Source: an optimization exercise on an open RTL-to-GDS flow (aim: small area). Production flows keep margins and buffers that such runs may drop.
RTL that was checked went through simulation tests only; none was proved equivalent to the original.
Not every run is shown, and edits may drop behaviour that the tests do not exercise.
For runs 5 and 6, only the layout was checked, not whether the RTL still works.
The flow treats the clock pin as an ideal source, which a real chip does not have.
No activity file was given, so power comes from the tool's default toggle rates.

run_1/clock_wires.png
Scale: 3 px per micron.
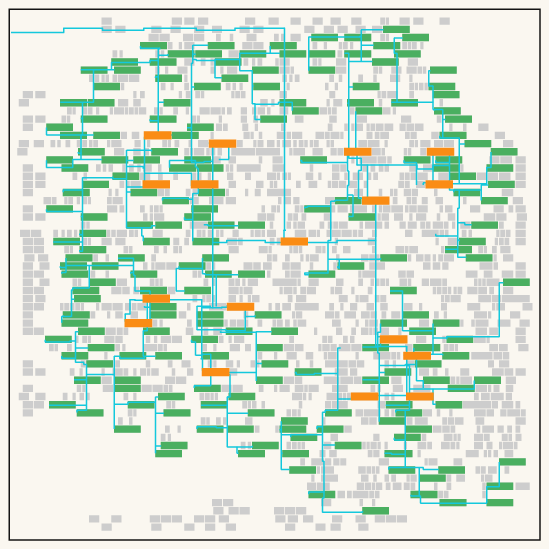
run_1/class_map.png
Scale: 3 px per micron.
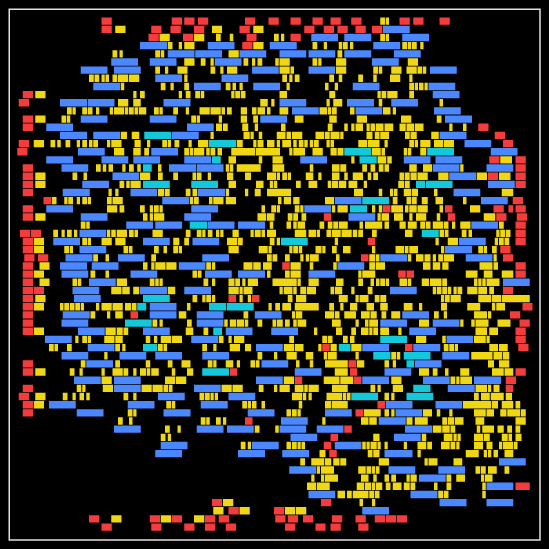
run_1/util_map.png
Scale: 2 px per micron. The die is cut into 18 by 18 equal tiles; dark purple is low, yellow is high, 0 to 100% covered.
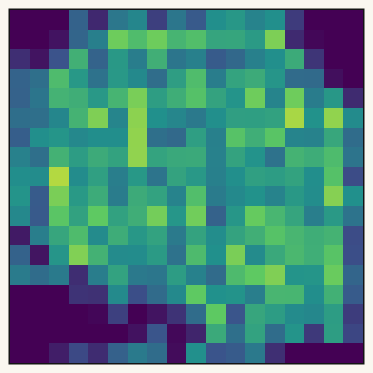
run_1/cts.png
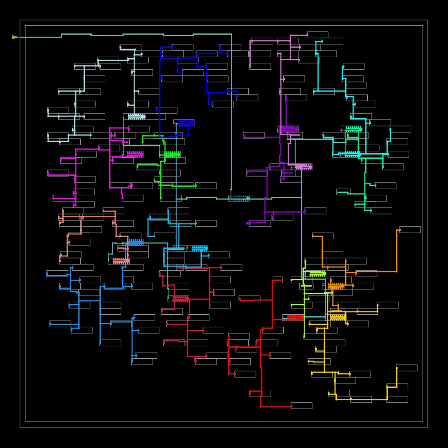
File: flow/run.sh
#!/bin/bash
# synth_recipe.tcl (not shown) runs the flow's synth.tcl, then flattens the netlist and writes it again
# the make line also repeats each setting of config.mk as NAME=value (left out here)
make -C /OpenROAD-flow-scripts/flow DESIGN_CONFIG=/design/flow/config.mk WORK_HOME=/design/flow/orfs CLKGATE_MAP_FILE= SYNTH_SCRIPT=/design/flow/synth_recipe.tcl finish
File: flow/config.mk
export PLATFORM = sky130hd
export DESIGN_NAME = axi_stream_insert_header
export DESIGN_NICKNAME = axi_stream_insert_header
export VERILOG_FILES = /design/flow/design.v
export SDC_FILE = /design/flow/constraint.sdc
export NUM_CORES = 4
export LEC_CHECK = 0
export CAP_MARGIN = 20
export CORE_MARGIN = 2
export CORE_UTILIZATION = 40
export PLACE_DENSITY = 0.6
export SLEW_MARGIN = 20
File: flow/constraint.sdc
create_clock -name core_clock -period 5.5 [get_ports {clk}]
set_input_delay 1.1000 -clock core_clock [delete_from_list [all_inputs] [get_ports {clk}]]
set_output_delay 1.1000 -clock core_clock [all_outputs]
set_load 0.01 [all_outputs]
File: flow/design.v
module axi_stream_insert_header #(
    parameter DATA_WD = 32,
    parameter DATA_BYTE_WD = DATA_WD / 8,
    parameter BYTE_CNT_WD = $clog2(DATA_BYTE_WD)
) (
    input clk,
    input rst_n,
    input valid_in,
    input [DATA_WD-1 : 0] data_in,
    input [DATA_BYTE_WD-1 : 0] keep_in,
    input last_in,
    output ready_in,
    output valid_out,
    output [DATA_WD-1 : 0] data_out,
    output [DATA_BYTE_WD-1 : 0] keep_out,
    output last_out,
    input ready_out,
    input valid_insert,
    input [DATA_WD-1 : 0] header_insert,
    input [DATA_BYTE_WD-1 : 0] keep_insert,
    input [BYTE_CNT_WD : 0] byte_insert_cnt,
    output ready_insert
);
function [BYTE_CNT_WD:0]count_1;
    input [DATA_BYTE_WD-1:0] data_in;
    reg [BYTE_CNT_WD:0]cnt,n;
begin
    cnt=0;
    for (n=0;n<DATA_BYTE_WD; n=n+1) begin
        if(data_in[n])
            cnt = cnt+1'b1; 
            count_1 =cnt;
    end
end
endfunction
localparam IDEL = 4'b0001;
localparam HAEDER_INSERT = 4'b0010;
localparam WAIT = 4'b0100;
localparam IN_OUT = 4'b1000;
reg [3:0] current_state;
reg [3:0] next_state;
reg [BYTE_CNT_WD : 0] byte_insert_cnt_temp;
reg [DATA_BYTE_WD-1 : 0] keep_insert_temp;
reg [DATA_WD-1:0] mem [0:4];
reg [1:0] addr_in;
reg [1:0] addr_out;
reg[4:0] cnt_temp;
reg [DATA_BYTE_WD-1 : 0] keepin_last;
wire [BYTE_CNT_WD:0] keepin_last_count;
wire [4:0] out_cnt ;
reg [2*DATA_WD-1 : 0] data_out_reg;
reg [2*DATA_BYTE_WD-1 : 0] keep_out_reg;
reg last_out_reg;
reg [4:0]cnt_out_temp;
    assign keepin_last_count = count_1(keepin_last); 
    assign ready_in = (current_state == HAEDER_INSERT || current_state==IN_OUT)?1'b1:1'b0;
    assign ready_insert = (current_state == IDEL)?1'b1:1'b0;
    assign valid_out = (current_state == IN_OUT)?1'b1:1'b0;
    assign out_cnt = (keepin_last_count+byte_insert_cnt_temp>DATA_BYTE_WD)?cnt_temp+1'b1:cnt_temp; 
    always @(posedge clk or negedge rst_n) begin
        if(!rst_n)begin
            current_state <= IDEL;
        end else begin
            current_state <= next_state;
        end
    end
    always @(*) begin
        next_state = IDEL;
        case (current_state)
            IDEL:begin
                if(valid_insert && ready_insert) 
                    next_state = HAEDER_INSERT;
                else 
                    next_state = IDEL;     
            end
            HAEDER_INSERT:begin
                if(ready_out && addr_in == 2'd3) 
                    next_state = IN_OUT;
                else if(addr_in == 2'd3)
                    next_state = WAIT; 
                else
                    next_state = HAEDER_INSERT;     
            end
            WAIT:begin
                if(valid_in && ready_out) 
                    next_state = IN_OUT;
                else 
                    next_state = WAIT;     
            end
            IN_OUT:begin
                if(last_out) 
                    next_state = IDEL;
                else 
                    next_state = IN_OUT;     
            end
            default: next_state = IDEL;
        endcase    
    end
    always @(posedge clk or negedge rst_n) begin
        if(!rst_n)begin
            byte_insert_cnt_temp <= 'b0;
            keep_insert_temp <= 'b0;
        end else if(valid_insert && ready_insert) begin
            byte_insert_cnt_temp <= byte_insert_cnt; 
            keep_insert_temp <= keep_insert;
        end else begin
            byte_insert_cnt_temp <= byte_insert_cnt_temp;
            keep_insert_temp <= keep_insert_temp;
        end
    end
    integer k;
    always @(posedge clk or negedge rst_n) begin
        if(!rst_n)begin
            addr_in <= 2'd0;
            cnt_temp <= 5'b0;
            keepin_last <= 'b0; 
            for(k=0;k<=4;k=k+1) 
               mem[k] <= 32'b0;        
        end else if(valid_insert && ready_insert && addr_in==2'd0) begin 
            addr_in <= addr_in + 1'b1;
            mem[addr_in] <= header_insert;
            cnt_temp <= 5'b0;
            keepin_last <= 'b0;
        end else if (valid_in && ready_in && last_in) begin 
            addr_in <= addr_in + 1'b1;
            mem[addr_in] <= data_in;
            cnt_temp <= cnt_temp + 1'b1;
            keepin_last <= keep_in;
        end else if (valid_in && ready_in) begin 
            addr_in <= addr_in + 1'b1;
            mem[addr_in] <= data_in;
            cnt_temp <= cnt_temp + 1'b1;
            keepin_last <= keepin_last;
        end else begin
            addr_in <= addr_in;
            cnt_temp <= cnt_temp;
            keepin_last <= keepin_last;
        end
    end
    always @(posedge clk or negedge rst_n) begin
        if(!rst_n)begin
            data_out_reg <= 'b0;
            keep_out_reg <= 'b0;
            last_out_reg <= 1'b0;
            addr_out <= 'b0;
            cnt_out_temp <= 'b0;
        end else if((current_state==HAEDER_INSERT || current_state==WAIT) && next_state == IN_OUT) begin 
            data_out_reg <= {mem[addr_out],mem[addr_out+1]} << (DATA_BYTE_WD - byte_insert_cnt)*8;
            keep_out_reg <= {DATA_BYTE_WD{1'b1}};
            last_out_reg <= 1'b0;
            addr_out <= addr_out + 1'b1;
            cnt_out_temp <= cnt_out_temp+1'b1;
        end else if (valid_out && ready_out) begin
            data_out_reg <= {mem[addr_out],mem[addr_out+1]} << (DATA_BYTE_WD - byte_insert_cnt)*8; 
            addr_out <= addr_out + 1'b1;
            cnt_out_temp <= cnt_out_temp+1'b1;
            if (cnt_out_temp == out_cnt-1'b1) begin
            last_out_reg <= 1'b1;
            keep_out_reg <= {keep_insert_temp,keepin_last} << (DATA_BYTE_WD - byte_insert_cnt);            
            end else begin                                                                                                                                           
            last_out_reg <= 1'b0;
            keep_out_reg <= {DATA_BYTE_WD{1'b1}};               
            end
        end else begin
            data_out_reg <= data_out_reg;
            keep_out_reg <= keep_out_reg;
            last_out_reg <= 1'b0;
            addr_out <= 'b0;
            cnt_out_temp <= 'b0;
        end
    end
    assign data_out = data_out_reg[2*DATA_WD-1:DATA_WD];
    assign keep_out = (out_cnt == cnt_temp)?keep_out_reg[2*DATA_BYTE_WD-1:DATA_BYTE_WD]:keep_out_reg[DATA_BYTE_WD-1:0];
    assign last_out = last_out_reg;
endmodule
==> summary.txt, run 1 <==
Die
  – Die width: 176 microns
  – Die height: 176 microns
  – Die area: 0.0311 sq mm

Layout
  – Multi-input logic area: 0.00638 sq mm
  – Antenna Cells: 0
  – Comb_multi_in: 1006
  – Commonest non-fill, non-tap cell in the layout: nand2_1
  – Clock buffer count: 18
  – Post-route design area: 0.0139 sq mm
  – Fraction of area in multi-input gates: 45.7%
  – Buffering overhead: 10.1%
  – Inverter count: 26
  – Flip-flop and latch count: 198
  – Finished Layout Cells: 1800
  – Most frequent cells in the layout: nand2_1 (238), dfrtp_1 (197), o21ai_0 (175)

Logic synthesis
  – Mean Syn Cell Area: 8.84 sq um
  – Most frequent cell after synthesis: nand2_1
  – Async set-reset flop share out of synthesis: 100%
  – Synth Area in Compound Gates: 27.1%
  – Post-synth EDFFs: 0
  – Mux cell area share after synthesis: 6.96%
  – Cell taking the most area after synthesis: dfrtp_1
  – Largest family of logic cells by synthesized area: compound AO/OA/AOI/OAI gates
  – Post-Synth Adder-Cell Area: 2.27%
  – Area contributors post-synth: dfrtp_1 (41%), nand2_1 (7.6%), o21ai_0 (7.4%)
  – Flop and latch count out of synthesis: 198
  – Synth Flop Type: dfrtp_1

Clock network
  – Clock buffer depth: 2
  – Clk latency of the worst-skew pair: 0.45 ns
  – Setup Fix Bufs, Post-CTS: 0
  – CTS tree: yes
  – Cts hold-fix bufs: 0

Timing
  – Worst hold margin: 0.493 ns
  – Fin crit period: 5.32 ns
  – Final setup vio count: 0
  – Fin crit share: 96.7%
  – Worst setup margin: 0.180 ns

Power and ir drop
  – Sequential Power Share: 38.2%
  – Sw frac: 41.8%
  – Pwr dens: 503 mW/mm^2
  – Comb power frac: 43.4%
  – Dominant power group: combinational cells
  – Cell-internal power: 0.00408 W
  – Comb. pwr: 0.00304 W

Worst setup path
  – Critical path startpoint category: flop
  – CP endpoint kind: output pin
  – Largest delay contributor family on the critical path: adder cells
  – Worst EP arrival: 4.22 ns
  – Worst Setup EP: keep_out[3]
  – Largest stage delay on the critical path: 0.51 ns
  – Worst Reg2Reg Path Length in Cells: 14
  – Worst-path cell chain: inv_1, ha_1, xor2_1, xor2_1, ha_1, inv_1, fa_1, or2b_2, a221oi_4, mux2_2, clkdlybuf4s50_1
  – Worst path required time: 4.40 ns
  – Reg2reg start: keepin_last[0]

Routing
  – WL final: 38700 microns
  – Routed WL per cell: 21.5 microns
  – Met2 wire len: 17000 microns
  – Detailed router's first-iteration violation count: 1462
  – Met3 WL: 2950 microns
  – DR vias/cell: 6.05

Placed design
  – Routability cong.: 0.925
  – Placed instance count: 1768
  – Placed cell area: 0.0133 sq mm

Hold path
  – HP Class: reg2reg
  – WHS Path Cells: 2
  – Hold EP: data_out_reg[38]

Global route
  – Met3 GRT Util: 5.04%

Run status
  – Outcome: timing/DRC/antenna clean
About clock_wires.png:
[flip-flops] green | count: 198
[clock-net drivers] orange | count: 17
[clock wires] cyan | length: 2550 microns
flops lie: all over the die

About class_map.png:
[sequential cells] blue | cells: 198 | share of their area: 37%
[remaining logic cells] yellow | cells: 1032 | share of their area: 48%
[remaining buffers and delay cells] red | cells: 148 | share of their area: 10%
[clock drivers and dummy loads] cyan | cells: 32 | share of their area: 4.6%

About util_map.png:
mean over tiles: 43%
emptiest ninth of the die: south-west
tiles over 75% full: 7.7%
fullest tile: 88%
nearly empty tiles: 11%
Initial Util: 40.3%
Core Box Area: 0.0295 sq mm
post-layout util: 47.3%

About cts.png:
Clock Sink Count: 198
total CTS buffers: 17

--- run 2 (changed files replaced; the others as in run 1) ---
==> flow/design.v <==
module axi_stream_insert_header #(
    parameter DATA_WD = 32,
    parameter DATA_BYTE_WD = DATA_WD / 8,
    parameter BYTE_CNT_WD = $clog2(DATA_BYTE_WD)
) (
    input clk,
    input rst_n,
    input valid_in,
    input [DATA_WD-1 : 0] data_in,
    input [DATA_BYTE_WD-1 : 0] keep_in,
    input last_in,
    output ready_in,
    output valid_out,
    output [DATA_WD-1 : 0] data_out,
    output [DATA_BYTE_WD-1 : 0] keep_out,
    output last_out,
    input ready_out,
    input valid_insert,
    input [DATA_WD-1 : 0] header_insert,
    input [DATA_BYTE_WD-1 : 0] keep_insert,
    input [BYTE_CNT_WD : 0] byte_insert_cnt,
    output ready_insert
);
reg  [1:0] st;
wire s_idle = ~st[1] & ~st[0];
wire s_hdr  = ~st[1] &  st[0];
wire s_io   =  st[1] &  st[0];
wire s_wait =  st[1] & ~st[0];
reg  [1:0] addr_in;
reg        v3;
reg  [31:0] mem0, mem1, mem2, mem3;
reg  [4:0] cnt_in;
reg  [4:0] cnt_out;
reg  [2:0] bict;
reg  [3:0] kit;
reg  [3:0] kl;
reg  [31:0] dreg;
reg  [7:0] kreg;
reg        lreg;
assign ready_in     = st[0];
assign ready_insert = s_idle;
assign valid_out    = s_io;
assign data_out     = dreg;
assign last_out     = lreg;
wire ain0 = (addr_in == 2'd0);
wire ain3 = (addr_in == 2'd3);
wire hacc = valid_insert & s_idle;
wire hs   = hacc & ain0;
wire we   = valid_in & st[0];
wire load = ready_out & (s_io | (s_hdr & ain3) | (s_wait & valid_in));
wire [2:0] klc = {1'b0, kl[0]} + {1'b0, kl[1]} + {1'b0, kl[2]} + {1'b0, kl[3]};
wire [3:0] ksum = {1'b0, klc} + {1'b0, bict};
wire inc = ksum > 4'd4;
wire [4:0] cnt_out_p1 = cnt_out + 5'd1;
wire match = inc ? (cnt_out == cnt_in) : (cnt_out_p1 == cnt_in);
wire last_nx = s_io & ready_out & match;
wire [2:0] s = byte_insert_cnt;
wire s_big = s[2] & (s[1] | s[0]);
reg  [7:0] kshift;
always @(*) begin
    case (s)
        3'd0: kshift = {kl, 4'b0000};
        3'd1: kshift = {kit[0], kl, 3'b000};
        3'd2: kshift = {kit[1:0], kl, 2'b00};
        3'd3: kshift = {kit[2:0], kl, 1'b0};
        3'd4: kshift = {kit, kl};
        default: kshift = 8'h00;
    endcase
end
assign keep_out = inc ? kreg[3:0] : kreg[7:4];
wire [1:0] a = cnt_out[1:0];
wire sz = (s == 3'd0);
wire [2:0] q = {1'b0, a} + {2'b00, sz};
wire [1:0] r = {s[1] ^ s[0], s[0]};
wire q0 = (q == 3'd0);
wire q1 = (q == 3'd1);
wire q2 = (q == 3'd2);
wire q3 = (q == 3'd3);
wire [31:0] wlo = ({32{q0}} & mem0) | ({32{q1}} & mem1) | ({32{q2}} & mem2) | ({32{q3}} & mem3);
wire [23:0] whi = ({24{q0}} & mem1[31:8]) | ({24{q1}} & mem2[31:8]) | ({24{~q0 & ~q1}} & mem3[31:8]);
wire vlo = ~s_big & (q0 | q1 | q2 | (q3 & v3));
wire vhi = ~s_big & (q0 | q1 | (q2 & v3));
wire [55:0] t = {wlo, whi};
wire [3:0] rs = {r == 2'd3, r == 2'd2, r == 2'd1, r == 2'd0};
reg  [31:0] dnx;
integer i, k;
always @(*) begin
    for (i = 0; i < 4; i = i + 1) begin
        dnx[31-8*i -: 8] = {8{~load}} & dreg[31-8*i -: 8];
        for (k = 0; k < 4; k = k + 1)
            dnx[31-8*i -: 8] = dnx[31-8*i -: 8] |
                ({8{load & rs[k] & ((i + k < 4) ? vlo : vhi)}} & t[55-8*(i+k) -: 8]);
    end
end
always @(posedge clk or negedge rst_n) begin
    if (!rst_n) begin
        st <= 2'b00;
        addr_in <= 2'd0;
        v3 <= 1'b0;
    end else begin
        case (st)
            2'b00: st <= valid_insert ? 2'b01 : 2'b00;
            2'b01: st <= ain3 ? (ready_out ? 2'b11 : 2'b10) : 2'b01;
            2'b10: st <= (valid_in & ready_out) ? 2'b11 : 2'b10;
            default: st <= lreg ? 2'b00 : 2'b11;
        endcase
        if (hs | we)
            addr_in <= addr_in + 2'd1;
        if (we & ain3)
            v3 <= 1'b1;
    end
end
always @(posedge clk) begin
    if (hs)
        mem0 <= header_insert;
    else if (we & ain0)
        mem0 <= data_in;
    if (we & (addr_in == 2'd1))
        mem1 <= data_in;
    if (we & (addr_in == 2'd2))
        mem2 <= data_in;
    if (we & ain3)
        mem3 <= data_in;
    if (hs)
        cnt_in <= 5'd0;
    else if (we)
        cnt_in <= cnt_in + 5'd1;
    if (hs)
        kl <= 4'd0;
    else if (we & last_in)
        kl <= keep_in;
    if (hacc) begin
        bict <= byte_insert_cnt;
        kit <= keep_insert;
    end
    cnt_out <= load ? cnt_out_p1 : 5'd0;
    lreg <= last_nx;
    dreg <= dnx;
    if (load)
        kreg <= last_nx ? kshift : 8'h0F;
end
endmodule
run_2/util_map.png
Scale: 2 px per micron. The die is cut into 16 by 16 equal tiles; dark purple is low, yellow is high, 0 to 100% covered.
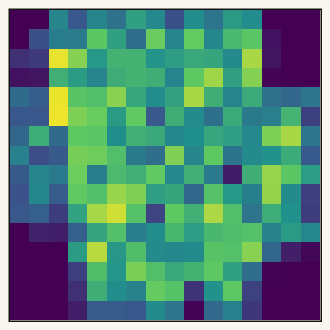
Core Box Area: 0.0226 sq mm
post-layout util: 49.4%

run_2/cts.png
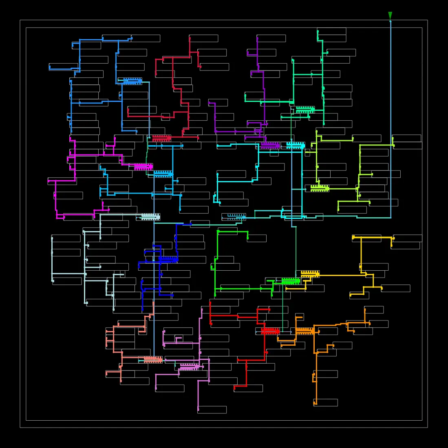
H-Tree Depth: 4
flip-flop and latch count: 195
root buffer cell: clkbuf_16
Clock Sink Count: 195

==> summary.txt, run 2 <==
Power and ir drop
  – Pwr Total: 0.00544 W
  – Cell-internal power: 0.00351 W (-14%)
  – Dominant power group: sequential cells
  – Comb power frac: 38.4% (-5.0 points)
  – Comb. pwr: 0.00209 W (-31%)
  – Sw frac: 35.4% (-6.4 points)
  – Leak pwr: 3.86 nW
  – Clk pwr share: 21.4%
  – Net switching power: 0.00192 W
  – Clk. pwr: 0.00117 W
  – Sequential Power Share: 40.2% (+2.0 points)
  – VDD IR max: 0.193 mV
  – Pwr dens: 488 mW/mm^2 (-3.0%)

Die
  – Die height: 155 microns (-12%)
  – Die width: 155 microns (-12%)
  – Initial Util: 40.5% (+0.19 points)
  – Row Count: 55
  – Die area: 0.0241 sq mm (-23%)
  – Io pins: 121

Logic synthesis
  – Flop and latch count out of synthesis: 195 (-1.5%)
  – Cell taking the most area after synthesis: edfxtp_1
  – Area contributors post-synth: edfxtp_1 (47%), dfxtp_1 (10%), mux4_2 (5.9%)
  – Synth Flop Type: edfxtp_1
  – Async set-reset flop share out of synthesis: 2.56% (-97 points)
  – Yosys top cell area share: 46.9%
  – Mean Syn Cell Area: 12.9 sq um (+45%)
  – Most frequent cell after synthesis: edfxtp_1
  – Mux cell area share after synthesis: 13.4% (+6.4 points)
  – Syn Nets: 804
  – Post-Synth Adder-Cell Area: 1.75% (-0.52 points)
  – Post-synth EDFFs: 143 (+143)
  – Synth Area in Compound Gates: 10.8% (-16 points)
  – Distinct cells, synth: 57
  – Synth cell count leaders: edfxtp_1 (143), nand2_1 (89), dfxtp_1 (47), nand3_1 (39), mux2_2 (38)
  – Syn Inst Count: 712
  – Largest family of logic cells by synthesized area: multiplexers

Layout
  – Buffering overhead: 11.5% (+1.4 points)
  – Antenna Cells: 0 (unchanged)
  – Register area: 0.00536 sq mm
  – Layout cell share with drive strength beyond 1: 14.9%
  – Inverter count: 11 (-58%)
  – Multi-input logic area: 0.00356 sq mm (-44%)
  – Clock buffer count: 17 (-1)
  – Post-route design area: 0.0111 sq mm (-20%)
  – Comb_multi_in: 462 (-54%)
  – Most frequent cells in the layout: edfxtp_1 (143), clkdlybuf4s50_1 (120), nand2_1 (89)
  – Area delta synth->final: 21.8%

Hold path
  – Hold EP: dreg[5]
  – HP Class: reg2reg
  – WHS Path Cells: 2 (unchanged)

Worst setup path
  – Worst-path cell chain: fa_1, fa_1, inv_1, fa_1, nor2b_1, o22ai_1, mux2_2, clkdlybuf4s50_1
  – Worst path required time: 4.40 ns (about the same)
  – Critical path startpoint category: flop
  – CP endpoint kind: output pin
  – Worst Setup EP: keep_out[2]
  – Largest stage delay on the critical path: 0.63 ns (+0.12 ns)
  – Reg2reg start: kl[0]
  – Worst reg-to-reg setup slack: 1.36 ns
  – Largest delay contributor family on the critical path: adder cells
  – CP most frequent cell: fa_1
  – Worst EP arrival: 3.94 ns (-0.28 ns)
  – Worst Path Buf+Inv: 2
  – Worst Reg2Reg Path Length in Cells: 10 (-4)
  – CP Depth: 8
  – RR Endpoint: kreg[2]
  – Largest fanout on the critical path: 7

Run status
  – Outcome: timing/DRC/antenna clean

Placed design
  – Final HPWL DP: 16000 microns
  – IO buf count: 120
  – Placed instance count: 1084 (-39%)
  – Routability cong.: 0.841 (-9.1%)
  – Placed cell area: 0.0106 sq mm (-20%)

Routing
  – Met3 WL: 1220 microns (-59%)
  – Routed WL per cell: 21.3 microns (-0.92%)
  – Met2 wire len: 11500 microns (-32%)
  – Router iterations before antenna repair: 5
  – Detailed router's first-iteration violation count: 652 (-55%)
  – WL final: 23800 microns (-39%)
  – DR vias/cell: 5.72 (-5.4%)

Timing
  – Worst hold margin: 0.496 ns (+0.00228 ns)
  – Clk_skew: 0.00756 ns
  – Max-slew violations: 0
  – Slew of the pin with the lowest slew margin: 1.04 ns
  – Final setup vio count: 0 (unchanged)
  – Setup tns final: 0 ns
  – Fin crit period: 5.04 ns (-0.278 ns)
  – Worst setup margin: 0.458 ns (+0.278 ns)
  – Fin crit share: 91.7% (-5.1 points)

Clock network
  – Clk latency of the worst-skew pair: 0.43 ns (-0.02 ns)
  – Clock buffer depth: 2 (unchanged)
  – Clock transition at path regs: 0.07 ns
  – # resized after CTS: 0
  – Total CTS buffers: 17 (unchanged)
  – CTS tree: yes
  – Cts hold-fix bufs: 0 (unchanged)
  – Setup Fix Bufs, Post-CTS: 0 (unchanged)

Global route
  – Grt met2 use: 32.9%
  – Met3 GRT Util: 2.98% (-2.1 points)
  – GR Layer Usage met1: 26.9%
  – First-pass GRT wire length: 36800 microns
  – Largest net degree at the start of global routing: 47
  – GR peak layer: met2
run_2/gates.png
Scale: 3 px per micron.
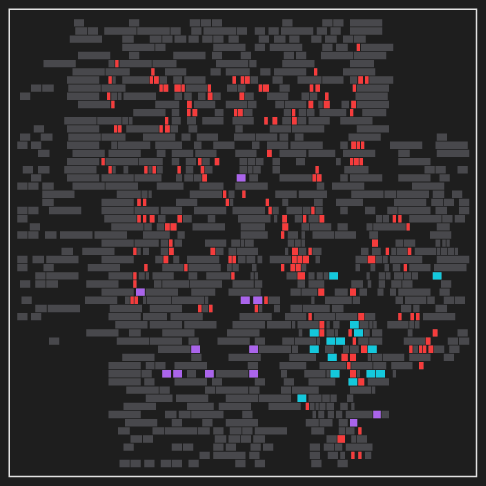
[nand cells] red | cells: 147 | most used: nand2_1
[non-inverting ao/oa cells] purple | cells: 12 | most used: o22a_1 | where: south
[xor and xnor cells] cyan | cells: 15 | most used: xor2_1
fraction of area in multi-input gates: 31.9%
Finished Layout Cells: 1116
commonest non-fill, non-tap cell in the layout: edfxtp_1

==> run 3: changes to the inputs <==
--- a/flow/design.v
+++ b/flow/design.v
@@ -77,20 +77,40 @@
 wire q2 = (q == 3'd2);
 wire q3 = (q == 3'd3);
-wire [31:0] wlo = ({32{q0}} & mem0) | ({32{q1}} & mem1) | ({32{q2}} & mem2) | ({32{q3}} & mem3);
-wire [23:0] whi = ({24{q0}} & mem1[31:8]) | ({24{q1}} & mem2[31:8]) | ({24{~q0 & ~q1}} & mem3[31:8]);
 wire vlo = ~s_big & (q0 | q1 | q2 | (q3 & v3));
 wire vhi = ~s_big & (q0 | q1 | (q2 & v3));
+wire [3:0] rs = {r == 2'd3, r == 2'd2, r == 2'd1, r == 2'd0};
+wire [31:0] wlo;
+wire [23:0] whi;
 wire [55:0] t = {wlo, whi};
-wire [3:0] rs = {r == 2'd3, r == 2'd2, r == 2'd1, r == 2'd0};
-reg  [31:0] dnx;
-integer i, k;
-always @(*) begin
-    for (i = 0; i < 4; i = i + 1) begin
-        dnx[31-8*i -: 8] = {8{~load}} & dreg[31-8*i -: 8];
-        for (k = 0; k < 4; k = k + 1)
-            dnx[31-8*i -: 8] = dnx[31-8*i -: 8] |
-                ({8{load & rs[k] & ((i + k < 4) ? vlo : vhi)}} & t[55-8*(i+k) -: 8]);
+wire [31:0] dnx;
+wire we0 = we & ain0;
+wire we1 = we & (addr_in == 2'd1);
+wire we2 = we & (addr_in == 2'd2);
+wire we3 = we & ain3;
+wire [31:0] mem0_d, mem1_d, mem2_d, mem3_d;
+genvar b, i, k;
+generate
+    for (b = 0; b < 32; b = b + 1) begin : g_bit
+        aoi_sel4 u_lo (.e({q3, q2, q1, q0}), .d({mem3[b], mem2[b], mem1[b], mem0[b]}), .y(wlo[b]));
+        aoi_sel3 u_w0 (.e({hs, we0, ~(hs | we0)}), .d({header_insert[b], data_in[b], mem0[b]}), .y(mem0_d[b]));
+        aoi_sel2 u_w1 (.e({we1, ~we1}), .d({data_in[b], mem1[b]}), .y(mem1_d[b]));
+        aoi_sel2 u_w2 (.e({we2, ~we2}), .d({data_in[b], mem2[b]}), .y(mem2_d[b]));
+        aoi_sel2 u_w3 (.e({we3, ~we3}), .d({data_in[b], mem3[b]}), .y(mem3_d[b]));
     end
-end
+    for (b = 8; b < 32; b = b + 1) begin : g_hi
+        aoi_sel3 u_hi (.e({~q0 & ~q1, q1, q0}), .d({mem3[b], mem2[b], mem1[b]}), .y(whi[b-8]));
+    end
+    for (i = 0; i < 4; i = i + 1) begin : g_out
+        wire [3:0] e;
+        for (k = 0; k < 4; k = k + 1) begin : g_sel
+            assign e[k] = load & rs[k] & ((i + k < 4) ? vlo : vhi);
+        end
+        for (b = 0; b < 8; b = b + 1) begin : g_ob
+            aoi_sel5 u_o (.e({~load, e}),
+                          .d({dreg[31-8*i-b], t[55-8*(i+3)-b], t[55-8*(i+2)-b], t[55-8*(i+1)-b], t[55-8*i-b]}),
+                          .y(dnx[31-8*i-b]));
+        end
+    end
+endgenerate
 always @(posedge clk or negedge rst_n) begin
     if (!rst_n) begin
@@ -112,14 +132,8 @@
 end
 always @(posedge clk) begin
-    if (hs)
-        mem0 <= header_insert;
-    else if (we & ain0)
-        mem0 <= data_in;
-    if (we & (addr_in == 2'd1))
-        mem1 <= data_in;
-    if (we & (addr_in == 2'd2))
-        mem2 <= data_in;
-    if (we & ain3)
-        mem3 <= data_in;
+    mem0 <= mem0_d;
+    mem1 <= mem1_d;
+    mem2 <= mem2_d;
+    mem3 <= mem3_d;
     if (hs)
         cnt_in <= 5'd0;
@@ -141,2 +155,14 @@
 end
 endmodule
+module aoi_sel2 (input [1:0] e, input [1:0] d, output y);
+    assign y = |(e & d);
+endmodule
+module aoi_sel3 (input [2:0] e, input [2:0] d, output y);
+    assign y = |(e & d);
+endmodule
+module aoi_sel4 (input [3:0] e, input [3:0] d, output y);
+    assign y = |(e & d);
+endmodule
+module aoi_sel5 (input [4:0] e, input [4:0] d, output y);
+    assign y = |(e & d);
+endmodule
==> flow/flow/run.sh (new file) <==
#!/bin/bash
# Standard ORFS layout, with plain buf_1 cells on the ports and no CTS dummy loads.
set -uo pipefail
export BUFFER_PORTS_ARGS="-buffer_cell sky130_fd_sc_hd__buf_1"
export CTS_ARGS="-sink_clustering_enable -repair_clock_nets -dont_use_dummy_load"
bash standard.sh finish > flow.log 2>&1
==> flow/standard.sh (new file) <==
#!/bin/bash
# synth_recipe.tcl (not shown) runs the flow's synth.tcl, then flattens the netlist and writes it again
# the make line also repeats each setting of config.mk as NAME=value (left out here)
make -C /OpenROAD-flow-scripts/flow DESIGN_CONFIG=/design/flow/config.mk WORK_HOME=/design/flow/orfs CLKGATE_MAP_FILE= SYNTH_SCRIPT=/design/flow/synth_recipe.tcl "${@:-finish}"
--- a/flow/config.mk
+++ b/flow/config.mk
@@ -11,2 +11,4 @@
 export PLACE_DENSITY = 0.6
 export SLEW_MARGIN = 20
+export SYNTH_HIERARCHICAL = 1
+export SYNTH_MINIMUM_KEEP_SIZE = 0
removed: flow/run.sh
run_3/gates.png
Scale: 3 px per micron.
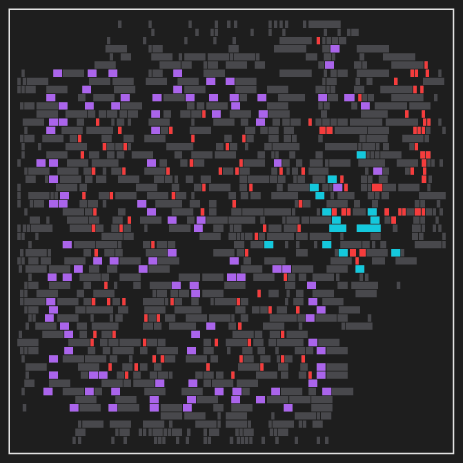
[non-inverting ao/oa cells] purple | cells: 104 | most used: a22o_1 | where: all over the die
[nand cells] red | cells: 111 | most used: nand2_1
[xor and xnor cells] cyan | cells: 15 | most used: xor2_1 | where: east

run_3/cts.png
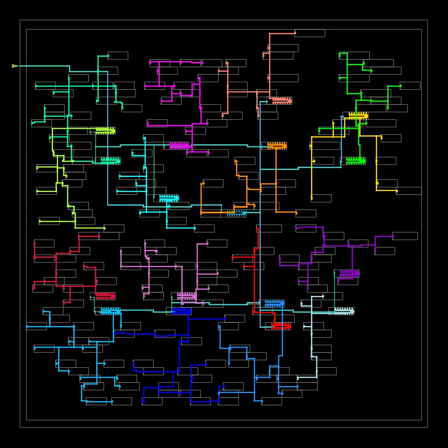

==> summary.txt, run 3 <==
Routing
  – # DRC: 0
  – Metal-1 WL: 11200 microns
  – Met3 WL: 1950 microns (+59%)
  – Detailed router's first-iteration violation count: 966 (+48%)
  – Post-route ant nets: 0
  – Routed WL per cell: 21.0 microns (-1.2%)
  – Router iterations before antenna repair: 10 (+5)
  – Via count: 7474
  – Met2 wire len: 12100 microns (+5.1%)
  – Max layer used: met4
  – DR vias/cell: 6.14 (+7.3%)
  – WL final: 25600 microns (+7.7%)

Layout
  – Sequential share of cell area: 42.3%
  – Comb_multi_in: 524 (+13%)
  – Flip-flop and latch count: 195 (unchanged)
  – Inverter count: 67 (+56)
  – Multi-input logic area: 0.00391 sq mm (+10%)
  – Final clock-cell share: 4.41%
  – Finished Layout Cells: 1217 (+9.1%)
  – Antenna Cells: 0 (unchanged)
  – Commonest non-fill, non-tap cell in the layout: dfxtp_1
  – Layout cell share with drive strength beyond 1: 6.23% (-8.7 points)
  – Bufs w/o clock: 144
  – Post-layout util: 47.6% (-1.8 points)
  – Area delta synth->final: 16.9%
  – Clock buffer count: 17 (unchanged)
  – Most frequent cells in the layout: dfxtp_1 (175), buf_1 (120), a22oi_1 (99)
  – Fraction of area in multi-input gates: 40.6% (+8.7 points)
  – Post-route design area: 0.00964 sq mm (-14%)
  – Register area: 0.00408 sq mm (-24%)
  – Fill count: 2003
  – Cell class ranked first by area: flip-flops and latches
  – Post-layout nets: 1042
  – Buffering overhead: 6.54% (-5.0 points)

Power and ir drop
  – Net switching power: 0.00239 W (+24%)
  – Comb power frac: 40.3% (+1.9 points)
  – Pwr Total: 0.00604 W (+11%)
  – Dominant power group: sequential cells
  – Sequential Power Share: 42.8% (+2.6 points)
  – Pwr dens: 627 mW/mm^2 (+29%)
  – Comb. pwr: 0.00244 W (+17%)
  – Seq power: 0.00258 W
  – Cell-internal power: 0.00366 W (+4.2%)
  – Sw frac: 39.5% (+4.1 points)
  – VDD IR max: 0.269 mV (+40%)
  – Leak pwr: 4.03 nW (+4.3%)

Worst setup path
  – CP Depth: 9 (+1)
  – RR Endpoint: kreg[2]
  – Largest fanout on the critical path: 7 (unchanged)
  – Worst path required time: 4.40 ns (about the same)
  – Worst reg-to-reg setup slack: 2.11 ns (+0.75 ns)
  – Worst Reg2Reg Path Length in Cells: 9 (-1)
  – Critical-path top delay cell: dfxtp_1
  – Worst Path Buf+Inv: 2 (unchanged)
  – CP most frequent cell: fa_1
  – Largest stage delay on the critical path: 0.49 ns (-0.14 ns)
  – Worst Setup EP: keep_out[0]
  – Reg2reg start: kl[0]
  – Crit. Startpoint: kl[0]
  – Critical path type: reg2out
  – Worst EP arrival: 3.13 ns (-0.81 ns)
  – Worst-path cell chain: fa_1, fa_1, inv_1, fa_1, nor2b_1, o22ai_1, nand2_1, nand2_1, buf_1
  – Largest delay contributor family on the critical path: adder cells
  – Critical path startpoint category: flop
  – CP endpoint kind: output pin

Logic synthesis
  – Distinct cells, synth: 46 (-19%)
  – Synth Flop Type: dfxtp_1
  – Area contributors post-synth: dfxtp_1 (43%), a222oi_1 (11%), a22o_1 (10%)
  – Largest family of logic cells by synthesized area: compound AO/OA/AOI/OAI gates
  – Seq/Total Area, Yosys: 49.5%
  – Post-Synth Adder-Cell Area: 2.09% (+0.34 points)
  – Synth Area in Compound Gates: 32.7% (+22 points)
  – Flop and latch count out of synthesis: 195 (unchanged)
  – Synth Area in XOR/XNOR: 1.85%
  – Cell taking the most area after synthesis: dfxtp_1
  – Mean Syn Cell Area: 10.4 sq um (-19%)
  – Most frequent cell after synthesis: dfxtp_1
  – Simple logic cell fraction of the synthesized area: 9.26%
  – Synth cell count leaders: dfxtp_1 (175), a22oi_1 (99), a22o_1 (97), nand2_1 (97), a222oi_1 (88)
  – Yosys top cell area share: 42.5% (-4.4 points)
  – Synthesized area: 0.00824 sq mm
  – Post-synth EDFFs: 15 (-90%)
  – Ys Warns: 7
  – Mux cell area share after synthesis: 0.987% (-12 points)
  – Syn Inst Count: 796 (+12%)
  – Async set-reset flop share out of synthesis: 2.56% (unchanged)
  – Syn Nets: 889 (+11%)

Clock network
  – # resized after CTS: 0 (unchanged)
  – Setup Fix Bufs, Post-CTS: 0 (unchanged)
  – Root buffer cell: clkbuf_16
  – Clock Sink Count: 195 (unchanged)
  – Cts hold-fix bufs: 0 (unchanged)
  – Clock transition at path regs: 0.06 ns (about the same)
  – Clock buffer depth: 2 (unchanged)
  – CTS tree: yes
  – Total CTS buffers: 17 (unchanged)
  – H-Tree Depth: 4 (unchanged)

Global route
  – GRT Util Overall: 23.5%
  – GR peak layer: met2
  – Vias in the first global route: 7166
  – GR Layer Usage met1: 31.4% (+4.5 points)
  – Initial antenna violation count: 0
  – Largest net degree at the start of global routing: 43 (-8.5%)
  – Grt met2 use: 38.7% (+5.8 points)
  – Met3 GRT Util: 4.75% (+1.8 points)
  – Gr ovfl total: 0
  – First-pass GRT wire length: 40200 microns (+9.3%)

Placed design
  – Final HPWL DP: 16000 microns (about the same)
  – Pre-CTS WS: 1.12 ns
  – Placed instance count: 1200 (+11%)
  – IO buf count: 120 (unchanged)
  – Placed cell area: 0.00921 sq mm (-13%)
  – Routability cong.: 0.816 (-2.9%)

Timing
  – Fin crit share: 76.9% (-15 points)
  – Setup tns final: 0 ns (unchanged)
  – Slew of the pin with the lowest slew margin: 0.960 ns (-0.0814 ns)
  – Max-slew violations: 0 (unchanged)
  – Final hold violation count: 0
  – Fin crit period: 4.23 ns (-0.811 ns)
  – Final setup vio count: 0 (unchanged)
  – Rel. slew slack: 35.8%
  – Worst setup margin: 1.27 ns (+0.811 ns)
  – Max Fclk: 236 MHz
  – Worst hold margin: 0.456 ns (-0.0392 ns)
  – RSZ-0062 raised after global routing: false

Die
  – Core Box Area: 0.0202 sq mm (-10%)
  – Die height: 148 microns (-5.0%)
  – Row Count: 52 (-5.5%)
  – Io pins: 121 (unchanged)
  – # Taps: 270
  – Die area: 0.0218 sq mm (-9.7%)
  – Initial Util: 40.7% (+0.20 points)
  – Die width: 148 microns (-5.0%)

Hold path
  – WHS Path Cells: 1 (-1)
  – HP Class: reg2reg
  – Hold EP: st[1]
  – Worst Hold Launch: lreg

Run
  – Number of max-cap violations: 0

Run status
  – Outcome: timing/DRC/antenna clean
run_3/clock_wires.png
Scale: 4 px per micron.
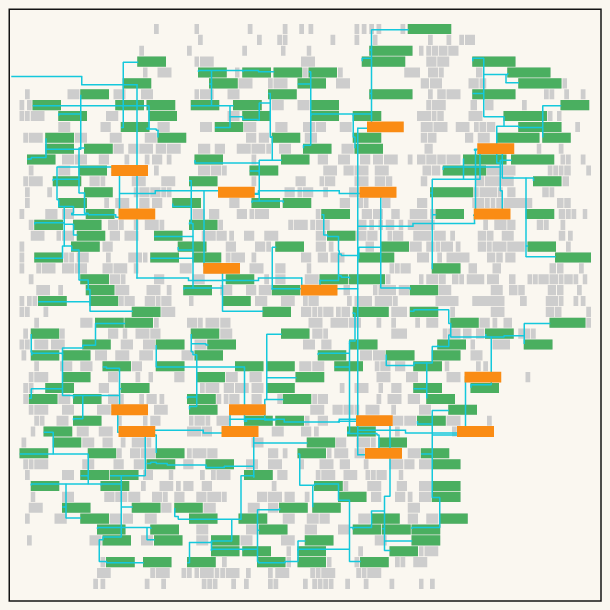
clk_skew: 0.0317 ns
Clk. pwr: 0.00102 W
Clk pwr share: 16.9%
clk latency of the worst-skew pair: 0.44 ns

==> run 4: changes to the inputs <==
==> flow/run.sh (new file) <==
#!/bin/bash
# synth_recipe.tcl (not shown) runs the flow's synth.tcl, then flattens the netlist and writes it again
# the make line also repeats each setting of config.mk as NAME=value (left out here)
make -C /OpenROAD-flow-scripts/flow DESIGN_CONFIG=/design/flow/config.mk WORK_HOME=/design/flow/orfs CLKGATE_MAP_FILE= SYNTH_SCRIPT=/design/flow/synth_recipe.tcl finish
removed: flow/flow/run.sh
removed: flow/standard.sh
run_4/clock_wires.png
Scale: 4 px per micron.
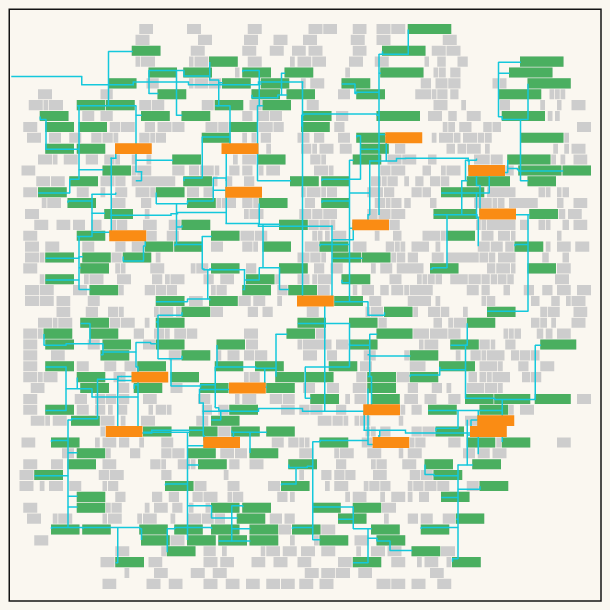
clk_skew: 0.0116 ns
Clk. pwr: 0.00122 W
Clk pwr share: 19.0%

run_4/class_map.png
Scale: 3 px per micron.
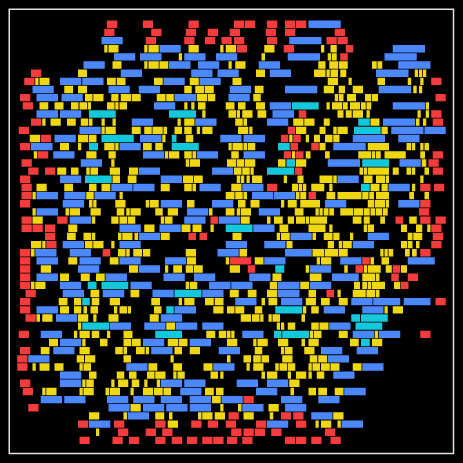
[remaining buffers and delay cells] red | cells: 145 | share of their area: 14%
[sequential cells] blue | cells: 195 | share of their area: 40%
[clock drivers and dummy loads] cyan | cells: 31 | share of their area: 5.6%
[remaining logic cells] yellow | cells: 591 | share of their area: 41%
Row Count: 52
post-route design area: 0.0106 sq mm
Core Box Area: 0.0202 sq mm
sequential share of cell area: 38.7%
post-layout util: 52.1%

==> summary.txt, run 4 <==
Worst setup path
  – CP Depth: 9 (unchanged)
  – Worst reg-to-reg setup slack: 2.12 ns (about the same)
  – Crit. Startpoint: kl[0]
  – RR Endpoint: kreg[2]
  – Worst Reg2Reg Path Length in Cells: 9 (unchanged)
  – Largest delay contributor family on the critical path: adder cells
  – Critical path startpoint category: flop
  – Worst-path cell chain: fa_1, fa_1, inv_1, fa_1, nor2b_1, o22ai_1, nand2_1, nand2_1, clkdlybuf4s50_1
  – Worst Path Buf+Inv: 2 (unchanged)
  – Worst path required time: 4.40 ns (about the same)
  – Reg2reg start: kl[0]
  – Largest stage delay on the critical path: 0.53 ns (+0.04 ns)
  – CP most frequent cell: fa_1
  – Critical path type: reg2out

Power and ir drop
  – Dominant power group: combinational cells
  – Sw frac: 38.4% (-1.0 points)
  – Comb. pwr: 0.00267 W (+9.4%)
  – VDD IR max: 0.294 mV (+9.3%)
  – Seq power: 0.00256 W (about the same)
  – Cell-internal power: 0.00397 W (+8.6%)
  – Pwr dens: 612 mW/mm^2 (-2.4%)
  – Comb power frac: 41.4% (+1.1 points)
  – Leak pwr: 4.42 nW (+9.6%)

Clock network
  – # resized after CTS: 0 (unchanged)
  – Clock Sink Count: 195 (unchanged)
  – CTS tree: yes
  – Clk latency of the worst-skew pair: 0.44 ns (about the same)
  – Setup Fix Bufs, Post-CTS: 0 (unchanged)
  – Cts hold-fix bufs: 0 (unchanged)
  – Clock transition at path regs: 0.07 ns (about the same)
  – Total CTS buffers: 17 (unchanged)

Layout
  – Fraction of area in multi-input gates: 37.1% (-3.5 points)
  – Bufs w/o clock: 145 (+0.69%)
  – Final clock-cell share: 5.37% (+0.96 points)
  – Flip-flop and latch count: 195 (unchanged)
  – Commonest non-fill, non-tap cell in the layout: dfxtp_1
  – Area delta synth->final: 28.0%
  – Layout cell share with drive strength beyond 1: 7.69% (+1.5 points)
  – Fill count: 1870 (-6.6%)
  – Register area: 0.00408 sq mm (unchanged)
  – Post-layout nets: 1043 (+0.096%)
  – Finished Layout Cells: 1232 (+1.2%)
  – Multi-input logic area: 0.00391 sq mm (unchanged)
  – Comb_multi_in: 524 (unchanged)
  – Inverter count: 67 (unchanged)
  – Clock buffer count: 17 (unchanged)

Timing
  – Slew of the pin with the lowest slew margin: 0.801 ns (-0.159 ns)
  – Worst setup margin: 0.909 ns (-0.360 ns)
  – RSZ-0062 raised after global routing: false
  – Fin crit period: 4.59 ns (+0.360 ns)
  – Max Fclk: 218 MHz (-7.8%)
  – Fin crit share: 83.5% (+6.5 points)
  – Worst hold margin: 0.456 ns (-0.0000220 ns)
  – Final setup vio count: 0 (unchanged)

Global route
  – First-pass GRT wire length: 40700 microns (+1.3%)
  – GR peak layer: met2
  – Grt met2 use: 39.2% (+0.51 points)
  – GRT Util Overall: 23.8% (+0.31 points)
  – Initial antenna violation count: 0 (unchanged)

Logic synthesis
  – Async set-reset flop share out of synthesis: 2.56% (unchanged)
  – Post-Synth Adder-Cell Area: 2.09% (unchanged)
  – Synth Area in XOR/XNOR: 1.85% (unchanged)
  – Most frequent cell after synthesis: dfxtp_1
  – Syn Nets: 889 (unchanged)
  – Syn Inst Count: 796 (unchanged)
  – Cell taking the most area after synthesis: dfxtp_1
  – Synth cell count leaders: dfxtp_1 (175), a22oi_1 (99), a22o_1 (97), nand2_1 (97), a222oi_1 (88)
  – Area contributors post-synth: dfxtp_1 (43%), a222oi_1 (11%), a22o_1 (10%)
  – Ys Warns: 7 (unchanged)
  – Synth Area in Compound Gates: 32.7% (unchanged)
  – Flop and latch count out of synthesis: 195 (unchanged)
  – Synthesized area: 0.00824 sq mm (unchanged)
  – Seq/Total Area, Yosys: 49.5% (unchanged)
  – Simple logic cell fraction of the synthesized area: 9.26% (unchanged)

Routing
  – Met3 WL: 1910 microns (-2.1%)
  – Via count: 7573 (+1.3%)
  – Detailed router's first-iteration violation count: 999 (+3.4%)
  – Metal-1 WL: 11500 microns (+2.3%)
  – Post-route ant nets: 0 (unchanged)
  – Router iterations before antenna repair: 7 (-3)
  – DR vias/cell: 6.15 (about the same)

Die
  – Die width: 148 microns (unchanged)
  – Io pins: 121 (unchanged)
  – # Taps: 270 (unchanged)

Run status
  – Outcome: timing/DRC/antenna clean

Hold path
  – Worst Hold Launch: lreg
  – HP Class: reg2reg

Placed design
  – Final HPWL DP: 16000 microns (-0.39%)
  – Placed cell area: 0.00998 sq mm (+8.4%)
  – IO buf count: 120 (unchanged)
  – Routability cong.: 0.838 (+2.7%)
run_4/util_map.png
Scale: 2 px per micron. The die is cut into 15 by 15 equal tiles; dark purple is low, yellow is high, 0 to 100% covered.
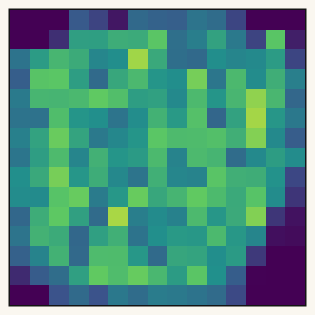
Initial Util: 40.7%

==> run 5: changes to the inputs <==
--- a/flow/design.v
+++ b/flow/design.v
@@ -36,5 +36,5 @@
 reg  [3:0] kl;
 reg  [31:0] dreg;
-reg  [7:0] kreg;
+reg  [3:0] kreg;
 reg        lreg;
 assign ready_in     = st[0];
@@ -68,5 +68,8 @@
     endcase
 end
-assign keep_out = inc ? kreg[3:0] : kreg[7:4];
+wire [3:0] kl_nx = (we & last_in) ? keep_in : kl;
+wire [2:0] klc_nx = {1'b0, kl_nx[0]} + {1'b0, kl_nx[1]} + {1'b0, kl_nx[2]} + {1'b0, kl_nx[3]};
+wire inc_nx = ({1'b0, klc_nx} + {1'b0, bict}) > 4'd4;
+assign keep_out = lreg ? kreg : {4{inc}};
 wire [1:0] a = cnt_out[1:0];
 wire sz = (s == 3'd0);
@@ -151,6 +154,6 @@
     lreg <= last_nx;
     dreg <= dnx;
-    if (load)
-        kreg <= last_nx ? kshift : 8'h0F;
+    if (last_nx)
+        kreg <= inc_nx ? kshift[3:0] : kshift[7:4];
 end
 endmodule
--- a/flow/config.mk
+++ b/flow/config.mk
@@ -6,9 +6,10 @@
 export NUM_CORES = 4
 export LEC_CHECK = 0
-export CAP_MARGIN = 20
+export CAP_MARGIN = 0
 export CORE_MARGIN = 2
 export CORE_UTILIZATION = 40
+export CTS_BUF_LIST = sky130_fd_sc_hd__clkbuf_8
 export PLACE_DENSITY = 0.6
-export SLEW_MARGIN = 20
+export SLEW_MARGIN = 0
 export SYNTH_HIERARCHICAL = 1
 export SYNTH_MINIMUM_KEEP_SIZE = 0
run_5/clock_wires.png
Scale: 4 px per micron.
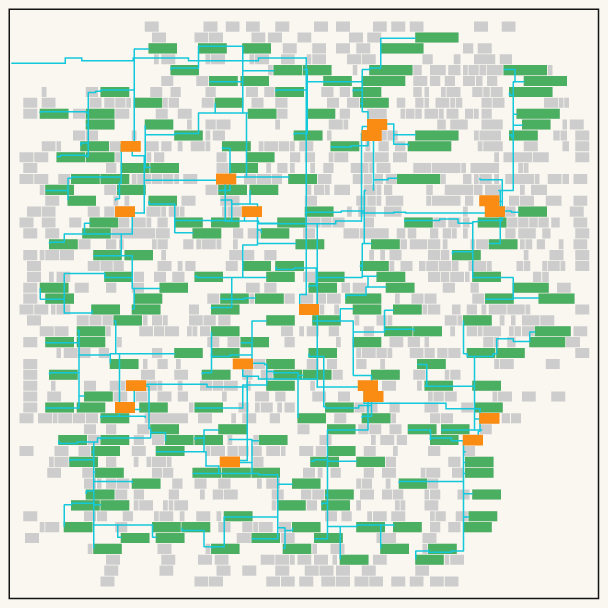
[clock-net drivers] orange | count: 17
[flip-flops] green | count: 191
[clock wires] cyan | length: 2260 microns
routed clock nets: 18

run_5/clock_nets.png
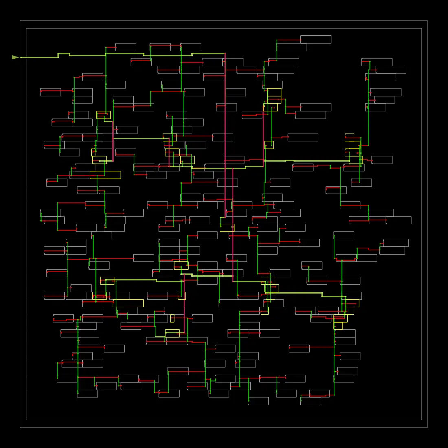
flip-flop and latch count: 191
clock buffer count: 19

==> summary.txt, run 5 <==
Run status
  – Outcome: timing/DRC/antenna clean

Worst setup path
  – Worst Setup EP: keep_out[0]
  – Crit. Startpoint: kl[0]
  – Worst Path Buf+Inv: 3 (+1)
  – Worst-path cell chain: fa_1, fa_1, inv_1, fa_1, inv_1, o22ai_1, o22ai_1, nor2_1, a21oi_1, clkdlybuf4s50_1
  – Worst path required time: 4.40 ns (about the same)
  – Critical path startpoint category: flop
  – Largest stage delay on the critical path: 0.55 ns (+0.02 ns)
  – Largest delay contributor family on the critical path: adder cells
  – CP Depth: 10 (+1)
  – Critical path type: reg2out
  – Worst Reg2Reg Path Length in Cells: 13 (+4)
  – CP endpoint kind: output pin
  – Critical-path top delay cell: clkdlybuf4s50_1
  – CP most frequent cell: fa_1
  – Worst reg-to-reg setup slack: 1.71 ns (-0.41 ns)
  – Reg2reg start: st[0]
  – RR Endpoint: kreg[0]

Die
  – Die width: 147 microns (-0.40%)
  – Die height: 147 microns
  – Core Box Area: 0.0202 sq mm (-0.32%)
  – Die area: 0.0216 sq mm
  – Io pins: 121 (unchanged)
  – # Taps: 270 (unchanged)
  – Initial Util: 40.5% (-0.20 points)
  – Row Count: 52 (unchanged)

Logic synthesis
  – Most frequent cell after synthesis: dfxtp_1
  – Ys Warns: 7 (unchanged)
  – Synth cell count leaders: dfxtp_1 (175), a22oi_1 (97), a22o_1 (96), a222oi_1 (88)
  – Area contributors post-synth: dfxtp_1 (43%), a222oi_1 (11%), a22o_1 (10%)
  – Synth Area in Compound Gates: 33.3% (+0.70 points)
  – Synthesized area: 0.00818 sq mm (-0.82%)
  – Syn Nets: 881 (-0.90%)
  – Cell taking the most area after synthesis: dfxtp_1
  – Post-Synth Adder-Cell Area: 3.00% (+0.90 points)
  – Seq/Total Area, Yosys: 48.4% (-1.1 points)
  – Synth Flop Type: dfxtp_1
  – Syn Inst Count: 784 (-1.5%)
  – Simple logic cell fraction of the synthesized area: 7.73% (-1.5 points)
  – Synth Area in XOR/XNOR: 1.61% (-0.24 points)
  – Mean Syn Cell Area: 10.4 sq um
  – Async set-reset flop share out of synthesis: 2.62% (+0.054 points)
  – Flop and latch count out of synthesis: 191 (-2.1%)
  – Post-synth EDFFs: 11

Layout
  – Multi-input logic area: 0.00391 sq mm (about the same)
  – Register area: 0.00396 sq mm (-2.9%)
  – Post-layout nets: 1035 (-0.77%)
  – Comb_multi_in: 504 (-3.8%)
  – Bufs w/o clock: 145 (unchanged)
  – Sequential share of cell area: 38.4% (-0.25 points)
  – Fill count: 1878 (+0.43%)
  – Post-layout util: 51.1% (-1.0 points)
  – Final clock-cell share: 3.87% (-1.5 points)
  – Most frequent cells in the layout: dfxtp_1 (175), clkdlybuf4s50_1 (120), a22oi_1 (97)
  – Layout cell share with drive strength beyond 1: 8.11% (+0.41 points)
  – Area delta synth->final: 26.0%
  – Post-route design area: 0.0103 sq mm (-2.3%)
  – Commonest non-fill, non-tap cell in the layout: dfxtp_1
  – Finished Layout Cells: 1220 (-0.97%)
  – Inverter count: 79 (+18%)
  – Fraction of area in multi-input gates: 38.0% (+0.86 points)

Routing
  – Met3 WL: 2050 microns (+7.3%)
  – DR vias/cell: 6.04 (-1.8%)
  – Metal-1 WL: 11600 microns (+0.82%)
  – Via count: 7365 (-2.7%)
  – Post-route ant nets: 0 (unchanged)
  – Routed WL per cell: 21.0 microns
  – Detailed router's first-iteration violation count: 860 (-14%)
  – Max layer used: met4
  – Met2 wire len: 11800 microns
  – Router iterations before antenna repair: 6 (-1)

Timing
  – Worst hold margin: 0.484 ns (+0.0274 ns)
  – RSZ-0062 raised after global routing: false
  – Final setup vio count: 0 (unchanged)
  – Max Fclk: 216 MHz (-0.74%)
  – Fin crit share: 84.1% (+0.62 points)
  – Worst setup margin: 0.875 ns (-0.0343 ns)
  – Setup tns final: 0 ns
  – Fin crit period: 4.62 ns (+0.0343 ns)
  – Slew of the pin with the lowest slew margin: 0.863 ns (+0.0622 ns)
  – Clk_skew: 0.0138 ns (+0.00225 ns)

Placed design
  – Placed cell area: 0.00991 sq mm (-0.78%)
  – Final HPWL DP: 15500 microns (-3.3%)
  – Routability cong.: 0.791 (-5.6%)
  – Pre-CTS WS: 0.637 ns
  – Placed instance count: 1189
  – IO buf count: 120 (unchanged)

Clock network
  – Clk latency of the worst-skew pair: 0.48 ns (+0.04 ns)
  – H-Tree Depth: 4
  – # resized after CTS: 0 (unchanged)
  – Clock Sink Count: 191 (-2.1%)
  – Total CTS buffers: 17 (unchanged)
  – Cts hold-fix bufs: 0 (unchanged)
  – Setup Fix Bufs, Post-CTS: 0 (unchanged)
  – Clock transition at path regs: 0.10 ns (+0.03 ns)
  – CTS tree: yes

Power and ir drop
  – Seq power: 0.00249 W (-3%)
  – Leak pwr: 4.37 nW (-0.97%)
  – VDD IR max: 0.296 mV (+0.78%)
  – Net switching power: 0.00250 W
  – Comb. pwr: 0.00289 W (+8.2%)
  – Sequential Power Share: 39.4%
  – Pwr dens: 614 mW/mm^2 (+0.35%)
  – Clk pwr share: 14.9% (-4.1 points)
  – Cell-internal power: 0.00383 W (-3.7%)
  – Clk. pwr: 0.000945 W (-23%)
  – Dominant power group: combinational cells
  – Comb power frac: 45.7% (+4.3 points)
  – Sw frac: 39.5% (+1.1 points)

Global route
  – Vias in the first global route: 7047
  – Met3 GRT Util: 5.22%
  – Largest net degree at the start of global routing: 57
  – Gr ovfl total: 0
  – GR peak layer: met2
  – GRT Util Overall: 23.8% (+0.028 points)
  – First-pass GRT wire length: 40400 microns (-0.68%)
  – Initial antenna violation count: 0 (unchanged)
  – Grt met2 use: 37.3% (-1.9 points)
  – GR Layer Usage met1: 33.8%

Hold path
  – WHS Path Cells: 2
  – HP Class: reg2reg
  – Worst Hold Launch: dreg[4]
  – Hold EP: dreg[4]

Run
  – Number of max-cap violations: 0
run_5/gates.png
Scale: 3 px per micron.
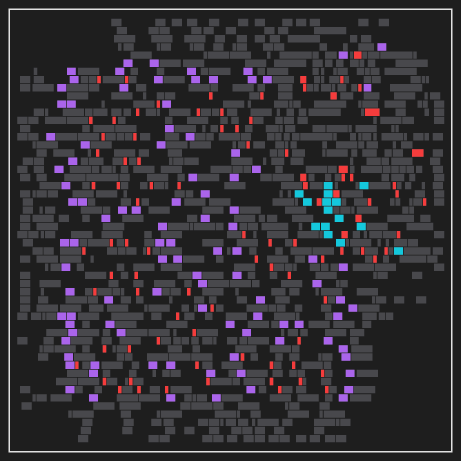
[nand cells] red | cells: 91 | most used: nand2_1
[xor and xnor cells] cyan | cells: 15 | most used: xnor2_1 | where: east
[non-inverting ao/oa cells] purple | cells: 99 | most used: a22o_1 | where: all over the die

==> run 6: changes to the inputs <==
==> flow/flow/run.sh (new file) <==
#!/bin/bash
# Standard ORFS layout, with plain buf_1 cells on the ports and no CTS dummy loads.
set -uo pipefail
export BUFFER_PORTS_ARGS="-buffer_cell sky130_fd_sc_hd__buf_1"
export CTS_ARGS="-sink_clustering_enable -repair_clock_nets -dont_use_dummy_load"
bash standard.sh finish > flow.log 2>&1
==> flow/standard.sh (new file) <==
#!/bin/bash
# synth_recipe.tcl (not shown) runs the flow's synth.tcl, then flattens the netlist and writes it again
# the make line also repeats each setting of config.mk as NAME=value (left out here)
make -C /OpenROAD-flow-scripts/flow DESIGN_CONFIG=/design/flow/config.mk WORK_HOME=/design/flow/orfs CLKGATE_MAP_FILE= SYNTH_SCRIPT=/design/flow/synth_recipe.tcl "${@:-finish}"
--- a/flow/config.mk
+++ b/flow/config.mk
@@ -8,7 +8,7 @@
 export CAP_MARGIN = 0
 export CORE_MARGIN = 2
-export CORE_UTILIZATION = 40
+export CORE_UTILIZATION = 65
 export CTS_BUF_LIST = sky130_fd_sc_hd__clkbuf_8
-export PLACE_DENSITY = 0.6
+export PLACE_DENSITY = 0.8
 export SLEW_MARGIN = 0
 export SYNTH_HIERARCHICAL = 1
removed: flow/run.sh
run_6/gates.png
Scale: 4 px per micron.
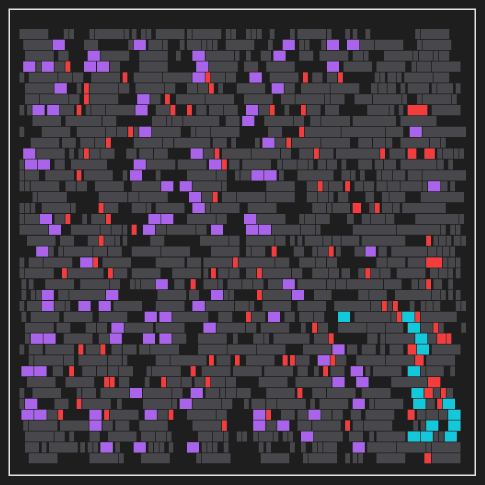
[xor and xnor cells] cyan | cells: 15 | most used: xnor2_1 | where: south-east
[nand cells] red | cells: 91 | most used: nand2_1 | where: all over the die
[non-inverting ao/oa cells] purple | cells: 99 | most used: a22o_1 | where: all over the die
Finished Layout Cells: 1100
fraction of area in multi-input gates: 41.6%

run_6/clock_wires.png
Scale: 4 px per micron.
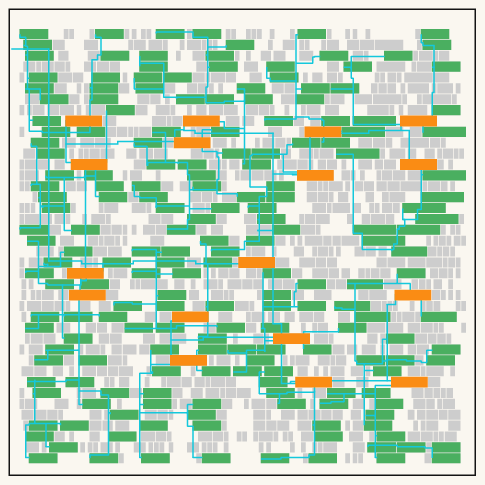
[clock-net drivers] orange | count: 17
[clock wires] cyan | length: 1860 microns
[flip-flops] green | count: 191
routed clock nets: 18
flops lie: all over the die

==> summary.txt, run 6 <==
Run status
  – Outcome: timing/DRC/antenna clean

Logic synthesis
  – Synth Area in XOR/XNOR: 1.61% (unchanged)
  – Flop and latch count out of synthesis: 191 (unchanged)
  – Syn Nets: 881 (unchanged)
  – Area contributors post-synth: dfxtp_1 (43%), a222oi_1 (11%), a22o_1 (10%)
  – Simple logic cell fraction of the synthesized area: 7.73% (unchanged)
  – Synthesized area: 0.00818 sq mm (unchanged)
  – Synth cell count leaders: dfxtp_1 (175), a22oi_1 (97), a22o_1 (96), a222oi_1 (88)
  – Post-Synth Adder-Cell Area: 3.00% (unchanged)
  – Yosys top cell area share: 42.9%
  – Synth Flop Type: dfxtp_1
  – Post-synth EDFFs: 11 (unchanged)
  – Ys Warns: 7 (unchanged)
  – Most frequent cell after synthesis: dfxtp_1
  – Syn Inst Count: 784 (unchanged)
  – Cell taking the most area after synthesis: dfxtp_1
  – Seq/Total Area, Yosys: 48.4% (unchanged)
  – Synth Area in Compound Gates: 33.3% (unchanged)
  – Mean Syn Cell Area: 10.4 sq um (unchanged)
  – Async set-reset flop share out of synthesis: 2.62% (unchanged)

Timing
  – Final setup vio count: 0 (unchanged)
  – Setup tns final: 0 ns (unchanged)
  – Max-slew violations: 0
  – Max Fclk: 226 MHz (+4.7%)
  – Fin crit share: 80.3% (-3.8 points)
  – Worst setup margin: 1.08 ns (+0.207 ns)
  – Fin crit period: 4.42 ns (-0.207 ns)
  – Worst hold margin: 0.482 ns (-0.00222 ns)
  – RSZ-0062 raised after global routing: false
  – Clk_skew: 0.0193 ns (+0.00549 ns)
  – Slew of the pin with the lowest slew margin: 1.20 ns (+0.337 ns)

Global route
  – Initial antenna violation count: 0 (unchanged)
  – GR Layer Usage met1: 46.3% (+13 points)
  – GRT Util Overall: 37.3% (+14 points)
  – Grt met2 use: 62.1% (+25 points)
  – Largest net degree at the start of global routing: 57 (unchanged)
  – Vias in the first global route: 7583 (+7.6%)
  – GR peak layer: met2
  – First-pass GRT wire length: 38700 microns (-4.1%)
  – Met3 GRT Util: 8.87% (+3.7 points)

Clock network
  – CTS tree: yes
  – Setup Fix Bufs, Post-CTS: 0 (unchanged)
  – H-Tree Depth: 4 (unchanged)
  – # resized after CTS: 0 (unchanged)
  – Cts hold-fix bufs: 0 (unchanged)
  – Clk latency of the worst-skew pair: 0.43 ns (-0.05 ns)
  – Clock transition at path regs: 0.06 ns (-0.04 ns)
  – Total CTS buffers: 17 (unchanged)
  – Clock buffer depth: 2
  – Clock Sink Count: 191 (unchanged)

Worst setup path
  – Critical-path top delay cell: fa_1
  – Worst reg-to-reg setup slack: 1.35 ns (-0.36 ns)
  – Worst-path cell chain: buf_1, and2_1, nand2_4, mux2i_1, fa_1, inv_1, fa_1, inv_1, fa_1, nand2b_4, a221oi_2, o2bb2ai_2, mux2_4, a31o_1
  – Reg2reg start: st[0]
  – Worst Reg2Reg Path Length in Cells: 13 (unchanged)
  – Critical path type: in2reg
  – Worst Setup EP: kreg[0]
  – Critical path startpoint category: primary input
  – CP endpoint kind: flop
  – CP Depth: 14 (+4)
  – Largest stage delay on the critical path: 0.52 ns (-0.03 ns)
  – Largest delay contributor family on the critical path: adder cells
  – RR Endpoint: kreg[0]
  – Crit. Startpoint: valid_in
  – CP most frequent cell: fa_1

Layout
  – Clock buffer count: 17 (-2)
  – Layout cell share with drive strength beyond 1: 6.44% (-1.7 points)
  – Commonest non-fill, non-tap cell in the layout: dfxtp_1
  – Inverter count: 79 (unchanged)
  – Flip-flop and latch count: 191 (unchanged)
  – Final clock-cell share: 4.52% (+0.65 points)
  – Post-layout nets: 1031 (-0.39%)
  – Multi-input logic area: 0.00391 sq mm (about the same)
  – Comb_multi_in: 504 (unchanged)
  – Register area: 0.00396 sq mm (unchanged)
  – Post-route design area: 0.00941 sq mm (-8.7%)
  – Fill count: 867 (-54%)
  – Area delta synth->final: 15.1%
  – Most frequent cells in the layout: dfxtp_1 (175), buf_1 (120), a22oi_1 (97)

Die
  – Row Count: 40 (-23%)
  – Io pins: 121 (unchanged)
  – # Taps: 168 (-38%)
  – Die width: 116 microns (-21%)
  – Die height: 116 microns (-21%)
  – Die area: 0.0135 sq mm (-38%)

Routing
  – Met2 wire len: 11800 microns (+0.54%)
  – Detailed router's first-iteration violation count: 1547 (+80%)
  – Via count: 7892 (+7.2%)
  – Metal-1 WL: 9340 microns (-19%)
  – DR vias/cell: 7.17 (+19%)
  – Max layer used: met4
  – Routed WL per cell: 22.9 microns (+9.1%)
  – Router iterations before antenna repair: 10 (+4)
  – Post-route ant nets: 0 (unchanged)

Power and ir drop
  – Clk. pwr: 0.000993 W (+5.1%)
  – Cell-internal power: 0.00372 W (-2.9%)
  – Leak pwr: 4.04 nW (-7.6%)
  – Pwr dens: 663 mW/mm^2 (+8.0%)
  – VDD IR max: 0.356 mV (+20%)
  – Sw frac: 40.5% (+0.95 points)
  – Sequential Power Share: 39.9% (+0.5 points)
  – Comb power frac: 44.2% (-1.5 points)
  – Net switching power: 0.00252 W (+0.96%)
  – Seq power: 0.00249 W (about the same)
  – Comb. pwr: 0.00276 W (-4%)
  – Dominant power group: combinational cells
  – Clk pwr share: 15.9% (+1.0 points)

Hold path
  – WHS Path Cells: 1 (-1)
  – HP Class: reg2reg
  – Worst Hold Launch: mem2[1]
  – Hold EP: mem2[1]

Placed design
  – Routability cong.: 0.868 (+9.7%)
  – IO buf count: 120 (unchanged)
  – Placed instance count: 1083 (-8.9%)
  – Final HPWL DP: 14800 microns (-4.1%)
  – Pre-CTS WS: 0.688 ns (+0.0512 ns)

Run
  – Number of max-cap violations: 0 (unchanged)
run_6/util_map.png
Scale: 3 px per micron. The die is cut into 12 by 12 equal tiles; dark purple is low, yellow is high, 0 to 100% covered.
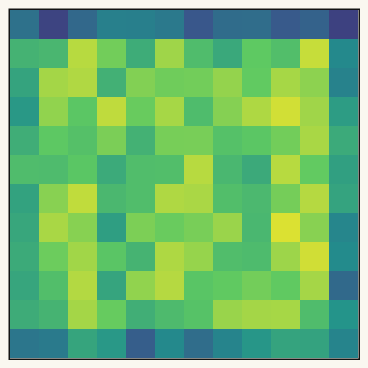
Initial Util: 67.2%
post-layout util: 77.4%
Core Box Area: 0.0122 sq mm

==> run 7: changes to the inputs <==
--- a/flow/design.v
+++ b/flow/design.v
@@ -49,31 +49,44 @@
 wire we   = valid_in & st[0];
 wire load = ready_out & (s_io | (s_hdr & ain3) | (s_wait & valid_in));
-wire [2:0] klc = {1'b0, kl[0]} + {1'b0, kl[1]} + {1'b0, kl[2]} + {1'b0, kl[3]};
-wire [3:0] ksum = {1'b0, klc} + {1'b0, bict};
-wire inc = ksum > 4'd4;
+function incf;
+    input [3:0] k;
+    input [2:0] c;
+    reg t1, t2, t3, t4;
+begin
+    t1 = k[0] | k[1] | k[2] | k[3];
+    t2 = (k[0] & (k[1] | k[2] | k[3])) | (k[1] & (k[2] | k[3])) | (k[2] & k[3]);
+    t3 = (k[0] & k[1] & (k[2] | k[3])) | (k[2] & k[3] & (k[0] | k[1]));
+    t4 = k[0] & k[1] & k[2] & k[3];
+    case (c)
+        3'd0: incf = 1'b0;
+        3'd1: incf = t4;
+        3'd2: incf = t3;
+        3'd3: incf = t2;
+        3'd4: incf = t1;
+        default: incf = 1'b1;
+    endcase
+end
+endfunction
+wire inc = incf(kl, bict);
 wire [4:0] cnt_out_p1 = cnt_out + 5'd1;
 wire match = inc ? (cnt_out == cnt_in) : (cnt_out_p1 == cnt_in);
 wire last_nx = s_io & ready_out & match;
 wire [2:0] s = byte_insert_cnt;
-wire s_big = s[2] & (s[1] | s[0]);
-reg  [7:0] kshift;
-always @(*) begin
-    case (s)
-        3'd0: kshift = {kl, 4'b0000};
-        3'd1: kshift = {kit[0], kl, 3'b000};
-        3'd2: kshift = {kit[1:0], kl, 2'b00};
-        3'd3: kshift = {kit[2:0], kl, 1'b0};
-        3'd4: kshift = {kit, kl};
-        default: kshift = 8'h00;
-    endcase
-end
+wire [4:0] sd = {s == 3'd4, s == 3'd3, s == 3'd2, s == 3'd1, s == 3'd0};
+wire s_big = ~|sd;
 wire [3:0] kl_nx = (we & last_in) ? keep_in : kl;
-wire [2:0] klc_nx = {1'b0, kl_nx[0]} + {1'b0, kl_nx[1]} + {1'b0, kl_nx[2]} + {1'b0, kl_nx[3]};
-wire inc_nx = ({1'b0, klc_nx} + {1'b0, bict}) > 4'd4;
+wire inc_nx = incf(kl_nx, bict);
+wire [7:0] kw = inc_nx ? {kl, 4'b0000} : {kit, kl};
+wire [3:0] kwin;
+genvar b, i, k;
+generate
+    for (b = 0; b < 4; b = b + 1) begin : g_kw
+        aoi_sel5 u_kw (.e(sd), .d(kw[b+4:b]), .y(kwin[b]));
+    end
+endgenerate
 assign keep_out = lreg ? kreg : {4{inc}};
 wire [1:0] a = cnt_out[1:0];
-wire sz = (s == 3'd0);
+wire sz = sd[0];
 wire [2:0] q = {1'b0, a} + {2'b00, sz};
-wire [1:0] r = {s[1] ^ s[0], s[0]};
 wire q0 = (q == 3'd0);
 wire q1 = (q == 3'd1);
@@ -82,5 +95,5 @@
 wire vlo = ~s_big & (q0 | q1 | q2 | (q3 & v3));
 wire vhi = ~s_big & (q0 | q1 | (q2 & v3));
-wire [3:0] rs = {r == 2'd3, r == 2'd2, r == 2'd1, r == 2'd0};
+wire [3:0] rs = {sd[1], sd[2], sd[3], sd[0] | sd[4]};
 wire [31:0] wlo;
 wire [23:0] whi;
@@ -92,5 +105,4 @@
 wire we3 = we & ain3;
 wire [31:0] mem0_d, mem1_d, mem2_d, mem3_d;
-genvar b, i, k;
 generate
     for (b = 0; b < 32; b = b + 1) begin : g_bit
@@ -155,5 +167,5 @@
     dreg <= dnx;
     if (last_nx)
-        kreg <= inc_nx ? kshift[3:0] : kshift[7:4];
+        kreg <= kwin;
 end
 endmodule
==> flow/flow/run.sh (replaced) <==
#!/bin/bash
# Standard ORFS layout, with plain buf_1 cells on the ports, no CTS dummy
# loads, and a power-recovery resize after CTS (downsizes cells with slack).
set -uo pipefail
here=$(pwd)
export BUFFER_PORTS_ARGS="-buffer_cell sky130_fd_sc_hd__buf_1"
export CTS_ARGS="-sink_clustering_enable -repair_clock_nets -dont_use_dummy_load"
export POST_CTS_TCL="$here/flow/post_cts.tcl"
bash standard.sh finish > flow.log 2>&1
==> flow/flow/post_cts.tcl (new file) <==
# Downsize cells that have timing slack to spare, then re-legalize.
log_cmd repair_timing -recover_power 100 -verbose
log_cmd detailed_placement
check_placement -verbose
--- a/flow/config.mk
+++ b/flow/config.mk
@@ -8,7 +8,7 @@
 export CAP_MARGIN = 0
 export CORE_MARGIN = 2
-export CORE_UTILIZATION = 65
+export CORE_UTILIZATION = 50
 export CTS_BUF_LIST = sky130_fd_sc_hd__clkbuf_8
-export PLACE_DENSITY = 0.8
+export PLACE_DENSITY = 0.65
 export SLEW_MARGIN = 0
 export SYNTH_HIERARCHICAL = 1
run_7/clock_nets.png
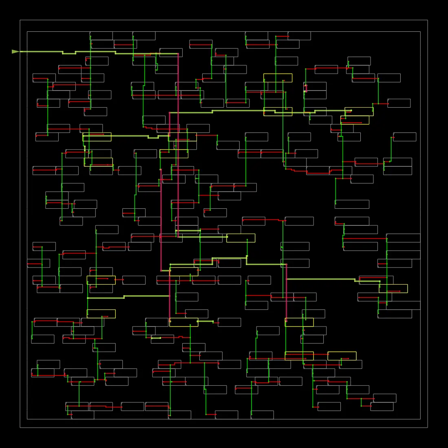
clk_skew: 0.0260 ns
Clock Sink Count: 191
Clk. pwr: 0.000999 W

run_7/gates.png
Scale: 4 px per micron.
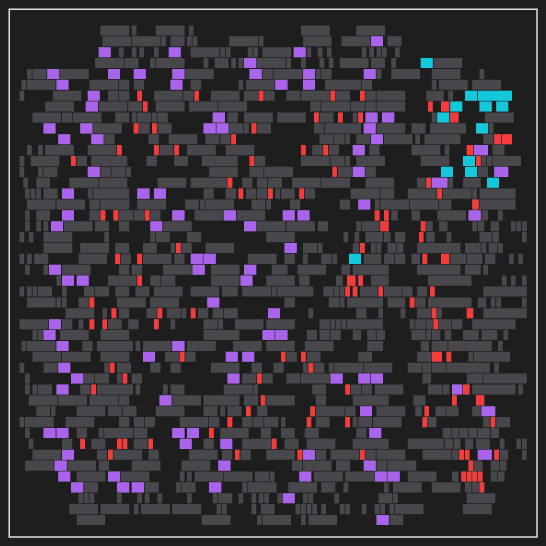
[nand cells] red | cells: 109 | most used: nand2_1 | where: all over the die
[non-inverting ao/oa cells] purple | cells: 103 | most used: a22o_1 | where: all over the die
[xor and xnor cells] cyan | cells: 13 | most used: xor2_1 | where: north-east
commonest non-fill, non-tap cell in the layout: dfxtp_1
Finished Layout Cells: 1152
fraction of area in multi-input gates: 41.4%

==> summary.txt, run 7 <==
Run status
  – Outcome: timing/DRC/antenna clean

Logic synthesis
  – Seq/Total Area, Yosys: 48.6% (+0.22 points)
  – Synth Area in XOR/XNOR: 1.58% (-0.024 points)
  – Flop and latch count out of synthesis: 191 (unchanged)
  – Ys Warns: 7 (unchanged)
  – Post-Synth Adder-Cell Area: 1.35% (-1.6 points)
  – Synth Area in Compound Gates: 33.9% (+0.53 points)
  – Async set-reset flop share out of synthesis: 2.62% (unchanged)
  – Area contributors post-synth: dfxtp_1 (43%), a222oi_1 (11%), a22o_1 (10%)
  – Syn Nets: 880 (-0.11%)
  – Yosys top cell area share: 43.0% (+0.19 points)
  – Syn Inst Count: 791 (+0.89%)
  – Most frequent cell after synthesis: dfxtp_1
  – Post-synth EDFFs: 11 (unchanged)

Layout
  – Multi-input logic area: 0.00389 sq mm (-0.54%)
  – Register area: 0.00396 sq mm (unchanged)
  – Comb_multi_in: 523 (+3.8%)
  – Flip-flop and latch count: 191 (unchanged)
  – Clock buffer count: 17 (unchanged)
  – Fill count: 1434 (+65%)
  – Post-route design area: 0.00939 sq mm (-0.24%)
  – Inverter count: 65 (-18%)
  – Post-layout nets: 1027 (-0.39%)
  – Final clock-cell share: 4.53% (+0.011 points)

Placed design
  – Pre-CTS WS: 0.993 ns (+0.305 ns)
  – Final HPWL DP: 15800 microns (+6.9%)
  – IO buf count: 120 (unchanged)

Die
  – Initial Util: 51.2% (-16 points)
  – Core Box Area: 0.0159 sq mm (+31%)
  – Row Count: 46 (+15%)
  – # Taps: 216 (+29%)
  – Io pins: 121 (unchanged)
  – Die area: 0.0173 sq mm (+28%)

Timing
  – Worst setup margin: 1.30 ns (+0.220 ns)
  – Slew of the pin with the lowest slew margin: 1.44 ns (+0.244 ns)
  – Max Fclk: 238 MHz (+5.2%)
  – Worst hold margin: 0.477 ns (-0.00409 ns)
  – Final setup vio count: 0 (unchanged)
  – Fin crit share: 76.3% (-4.0 points)

Global route
  – First-pass GRT wire length: 40800 microns (+5.2%)
  – GR Layer Usage met1: 38.1% (-8.2 points)
  – Initial antenna violation count: 0 (unchanged)
  – Largest net degree at the start of global routing: 57 (unchanged)
  – GR peak layer: met2
  – Vias in the first global route: 7545 (-0.50%)

Routing
  – DR vias/cell: 6.65 (-7.3%)
  – Via count: 7665 (-2.9%)
  – Routed WL per cell: 22.3 microns (-2.4%)
  – Metal-1 WL: 10500 microns (+12%)
  – Met2 wire len: 12300 microns (+3.7%)

Power and ir drop
  – Leak pwr: 3.97 nW (-1.6%)
  – Comb. pwr: 0.00234 W (-15%)
  – Sequential Power Share: 43.2% (+3.3 points)
  – VDD IR max: 0.294 mV (-18%)
  – Pwr dens: 626 mW/mm^2 (-5.6%)
  – Clk pwr share: 17.0% (+1.1 points)
  – Net switching power: 0.00230 W (-8.8%)
  – Sw frac: 39.2% (-1.3 points)

Worst setup path
  – Critical path startpoint category: primary input
  – Critical path type: in2reg
  – CP Depth: 6 (-8)
  – CP endpoint kind: flop
  – Worst-path cell chain: buf_1, and2_0, nand2_2, inv_1, clkbuf_1, a22o_1
  – Largest stage delay on the critical path: 1.11 ns (+0.59 ns)
  – Worst Setup EP: mem2[27]
  – Largest delay contributor family on the critical path: buffers and inverters
  – Worst Reg2Reg Path Length in Cells: 5 (-8)

Hold path
  – HP Class: reg2reg
  – Hold EP: dreg[7]

Clock network
  – CTS tree: yes
run_7/clock_wires.png
Scale: 4 px per micron.
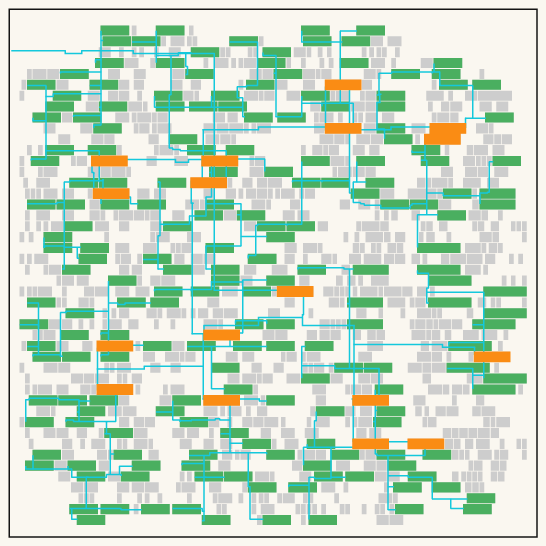
[clock-net drivers] orange | count: 17
[flip-flops] green | count: 191
[clock wires] cyan | length: 2010 microns
routed clock nets: 18

==> run 8: changes to the inputs <==
==> flow/flow/run.sh (replaced) <==
#!/bin/bash
# Standard ORFS layout (standard.sh, standard synthesis) with:
#  - plain buf_1 cells as the port buffers,
#  - CTS with clkbuf_8 and no dummy loads,
#  - a power-recovery resize after CTS (downsizes cells that have slack).
set -uo pipefail
here=$(pwd)
export BUFFER_PORTS_ARGS="-buffer_cell sky130_fd_sc_hd__buf_1"
export CTS_ARGS="-sink_clustering_enable -repair_clock_nets -dont_use_dummy_load -buf_list sky130_fd_sc_hd__clkbuf_8"
export POST_CTS_TCL="$here/flow/post_cts.tcl"
bash standard.sh finish > flow.log 2>&1
--- a/flow/config.mk
+++ b/flow/config.mk
@@ -9,5 +9,4 @@
 export CORE_MARGIN = 2
 export CORE_UTILIZATION = 50
-export CTS_BUF_LIST = sky130_fd_sc_hd__clkbuf_8
 export PLACE_DENSITY = 0.65
 export SLEW_MARGIN = 0
run_8/util_map.png
Scale: 3 px per micron. The die is cut into 13 by 13 equal tiles; dark purple is low, yellow is high, 0 to 100% covered.
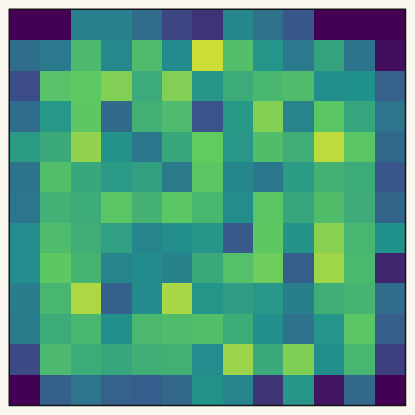
fullest tile: 92%
nearly empty tiles: 4.1%
mean over tiles: 52%
tiles over 75% full: 8.3%
Core Box Area: 0.0159 sq mm
post-layout util: 57.9%
Initial Util: 51.2%

run_8/class_map.png
Scale: 4 px per micron.
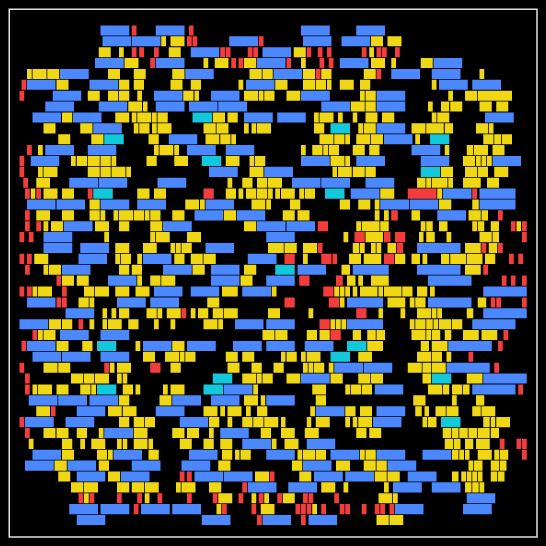
[sequential cells] blue | cells: 191 | share of their area: 44%
[remaining logic cells] yellow | cells: 588 | share of their area: 46%
[remaining buffers and delay cells] red | cells: 140 | share of their area: 6.8%
[clock-net drivers] cyan | cells: 17 | share of their area: 2.6%
sequential share of cell area: 43.0%
Row Count: 46
post-route design area: 0.00920 sq mm

==> summary.txt, run 8 <==
Run status
  – Outcome: timing/DRC/antenna clean

Global route
  – GR peak layer: met2
  – GR Layer Usage met1: 37.7% (-0.38 points)
  – Largest net degree at the start of global routing: 57 (unchanged)
  – Vias in the first global route: 7533 (-0.16%)
  – First-pass GRT wire length: 40500 microns (-0.63%)
  – Initial antenna violation count: 0 (unchanged)

Logic synthesis
  – Async set-reset flop share out of synthesis: 2.62% (unchanged)
  – Ys Warns: 7 (unchanged)
  – Post-Synth Adder-Cell Area: 1.35% (unchanged)
  – Post-synth EDFFs: 11 (unchanged)
  – Flop and latch count out of synthesis: 191 (unchanged)
  – Most frequent cell after synthesis: dfxtp_1
  – Area contributors post-synth: dfxtp_1 (43%), a222oi_1 (11%), a22o_1 (10%)
  – Synth Area in XOR/XNOR: 1.58% (unchanged)
  – Yosys top cell area share: 43.0% (unchanged)
  – Seq/Total Area, Yosys: 48.6% (unchanged)
  – Synth Area in Compound Gates: 33.9% (unchanged)
  – Syn Inst Count: 791 (unchanged)
  – Syn Nets: 880 (unchanged)

Routing
  – Routed WL per cell: 22.4 microns (+0.17%)
  – DR vias/cell: 6.73 (+1.1%)
  – Metal-1 WL: 10300 microns (-1.5%)
  – Via count: 7751 (+1.1%)
  – Met2 wire len: 12300 microns (+0.39%)

Timing
  – Max Fclk: 238 MHz (+0.12%)
  – Fin crit share: 76.2% (-0.095 points)
  – Slew of the pin with the lowest slew margin: 1.20 ns (-0.249 ns)
  – Final setup vio count: 0 (unchanged)
  – Worst setup margin: 1.31 ns (+0.00523 ns)
  – Clk_skew: 0.0438 ns (+0.0178 ns)
  – Setup tns final: 0 ns

Hold path
  – Hold EP: dreg[7]
  – HP Class: reg2reg

Die
  – Die area: 0.0173 sq mm (unchanged)
  – # Taps: 216 (unchanged)
  – Io pins: 121 (unchanged)

Layout
  – Finished Layout Cells: 1152 (unchanged)
  – Comb_multi_in: 523 (unchanged)
  – Post-layout nets: 1027 (unchanged)
  – Register area: 0.00396 sq mm (unchanged)
  – Clock buffer count: 17 (unchanged)
  – Inverter count: 65 (unchanged)
  – Fill count: 1465 (+2.2%)

Placed design
  – Pre-CTS WS: 0.993 ns (unchanged)
  – IO buf count: 120 (unchanged)
  – Placed instance count: 1134
  – Final HPWL DP: 15800 microns (unchanged)

Worst setup path
  – CP endpoint kind: flop
  – CP Depth: 11 (+5)
  – Largest delay contributor family on the critical path: simple AND/OR/NAND/NOR gates
  – Critical path startpoint category: primary input
  – Worst Reg2Reg Path Length in Cells: 10 (+5)
  – Worst-path cell chain: clkbuf_1, nor3_1, ha_1, ha_1, or2_2, nor2_4, buf_4, a222oi_1, inv_1, a222oi_1, nand2_1
  – Critical path type: in2reg
  – Largest stage delay on the critical path: 0.66 ns (-0.45 ns)

Clock network
  – Clock Sink Count: 191 (unchanged)

Power and ir drop
  – Leak pwr: 3.89 nW (-2.1%)
  – Comb. pwr: 0.00234 W (about the same)
  – Sw frac: 40.7% (+1.5 points)
  – Clk. pwr: 0.000700 W (-30%)
  – Sequential Power Share: 45.4% (+2.2 points)
  – Net switching power: 0.00226 W (-1.6%)
  – VDD IR max: 0.243 mV (-17%)
run_8/gates.png
Scale: 4 px per micron.
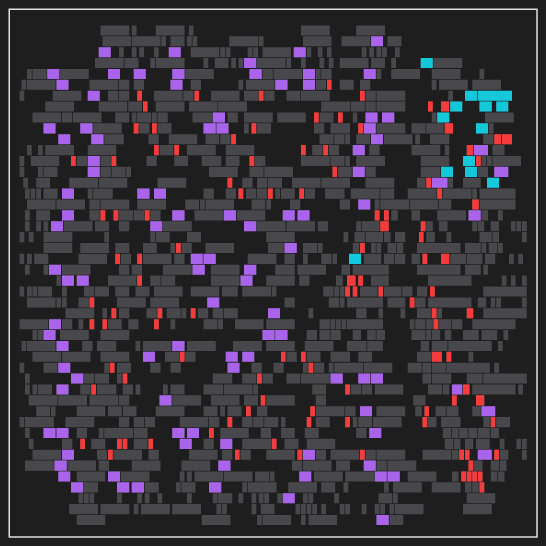
[non-inverting ao/oa cells] purple | cells: 103 | most used: a22o_1 | where: all over the die
[nand cells] red | cells: 109 | most used: nand2_1 | where: all over the die
[xor and xnor cells] cyan | cells: 13 | most used: xor2_1 | where: north-east
fraction of area in multi-input gates: 42.3%

==> run 9: changes to the inputs <==
--- a/flow/design.v
+++ b/flow/design.v
@@ -75,11 +75,12 @@
 wire [4:0] sd = {s == 3'd4, s == 3'd3, s == 3'd2, s == 3'd1, s == 3'd0};
 wire s_big = ~|sd;
-wire [3:0] kl_nx = (we & last_in) ? keep_in : kl;
-wire inc_nx = incf(kl_nx, bict);
-wire [7:0] kw = inc_nx ? {kl, 4'b0000} : {kit, kl};
+wire inc_nx = (we & last_in) ? incf(keep_in, bict) : inc;
+wire [7:0] kw;
+assign kw[3:0] = kl & {4{~inc_nx}};
 wire [3:0] kwin;
 genvar b, i, k;
 generate
     for (b = 0; b < 4; b = b + 1) begin : g_kw
+        aoi_sel2 u_kh (.e({inc_nx, ~inc_nx}), .d({kl[b], kit[b]}), .y(kw[b+4]));
         aoi_sel5 u_kw (.e(sd), .d(kw[b+4:b]), .y(kwin[b]));
     end
--- a/flow/config.mk
+++ b/flow/config.mk
@@ -8,6 +8,6 @@
 export CAP_MARGIN = 0
 export CORE_MARGIN = 2
-export CORE_UTILIZATION = 50
-export PLACE_DENSITY = 0.65
+export CORE_UTILIZATION = 40
+export PLACE_DENSITY = 0.6
 export SLEW_MARGIN = 0
 export SYNTH_HIERARCHICAL = 1
run_9/class_map.png
Scale: 3 px per micron.
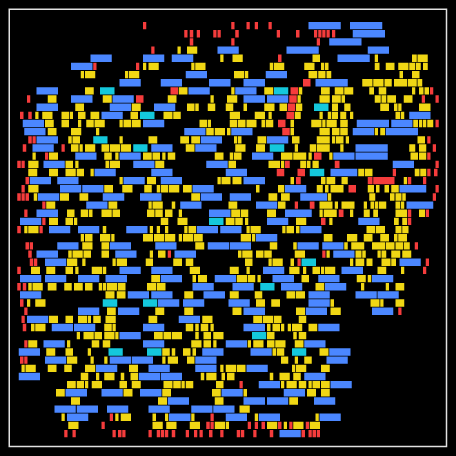
[clock-net drivers] cyan | cells: 17 | share of their area: 2.6%
[sequential cells] blue | cells: 191 | share of their area: 45%
[remaining buffers and delay cells] red | cells: 142 | share of their area: 6.9%
[remaining logic cells] yellow | cells: 575 | share of their area: 46%

run_9/gates.png
Scale: 3 px per micron.
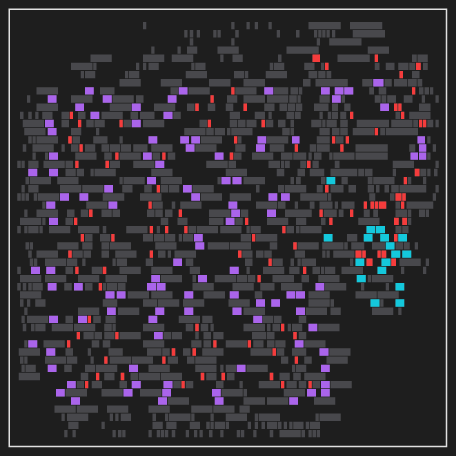
[non-inverting ao/oa cells] purple | cells: 107 | most used: a22o_1 | where: all over the die
[xor and xnor cells] cyan | cells: 17 | most used: xor2_1 | where: east
[nand cells] red | cells: 104 | most used: nand2_1

==> summary.txt, run 9 <==
Layout
  – Clock buffer count: 17 (unchanged)
  – Comb_multi_in: 509 (-2.7%)
  – Finished Layout Cells: 1190 (+3.3%)
  – Register area: 0.00396 sq mm (unchanged)
  – Post-layout util: 46.9% (-11 points)
  – Inverter count: 66 (+1.5%)
  – Post-layout nets: 1016 (-1.1%)
  – Fraction of area in multi-input gates: 41.3% (-0.98 points)
  – Post-route design area: 0.00916 sq mm (-0.39%)
  – Sequential share of cell area: 43.2% (+0.17 points)

Global route
  – Initial antenna violation count: 1 (+1)
  – Largest net degree at the start of global routing: 57 (unchanged)
  – GR Layer Usage met1: 33.4% (-4.3 points)
  – GR peak layer: met2
  – Vias in the first global route: 7078 (-6.0%)
  – First-pass GRT wire length: 39900 microns (-1.4%)

Power and ir drop
  – Sw frac: 40.5% (-0.18 points)
  – Sequential Power Share: 44.8% (-0.6 points)
  – VDD IR max: 0.422 mV (+74%)
  – Leak pwr: 3.88 nW (-0.37%)
  – Comb. pwr: 0.00233 W (about the same)
  – Net switching power: 0.00223 W (-1.5%)

Timing
  – Clk_skew: 0.0258 ns (-0.0180 ns)
  – Setup tns final: 0 ns (unchanged)
  – Worst setup margin: 1.05 ns (-0.260 ns)
  – Max Fclk: 225 MHz (-5.8%)
  – Slew of the pin with the lowest slew margin: 1.33 ns (+0.130 ns)
  – Fin crit share: 81.0% (+4.7 points)

Die
  – Initial Util: 40.9% (-10 points)
  – # Taps: 265 (+23%)
  – Die area: 0.0211 sq mm (+22%)
  – Row Count: 51 (+11%)
  – Io pins: 121 (unchanged)

Routing
  – Routed WL per cell: 21.2 microns (-5.4%)
  – Met2 wire len: 11700 microns (-5.4%)
  – Metal-1 WL: 11200 microns (+8.5%)
  – Via count: 7430 (-4.1%)
  – DR vias/cell: 6.24 (-7.2%)

Run status
  – Outcome: timing/DRC/antenna clean

Worst setup path
  – Worst Reg2Reg Path Length in Cells: 9 (-1)
  – Critical path startpoint category: primary input
  – Worst-path cell chain: clkbuf_1, nor3_1, ha_1, ha_1, or2_2, nor2_4, clkbuf_2, a222oi_1, inv_1, a222oi_1, nand2_1
  – Largest stage delay on the critical path: 0.74 ns (+0.08 ns)
  – Largest delay contributor family on the critical path: simple AND/OR/NAND/NOR gates
  – Critical path type: in2reg

Logic synthesis
  – Seq/Total Area, Yosys: 49.6% (+0.95 points)
  – Synth Area in Compound Gates: 34.4% (+0.49 points)
  – Async set-reset flop share out of synthesis: 2.62% (unchanged)
  – Most frequent cell after synthesis: dfxtp_1
  – Post-synth EDFFs: 11 (unchanged)
  – Syn Nets: 861 (-2.2%)
  – Syn Inst Count: 772 (-2.4%)
  – Post-Synth Adder-Cell Area: 1.65% (+0.29 points)
  – Yosys top cell area share: 43.9% (+0.84 points)
  – Ys Warns: 7 (unchanged)

Placed design
  – Placed instance count: 1172 (+3.4%)
  – Pre-CTS WS: 1.21 ns (+0.213 ns)
  – IO buf count: 120 (unchanged)
  – Final HPWL DP: 14900 microns (-6.1%)

Clock network
  – Clock Sink Count: 191 (unchanged)
run_9/util_map.png
Scale: 2 px per micron. The die is cut into 15 by 15 equal tiles; dark purple is low, yellow is high, 0 to 100% covered.
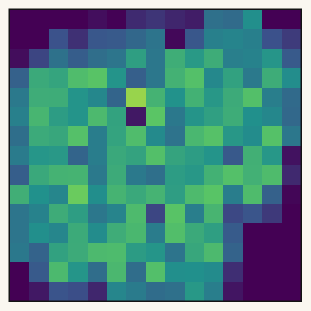
emptiest ninth of the die: south-east
nearly empty tiles: 11%
tiles over 75% full: 0.90%
fullest tile: 84%
mean over tiles: 42%

==> run 10: changes to the inputs <==
--- a/flow/flow/run.sh
+++ b/flow/flow/run.sh
@@ -7,5 +7,5 @@
 here=$(pwd)
 export BUFFER_PORTS_ARGS="-buffer_cell sky130_fd_sc_hd__buf_1"
-export CTS_ARGS="-sink_clustering_enable -repair_clock_nets -dont_use_dummy_load -buf_list sky130_fd_sc_hd__clkbuf_8"
+export CTS_ARGS="-sink_clustering_enable -repair_clock_nets -dont_use_dummy_load -buf_list sky130_fd_sc_hd__clkbuf_8 -sink_clustering_size 24 -sink_clustering_max_diameter 100"
 export POST_CTS_TCL="$here/flow/post_cts.tcl"
 bash standard.sh finish > flow.log 2>&1
run_10/clock_wires.png
Scale: 4 px per micron.
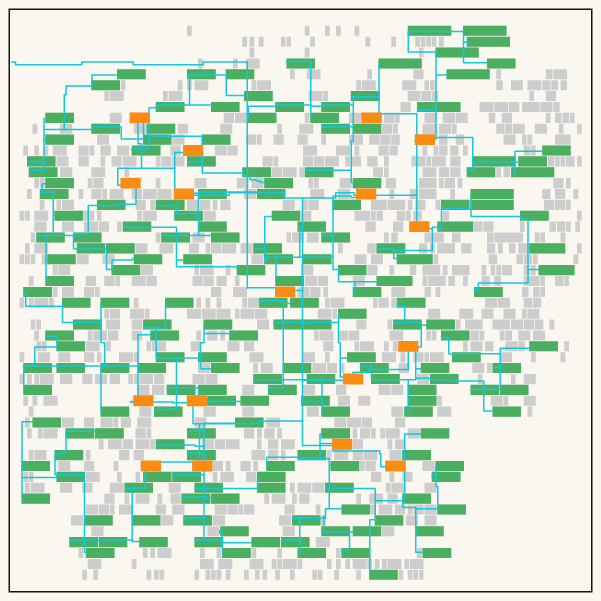
[clock wires] cyan | length: 2190 microns
[clock-net drivers] orange | count: 17
[flip-flops] green | count: 191
routed clock nets: 18
flops lie: all over the die
Clk pwr share: 12.9%
clk latency of the worst-skew pair: 0.48 ns

==> summary.txt, run 10 <==
Run status
  – Outcome: timing/DRC/antenna clean

Layout
  – Final clock-cell share: 2.55%
  – Multi-input logic area: 0.00378 sq mm
  – Inverter count: 66 (unchanged)
  – Comb_multi_in: 509 (unchanged)
  – Post-layout nets: 1016 (unchanged)
  – Post-route design area: 0.00916 sq mm (unchanged)
  – Clock buffer count: 17 (unchanged)
  – Register area: 0.00396 sq mm (unchanged)
  – Sequential share of cell area: 43.2% (unchanged)
  – Fraction of area in multi-input gates: 41.3% (unchanged)
  – Buffering overhead: 6.62%
  – Post-layout util: 46.9% (unchanged)
  – Finished Layout Cells: 1190 (unchanged)

Placed design
  – IO buf count: 120 (unchanged)
  – Final HPWL DP: 14900 microns (unchanged)
  – Pre-CTS WS: 1.21 ns (unchanged)
  – Placed instance count: 1172 (unchanged)

Logic synthesis
  – Syn Inst Count: 772 (unchanged)
  – Syn Nets: 861 (unchanged)
  – Seq/Total Area, Yosys: 49.6% (unchanged)
  – Post-synth EDFFs: 11 (unchanged)
  – Post-Synth Adder-Cell Area: 1.65% (unchanged)
  – Synth Area in Compound Gates: 34.4% (unchanged)
  – Yosys top cell area share: 43.9% (unchanged)
  – Most frequent cell after synthesis: dfxtp_1
  – Flop and latch count out of synthesis: 191
  – Cell taking the most area after synthesis: dfxtp_1
  – Ys Warns: 7 (unchanged)
  – Synth Area in XOR/XNOR: 1.86%
  – Async set-reset flop share out of synthesis: 2.62% (unchanged)

Routing
  – Metal-1 WL: 11200 microns (unchanged)
  – Via count: 7430 (unchanged)
  – Post-route ant nets: 0
  – DR vias/cell: 6.24 (unchanged)
  – Routed WL per cell: 21.2 microns (unchanged)
  – Met2 wire len: 11700 microns (unchanged)

Power and ir drop
  – Sw frac: 40.5% (unchanged)
  – Comb power frac: 42.3%
  – VDD IR max: 0.422 mV (unchanged)
  – Net switching power: 0.00223 W (unchanged)
  – Sequential Power Share: 44.8% (about the same)
  – Comb. pwr: 0.00233 W (about the same)
  – Leak pwr: 3.88 nW (unchanged)

Worst setup path
  – Worst-path cell chain: clkbuf_1, nor3_1, ha_1, ha_1, or2_2, nor2_4, clkbuf_2, a222oi_1, inv_1, a222oi_1, nand2_1
  – Critical path type: in2reg
  – Worst Reg2Reg Path Length in Cells: 9 (unchanged)
  – Largest delay contributor family on the critical path: simple AND/OR/NAND/NOR gates
  – Largest stage delay on the critical path: 0.74 ns (about the same)
  – Critical path startpoint category: primary input
  – Crit. Startpoint: byte_insert_cnt[1]

Global route
  – Vias in the first global route: 7078 (unchanged)
  – Largest net degree at the start of global routing: 57 (unchanged)
  – Met3 GRT Util: 4.03%
  – GR Layer Usage met1: 33.4% (unchanged)
  – GR peak layer: met2
  – First-pass GRT wire length: 39900 microns (unchanged)

Die
  – Die area: 0.0211 sq mm (unchanged)
  – Initial Util: 40.9% (unchanged)
  – Row Count: 51 (unchanged)
  – Io pins: 121 (unchanged)
  – Die width: 145 microns
  – # Taps: 265 (unchanged)

Timing
  – Fin crit share: 81.0% (unchanged)
  – Slew of the pin with the lowest slew margin: 1.33 ns (unchanged)
  – Worst setup margin: 1.05 ns (unchanged)
  – Setup tns final: 0 ns (unchanged)
  – Max Fclk: 225 MHz (unchanged)

Clock network
  – Clock Sink Count: 191 (unchanged)
run_10/clock_nets.png
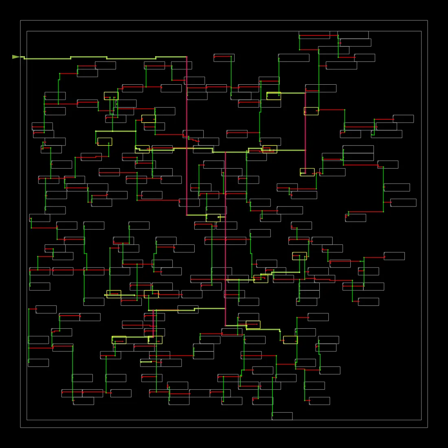
clk_skew: 0.0258 ns
Clk. pwr: 0.000711 W

==> run 11: changes to the inputs <==
--- a/flow/design.v
+++ b/flow/design.v
@@ -27,8 +27,9 @@
 wire s_io   =  st[1] &  st[0];
 wire s_wait =  st[1] & ~st[0];
-reg  [1:0] addr_in;
 reg        v3;
 reg  [31:0] mem0, mem1, mem2, mem3;
-reg  [4:0] cnt_in;
+reg  [1:0] cnt_lo;
+reg  [2:0] cnt_hi;
+wire [4:0] cnt_in = {cnt_hi, cnt_lo};
 reg  [4:0] cnt_out;
 reg  [2:0] bict;
@@ -43,6 +44,8 @@
 assign data_out     = dreg;
 assign last_out     = lreg;
-wire ain0 = (addr_in == 2'd0);
-wire ain3 = (addr_in == 2'd3);
+wire ain0 = (cnt_lo == 2'd3);
+wire ain1 = (cnt_lo == 2'd0);
+wire ain2 = (cnt_lo == 2'd1);
+wire ain3 = (cnt_lo == 2'd2);
 wire hacc = valid_insert & s_idle;
 wire hs   = hacc & ain0;
@@ -102,6 +105,6 @@
 wire [31:0] dnx;
 wire we0 = we & ain0;
-wire we1 = we & (addr_in == 2'd1);
-wire we2 = we & (addr_in == 2'd2);
+wire we1 = we & ain1;
+wire we2 = we & ain2;
 wire we3 = we & ain3;
 wire [31:0] mem0_d, mem1_d, mem2_d, mem3_d;
@@ -132,5 +135,5 @@
     if (!rst_n) begin
         st <= 2'b00;
-        addr_in <= 2'd0;
+        cnt_lo <= 2'b11;
         v3 <= 1'b0;
     end else begin
@@ -141,6 +144,8 @@
             default: st <= lreg ? 2'b00 : 2'b11;
         endcase
-        if (hs | we)
-            addr_in <= addr_in + 2'd1;
+        if (hs)
+            cnt_lo <= 2'd0;
+        else if (we)
+            cnt_lo <= cnt_lo + 2'd1;
         if (we & ain3)
             v3 <= 1'b1;
@@ -153,7 +158,7 @@
     mem3 <= mem3_d;
     if (hs)
-        cnt_in <= 5'd0;
-    else if (we)
-        cnt_in <= cnt_in + 5'd1;
+        cnt_hi <= 3'd0;
+    else if (we & (cnt_lo == 2'd3))
+        cnt_hi <= cnt_hi + 3'd1;
     if (hs)
         kl <= 4'd0;
--- a/flow/flow/run.sh
+++ b/flow/flow/run.sh
@@ -7,5 +7,5 @@
 here=$(pwd)
 export BUFFER_PORTS_ARGS="-buffer_cell sky130_fd_sc_hd__buf_1"
-export CTS_ARGS="-sink_clustering_enable -repair_clock_nets -dont_use_dummy_load -buf_list sky130_fd_sc_hd__clkbuf_8 -sink_clustering_size 24 -sink_clustering_max_diameter 100"
+export CTS_ARGS="-sink_clustering_enable -repair_clock_nets -dont_use_dummy_load -buf_list \"sky130_fd_sc_hd__clkbuf_4 sky130_fd_sc_hd__clkbuf_8\""
 export POST_CTS_TCL="$here/flow/post_cts.tcl"
 bash standard.sh finish > flow.log 2>&1
run_11/gates.png
Scale: 3 px per micron.
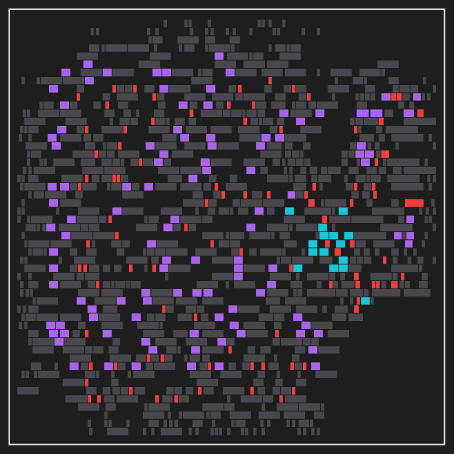
fraction of area in multi-input gates: 40.9%
Finished Layout Cells: 1174

run_11/util_map.png
Scale: 2 px per micron. The die is cut into 14 by 14 equal tiles; dark purple is low, yellow is high, 0 to 100% covered.
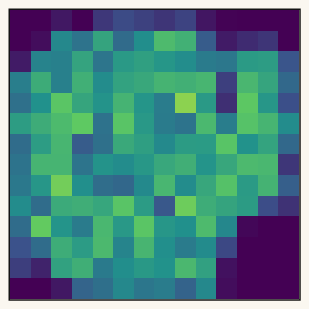
fullest tile: 82%
emptiest ninth of the die: south-east
tiles over 75% full: 2.0%
nearly empty tiles: 12%
mean over tiles: 42%
post-layout util: 46.9%
Initial Util: 40.8%
Core Box Area: 0.0194 sq mm

==> summary.txt, run 11 <==
Run status
  – Outcome: timing/DRC/antenna clean

Layout
  – Buffering overhead: 6.94% (+0.31 points)
  – Register area: 0.00392 sq mm (-0.95%)
  – Final clock-cell share: 2.57% (+0.020 points)
  – Cell class ranked first by area: flip-flops and latches
  – Most frequent cells in the layout: dfxtp_1 (173), buf_1 (116), a22oi_1 (100), a22o_1 (100), a222oi_1 (92)
  – Commonest non-fill, non-tap cell in the layout: dfxtp_1
  – Post-layout nets: 1000 (-1.6%)
  – Bufs w/o clock: 142
  – Inverter count: 67 (+1.5%)
  – Fill count: 1895
  – Antenna Cells: 0
  – Post-route design area: 0.00909 sq mm (-0.78%)
  – Layout cell share with drive strength beyond 1: 5.72%
  – Flip-flop and latch count: 189
  – Area delta synth->final: 15.0%
  – Sequential share of cell area: 43.1% (-0.074 points)
  – Multi-input logic area: 0.00372 sq mm (-1.6%)
  – Comb_multi_in: 494 (-2.9%)
  – Clock buffer count: 17 (unchanged)

Power and ir drop
  – Leak pwr: 3.86 nW (-0.38%)
  – VDD IR max: 0.254 mV (-40%)
  – Pwr Total: 0.00557 W
  – Sequential Power Share: 44.7% (about the same)
  – Comb. pwr: 0.00238 W (+2%)
  – Pwr dens: 613 mW/mm^2
  – Sw frac: 40.4% (about the same)
  – Net switching power: 0.00225 W (+1.1%)
  – Comb power frac: 42.7% (+0.4 points)
  – Cell-internal power: 0.00332 W
  – Seq power: 0.00249 W

Timing
  – Worst hold margin: 0.477 ns
  – Setup tns final: 0 ns (unchanged)
  – Fin crit share: 73.0% (-8.0 points)
  – Worst setup margin: 1.49 ns (+0.439 ns)
  – Rel. slew slack: 16.6%
  – Max-slew violations: 0
  – Final setup vio count: 0
  – Slew of the pin with the lowest slew margin: 1.25 ns (-0.0744 ns)
  – Fin crit period: 4.01 ns
  – Max Fclk: 249 MHz (+11%)
  – RSZ-0062 raised after global routing: false
  – Final hold violation count: 0

Logic synthesis
  – Synth Area in Compound Gates: 34.5% (+0.14 points)
  – Simple logic cell fraction of the synthesized area: 8.33%
  – Post-Synth Adder-Cell Area: 1.39% (-0.25 points)
  – Syn Inst Count: 755 (-2.2%)
  – Yosys top cell area share: 43.8% (-0.069 points)
  – Synth cell count leaders: dfxtp_1 (173), a22o_1 (100), a22oi_1 (100), a222oi_1 (92), nand2_1 (79)
  – Most frequent cell after synthesis: dfxtp_1
  – Ys Warns: 7 (unchanged)
  – Synthesized area: 0.00791 sq mm
  – Seq/Total Area, Yosys: 49.6% (about the same)
  – Distinct cells, synth: 47
  – Flop and latch count out of synthesis: 189 (-1.0%)
  – Mean Syn Cell Area: 10.5 sq um
  – Synth Flop Type: dfxtp_1
  – Largest family of logic cells by synthesized area: compound AO/OA/AOI/OAI gates
  – Mux cell area share after synthesis: 0.902%
  – Async set-reset flop share out of synthesis: 2.65% (+0.028 points)
  – Post-synth EDFFs: 11 (unchanged)
  – Synth Area in XOR/XNOR: 1.66% (-0.20 points)
  – Syn Nets: 844 (-2.0%)
  – Cell taking the most area after synthesis: dfxtp_1

Clock network
  – Clock transition at path regs: 0.09 ns
  – CTS tree: yes
  – Clk latency of the worst-skew pair: 0.48 ns (about the same)
  – Clock Sink Count: 189 (-1.0%)

Die
  – Io pins: 121 (unchanged)
  – # Taps: 265 (unchanged)
  – Row Count: 51 (unchanged)
  – Die height: 145 microns
  – Die width: 145 microns (-0.48%)
  – Die area: 0.0209 sq mm (-0.96%)

Routing
  – Max layer used: met4
  – WL final: 24900 microns
  – Via count: 7287 (-1.9%)
  – # DRC: 0
  – DR vias/cell: 6.21 (-0.59%)
  – Router iterations before antenna repair: 9
  – Met2 wire len: 11200 microns (-4.3%)
  – Detailed router's first-iteration violation count: 1022
  – Metal-1 WL: 11300 microns (+0.51%)
  – Post-route ant nets: 0 (unchanged)
  – Routed WL per cell: 21.2 microns (about the same)
  – Met3 WL: 2130 microns

Global route
  – Met3 GRT Util: 5.50% (+1.5 points)
  – GR peak layer: met2
  – Grt met2 use: 37.1%
  – Initial antenna violation count: 0
  – First-pass GRT wire length: 38000 microns (-4.7%)
  – GRT Util Overall: 23.9%
  – Vias in the first global route: 6737 (-4.8%)
  – GR Layer Usage met1: 33.5% (+0.046 points)
  – Gr ovfl total: 0
  – Largest net degree at the start of global routing: 46 (-19%)

Worst setup path
  – Worst EP arrival: 4.35 ns
  – Worst reg-to-reg setup slack: 1.97 ns
  – Reg2reg start: cnt_lo[0]
  – RR Endpoint: mem3[5]
  – Critical-path top delay cell: or2_2
  – CP Depth: 11
  – Worst Setup EP: dreg[21]
  – Critical path startpoint category: primary input
  – Largest delay contributor family on the critical path: simple AND/OR/NAND/NOR gates
  – Largest stage delay on the critical path: 0.67 ns (-0.07 ns)
  – Largest fanout on the critical path: 35
  – Worst-path cell chain: clkbuf_1, nor3_1, ha_1, ha_1, or2_2, nor2_4, buf_12, a222oi_1, inv_1, a222oi_1, nand2_1
  – Critical path type: in2reg
  – Crit. Startpoint: byte_insert_cnt[1]
  – Worst Reg2Reg Path Length in Cells: 7 (-2)
  – Worst Path Buf+Inv: 3
  – CP endpoint kind: flop

Placed design
  – IO buf count: 120 (unchanged)
  – Pre-CTS WS: 1.10 ns (-0.107 ns)
  – Final HPWL DP: 15100 microns (+1.5%)
  – Placed cell area: 0.00887 sq mm
  – Routability cong.: 0.855
  – Placed instance count: 1156 (-1.4%)

Hold path
  – HP Class: reg2reg
  – WHS Path Cells: 2
  – Worst Hold Launch: dreg[27]

Run
  – Number of max-cap violations: 0
run_11/clock_wires.png
Scale: 4 px per micron.
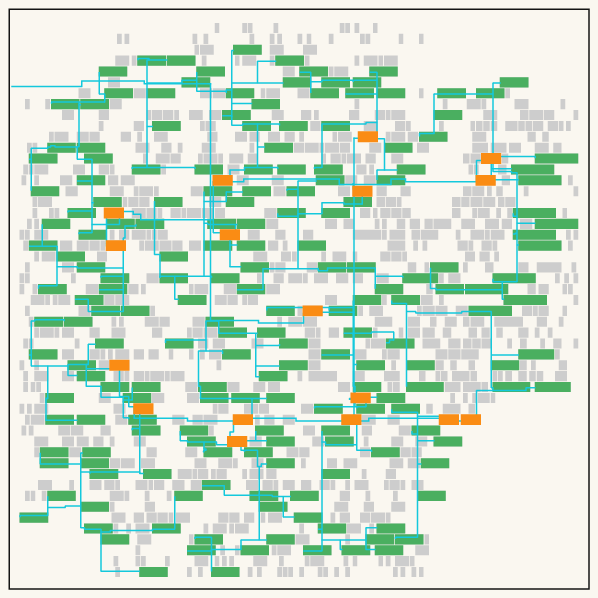
Clk. pwr: 0.000701 W
Clk pwr share: 12.6%
clk_skew: 0.0437 ns

==> run 12: changes to the inputs <==
--- a/flow/flow/run.sh
+++ b/flow/flow/run.sh
@@ -7,5 +7,5 @@
 here=$(pwd)
 export BUFFER_PORTS_ARGS="-buffer_cell sky130_fd_sc_hd__buf_1"
-export CTS_ARGS="-sink_clustering_enable -repair_clock_nets -dont_use_dummy_load -buf_list \"sky130_fd_sc_hd__clkbuf_4 sky130_fd_sc_hd__clkbuf_8\""
+export CTS_ARGS="-sink_clustering_enable -repair_clock_nets -dont_use_dummy_load -buf_list sky130_fd_sc_hd__clkbuf_8"
 export POST_CTS_TCL="$here/flow/post_cts.tcl"
 bash standard.sh finish > flow.log 2>&1
run_12/class_map.png
Scale: 3 px per micron.
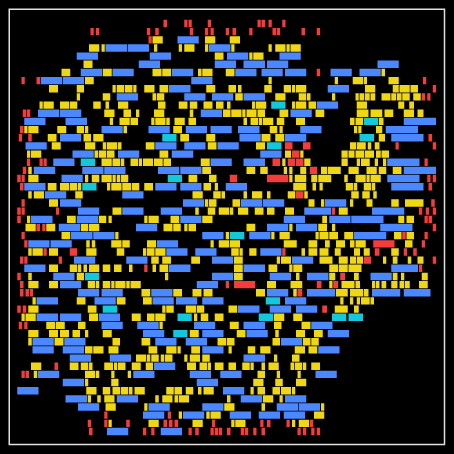
[remaining buffers and delay cells] red | cells: 142 | share of their area: 7.2%
[remaining logic cells] yellow | cells: 561 | share of their area: 45%
[sequential cells] blue | cells: 189 | share of their area: 45%
[clock-net drivers] cyan | cells: 17 | share of their area: 2.7%
Row Count: 51
sequential share of cell area: 43.1%
post-route design area: 0.00909 sq mm

==> summary.txt, run 12 <==
Run status
  – Outcome: timing/DRC/antenna clean

Power and ir drop
  – Clk pwr share: 12.6% (about the same)
  – Pwr dens: 613 mW/mm^2 (unchanged)
  – VDD IR max: 0.254 mV (unchanged)
  – Comb power frac: 42.7% (about the same)
  – Cell-internal power: 0.00332 W (unchanged)
  – Pwr Total: 0.00557 W (unchanged)
  – Net switching power: 0.00225 W (unchanged)
  – Comb. pwr: 0.00238 W (about the same)
  – Seq power: 0.00249 W (about the same)
  – Clk. pwr: 0.000701 W (about the same)
  – Sequential Power Share: 44.7% (about the same)
  – Sw frac: 40.4% (unchanged)

Routing
  – Via count: 7287 (unchanged)
  – WL final: 24900 microns (unchanged)
  – Post-route ant nets: 0 (unchanged)
  – # DRC: 0 (unchanged)
  – Metal-1 WL: 11300 microns (unchanged)
  – Max layer used: met4
  – DR vias/cell: 6.21 (unchanged)
  – Met2 wire len: 11200 microns (unchanged)
  – Detailed router's first-iteration violation count: 1022 (unchanged)
  – Router iterations before antenna repair: 9 (unchanged)
  – Routed WL per cell: 21.2 microns (unchanged)
  – Met3 WL: 2130 microns (unchanged)

Placed design
  – Routability cong.: 0.855 (unchanged)
  – IO buf count: 120 (unchanged)
  – Placed cell area: 0.00887 sq mm (unchanged)
  – Pre-CTS WS: 1.10 ns (unchanged)

Layout
  – Buffering overhead: 6.94% (unchanged)
  – Layout cell share with drive strength beyond 1: 5.72% (unchanged)
  – Most frequent cells in the layout: dfxtp_1 (173), buf_1 (116), a22oi_1 (100), a22o_1 (100), a222oi_1 (92)
  – Inverter count: 67 (unchanged)
  – Register area: 0.00392 sq mm (unchanged)
  – Final clock-cell share: 2.57% (unchanged)
  – Antenna Cells: 0 (unchanged)
  – Cell class ranked first by area: flip-flops and latches
  – Area delta synth->final: 15.0% (unchanged)
  – Post-layout nets: 1000 (unchanged)
  – Fill count: 1895 (unchanged)
  – Fraction of area in multi-input gates: 40.9% (unchanged)
  – Comb_multi_in: 494 (unchanged)
  – Commonest non-fill, non-tap cell in the layout: dfxtp_1
  – Finished Layout Cells: 1174 (unchanged)
  – Multi-input logic area: 0.00372 sq mm (unchanged)

Timing
  – Clk_skew: 0.0437 ns (unchanged)
  – Final setup vio count: 0 (unchanged)
  – RSZ-0062 raised after global routing: false
  – Worst setup margin: 1.49 ns (unchanged)
  – Max-slew violations: 0 (unchanged)
  – Final hold violation count: 0 (unchanged)
  – Rel. slew slack: 16.6% (unchanged)
  – Setup tns final: 0 ns (unchanged)
  – Worst hold margin: 0.477 ns (unchanged)
  – Fin crit share: 73.0% (unchanged)
  – Max Fclk: 249 MHz (unchanged)
  – Slew of the pin with the lowest slew margin: 1.25 ns (unchanged)

Hold path
  – WHS Path Cells: 2 (unchanged)
  – Worst Hold Launch: dreg[27]
  – HP Class: reg2reg

Logic synthesis
  – Distinct cells, synth: 47 (unchanged)
  – Ys Warns: 7 (unchanged)
  – Cell taking the most area after synthesis: dfxtp_1
  – Post-Synth Adder-Cell Area: 1.39% (unchanged)
  – Largest family of logic cells by synthesized area: compound AO/OA/AOI/OAI gates
  – Syn Inst Count: 755 (unchanged)
  – Synth Area in Compound Gates: 34.5% (unchanged)
  – Synth Flop Type: dfxtp_1
  – Syn Nets: 844 (unchanged)
  – Mean Syn Cell Area: 10.5 sq um (unchanged)
  – Yosys top cell area share: 43.8% (unchanged)
  – Synthesized area: 0.00791 sq mm (unchanged)
  – Mux cell area share after synthesis: 0.902% (unchanged)
  – Async set-reset flop share out of synthesis: 2.65% (unchanged)
  – Synth Area in XOR/XNOR: 1.66% (unchanged)
  – Seq/Total Area, Yosys: 49.6% (unchanged)
  – Flop and latch count out of synthesis: 189 (unchanged)
  – Simple logic cell fraction of the synthesized area: 8.33% (unchanged)
  – Synth cell count leaders: dfxtp_1 (173), a22o_1 (100), a22oi_1 (100), a222oi_1 (92), nand2_1 (79)

Worst setup path
  – Largest delay contributor family on the critical path: simple AND/OR/NAND/NOR gates
  – Crit. Startpoint: byte_insert_cnt[1]
  – RR Endpoint: mem3[5]
  – Critical-path top delay cell: or2_2
  – Reg2reg start: cnt_lo[0]
  – Worst Setup EP: dreg[21]
  – Largest stage delay on the critical path: 0.67 ns (about the same)
  – Largest fanout on the critical path: 35 (unchanged)
  – CP Depth: 11 (unchanged)
  – Worst Reg2Reg Path Length in Cells: 7 (unchanged)
  – Worst reg-to-reg setup slack: 1.97 ns (about the same)
  – Worst Path Buf+Inv: 3 (unchanged)
  – Critical path startpoint category: primary input
  – Critical path type: in2reg
  – Worst EP arrival: 4.35 ns (about the same)

Die
  – Die width: 145 microns (unchanged)
  – Die area: 0.0209 sq mm (unchanged)
  – # Taps: 265 (unchanged)
  – Die height: 145 microns (unchanged)
  – Initial Util: 40.8% (unchanged)
  – Core Box Area: 0.0194 sq mm (unchanged)
  – Io pins: 121 (unchanged)

Global route
  – Vias in the first global route: 6737 (unchanged)
  – Grt met2 use: 37.1% (unchanged)
  – GR Layer Usage met1: 33.5% (unchanged)
  – First-pass GRT wire length: 38000 microns (unchanged)
  – Met3 GRT Util: 5.50% (unchanged)
  – GRT Util Overall: 23.9% (unchanged)
  – GR peak layer: met2
  – Initial antenna violation count: 0 (unchanged)

Clock network
  – Clk latency of the worst-skew pair: 0.48 ns (about the same)
  – Clock transition at path regs: 0.09 ns (about the same)
  – CTS tree: yes
run_12/clock_nets.png
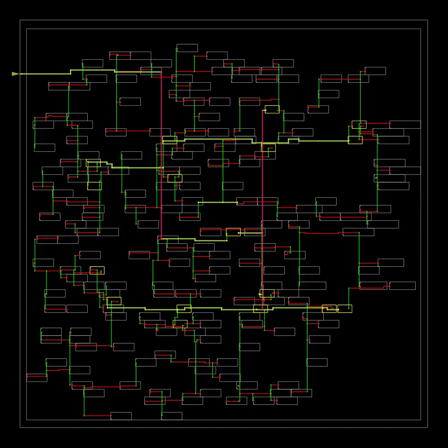
flip-flop and latch count: 189
clock buffer count: 17
Clock Sink Count: 189


==> gallery <==
Clock nets.
(a)
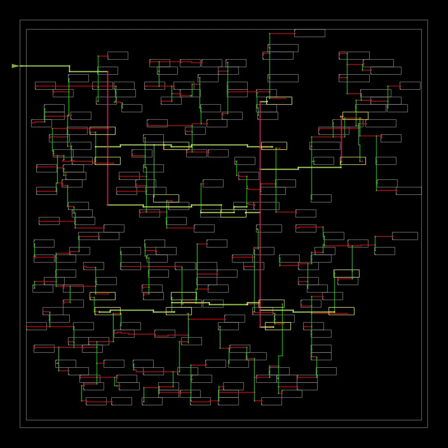
(b)
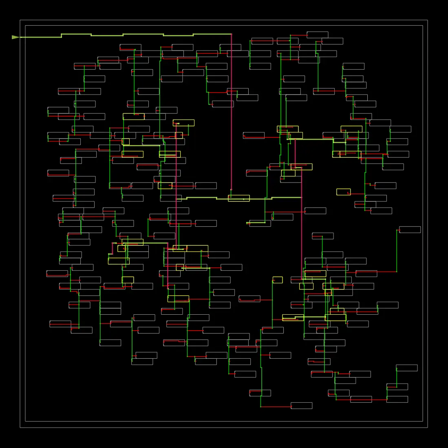
(c)
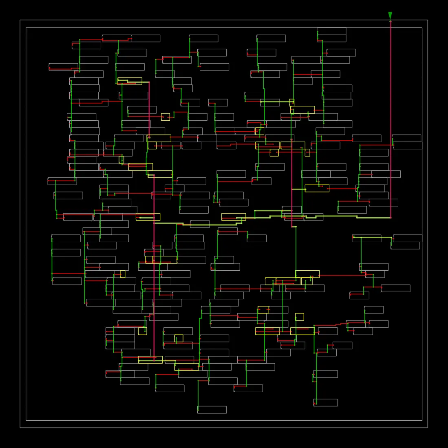
(d)
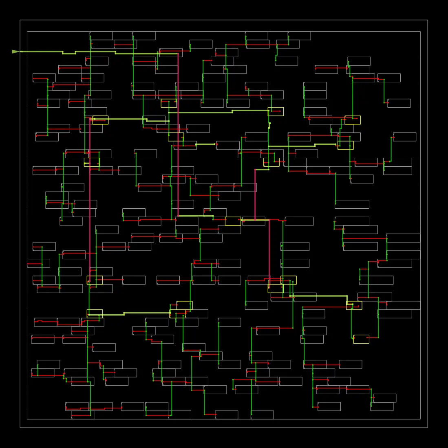
(e)
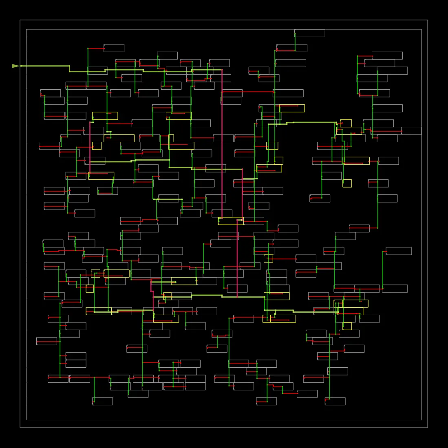
(f)
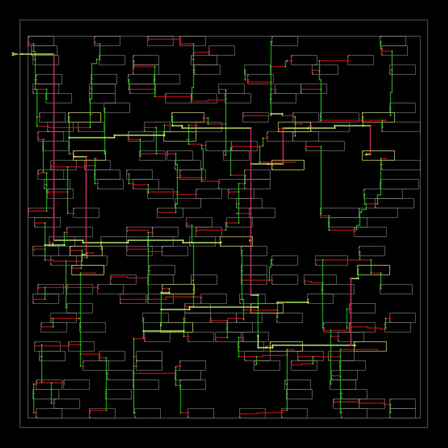
- (f) = run 6
- (a) = run 3
- (b) = run 1
- (e) = run 4
- (d) = run 8
- (c) = run 2


==> gallery <==
Cell area per tile.
Plate I
Scale: 2 px per micron. The die is cut into 15 by 15 equal tiles; dark purple is low, yellow is high, 0 to 100% covered.
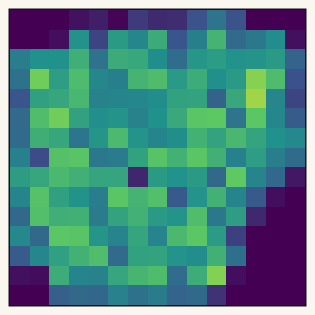
Plate II
Scale: 3 px per micron. The die is cut into 13 by 13 equal tiles; dark purple is low, yellow is high, 0 to 100% covered.
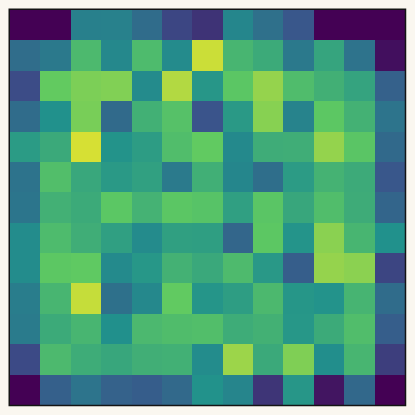
Run 7 is Plate II.
Run 3 is Plate I.

Key to Plate I:
emptiest ninth of the die: south-east
nearly empty tiles: 12%
tiles over 75% full: 2.2%

[separate check: timing with driven ports]
How much do the figures lean on ideal ports? The routed layouts below were timed once more, with nothing changed but the port constraints.
Step 1 (the two cells are an assumption about what drives the block):
set clk [get_ports {clk}]
set_driving_cell -lib_cell sky130_fd_sc_hd__clkbuf_16 $clk
set_driving_cell -lib_cell sky130_fd_sc_hd__buf_2 [delete_from_list [all_inputs] $clk]
Step 2 times the ports against the registers' clock, not the clock port: input delays grow and output delays shrink by t, the midpoint of the rising clock arrivals with the driver on.
Slacks: ideal ports / drivers / drivers and shift; pairs: ideal ports / drivers.
run	shift t [ns]	setup WS [ns]	worst setup path after step 2
run 1	0.494	0.180 / 0.129 / 0.623	register to output
run 2	0.471	0.458 / 0.412 / 0.752	input to register
run 3	0.474	1.270 / 1.223 / 1.079	input to register
run 4	0.479	0.909 / 0.864 / 0.885	input to register
run 5	0.512	0.875 / 0.832 / 0.629	input to register
run 6	0.467	1.082 / 1.102 / 0.635	input to register
run 7	0.469	1.302 / 1.319 / 0.850	input to register
run 8	0.488	1.307 / 1.318 / 0.830	input to register
run 9	0.499	1.047 / 1.059 / 0.560	input to register
run 10	0.499	1.047 / 1.059 / 0.560	input to register
run 11	0.494	1.486 / 1.509 / 1.016	input to register
run 12	0.494	1.486 / 1.509 / 1.016	input to register
After both steps setup and hold are still met in every run listed.
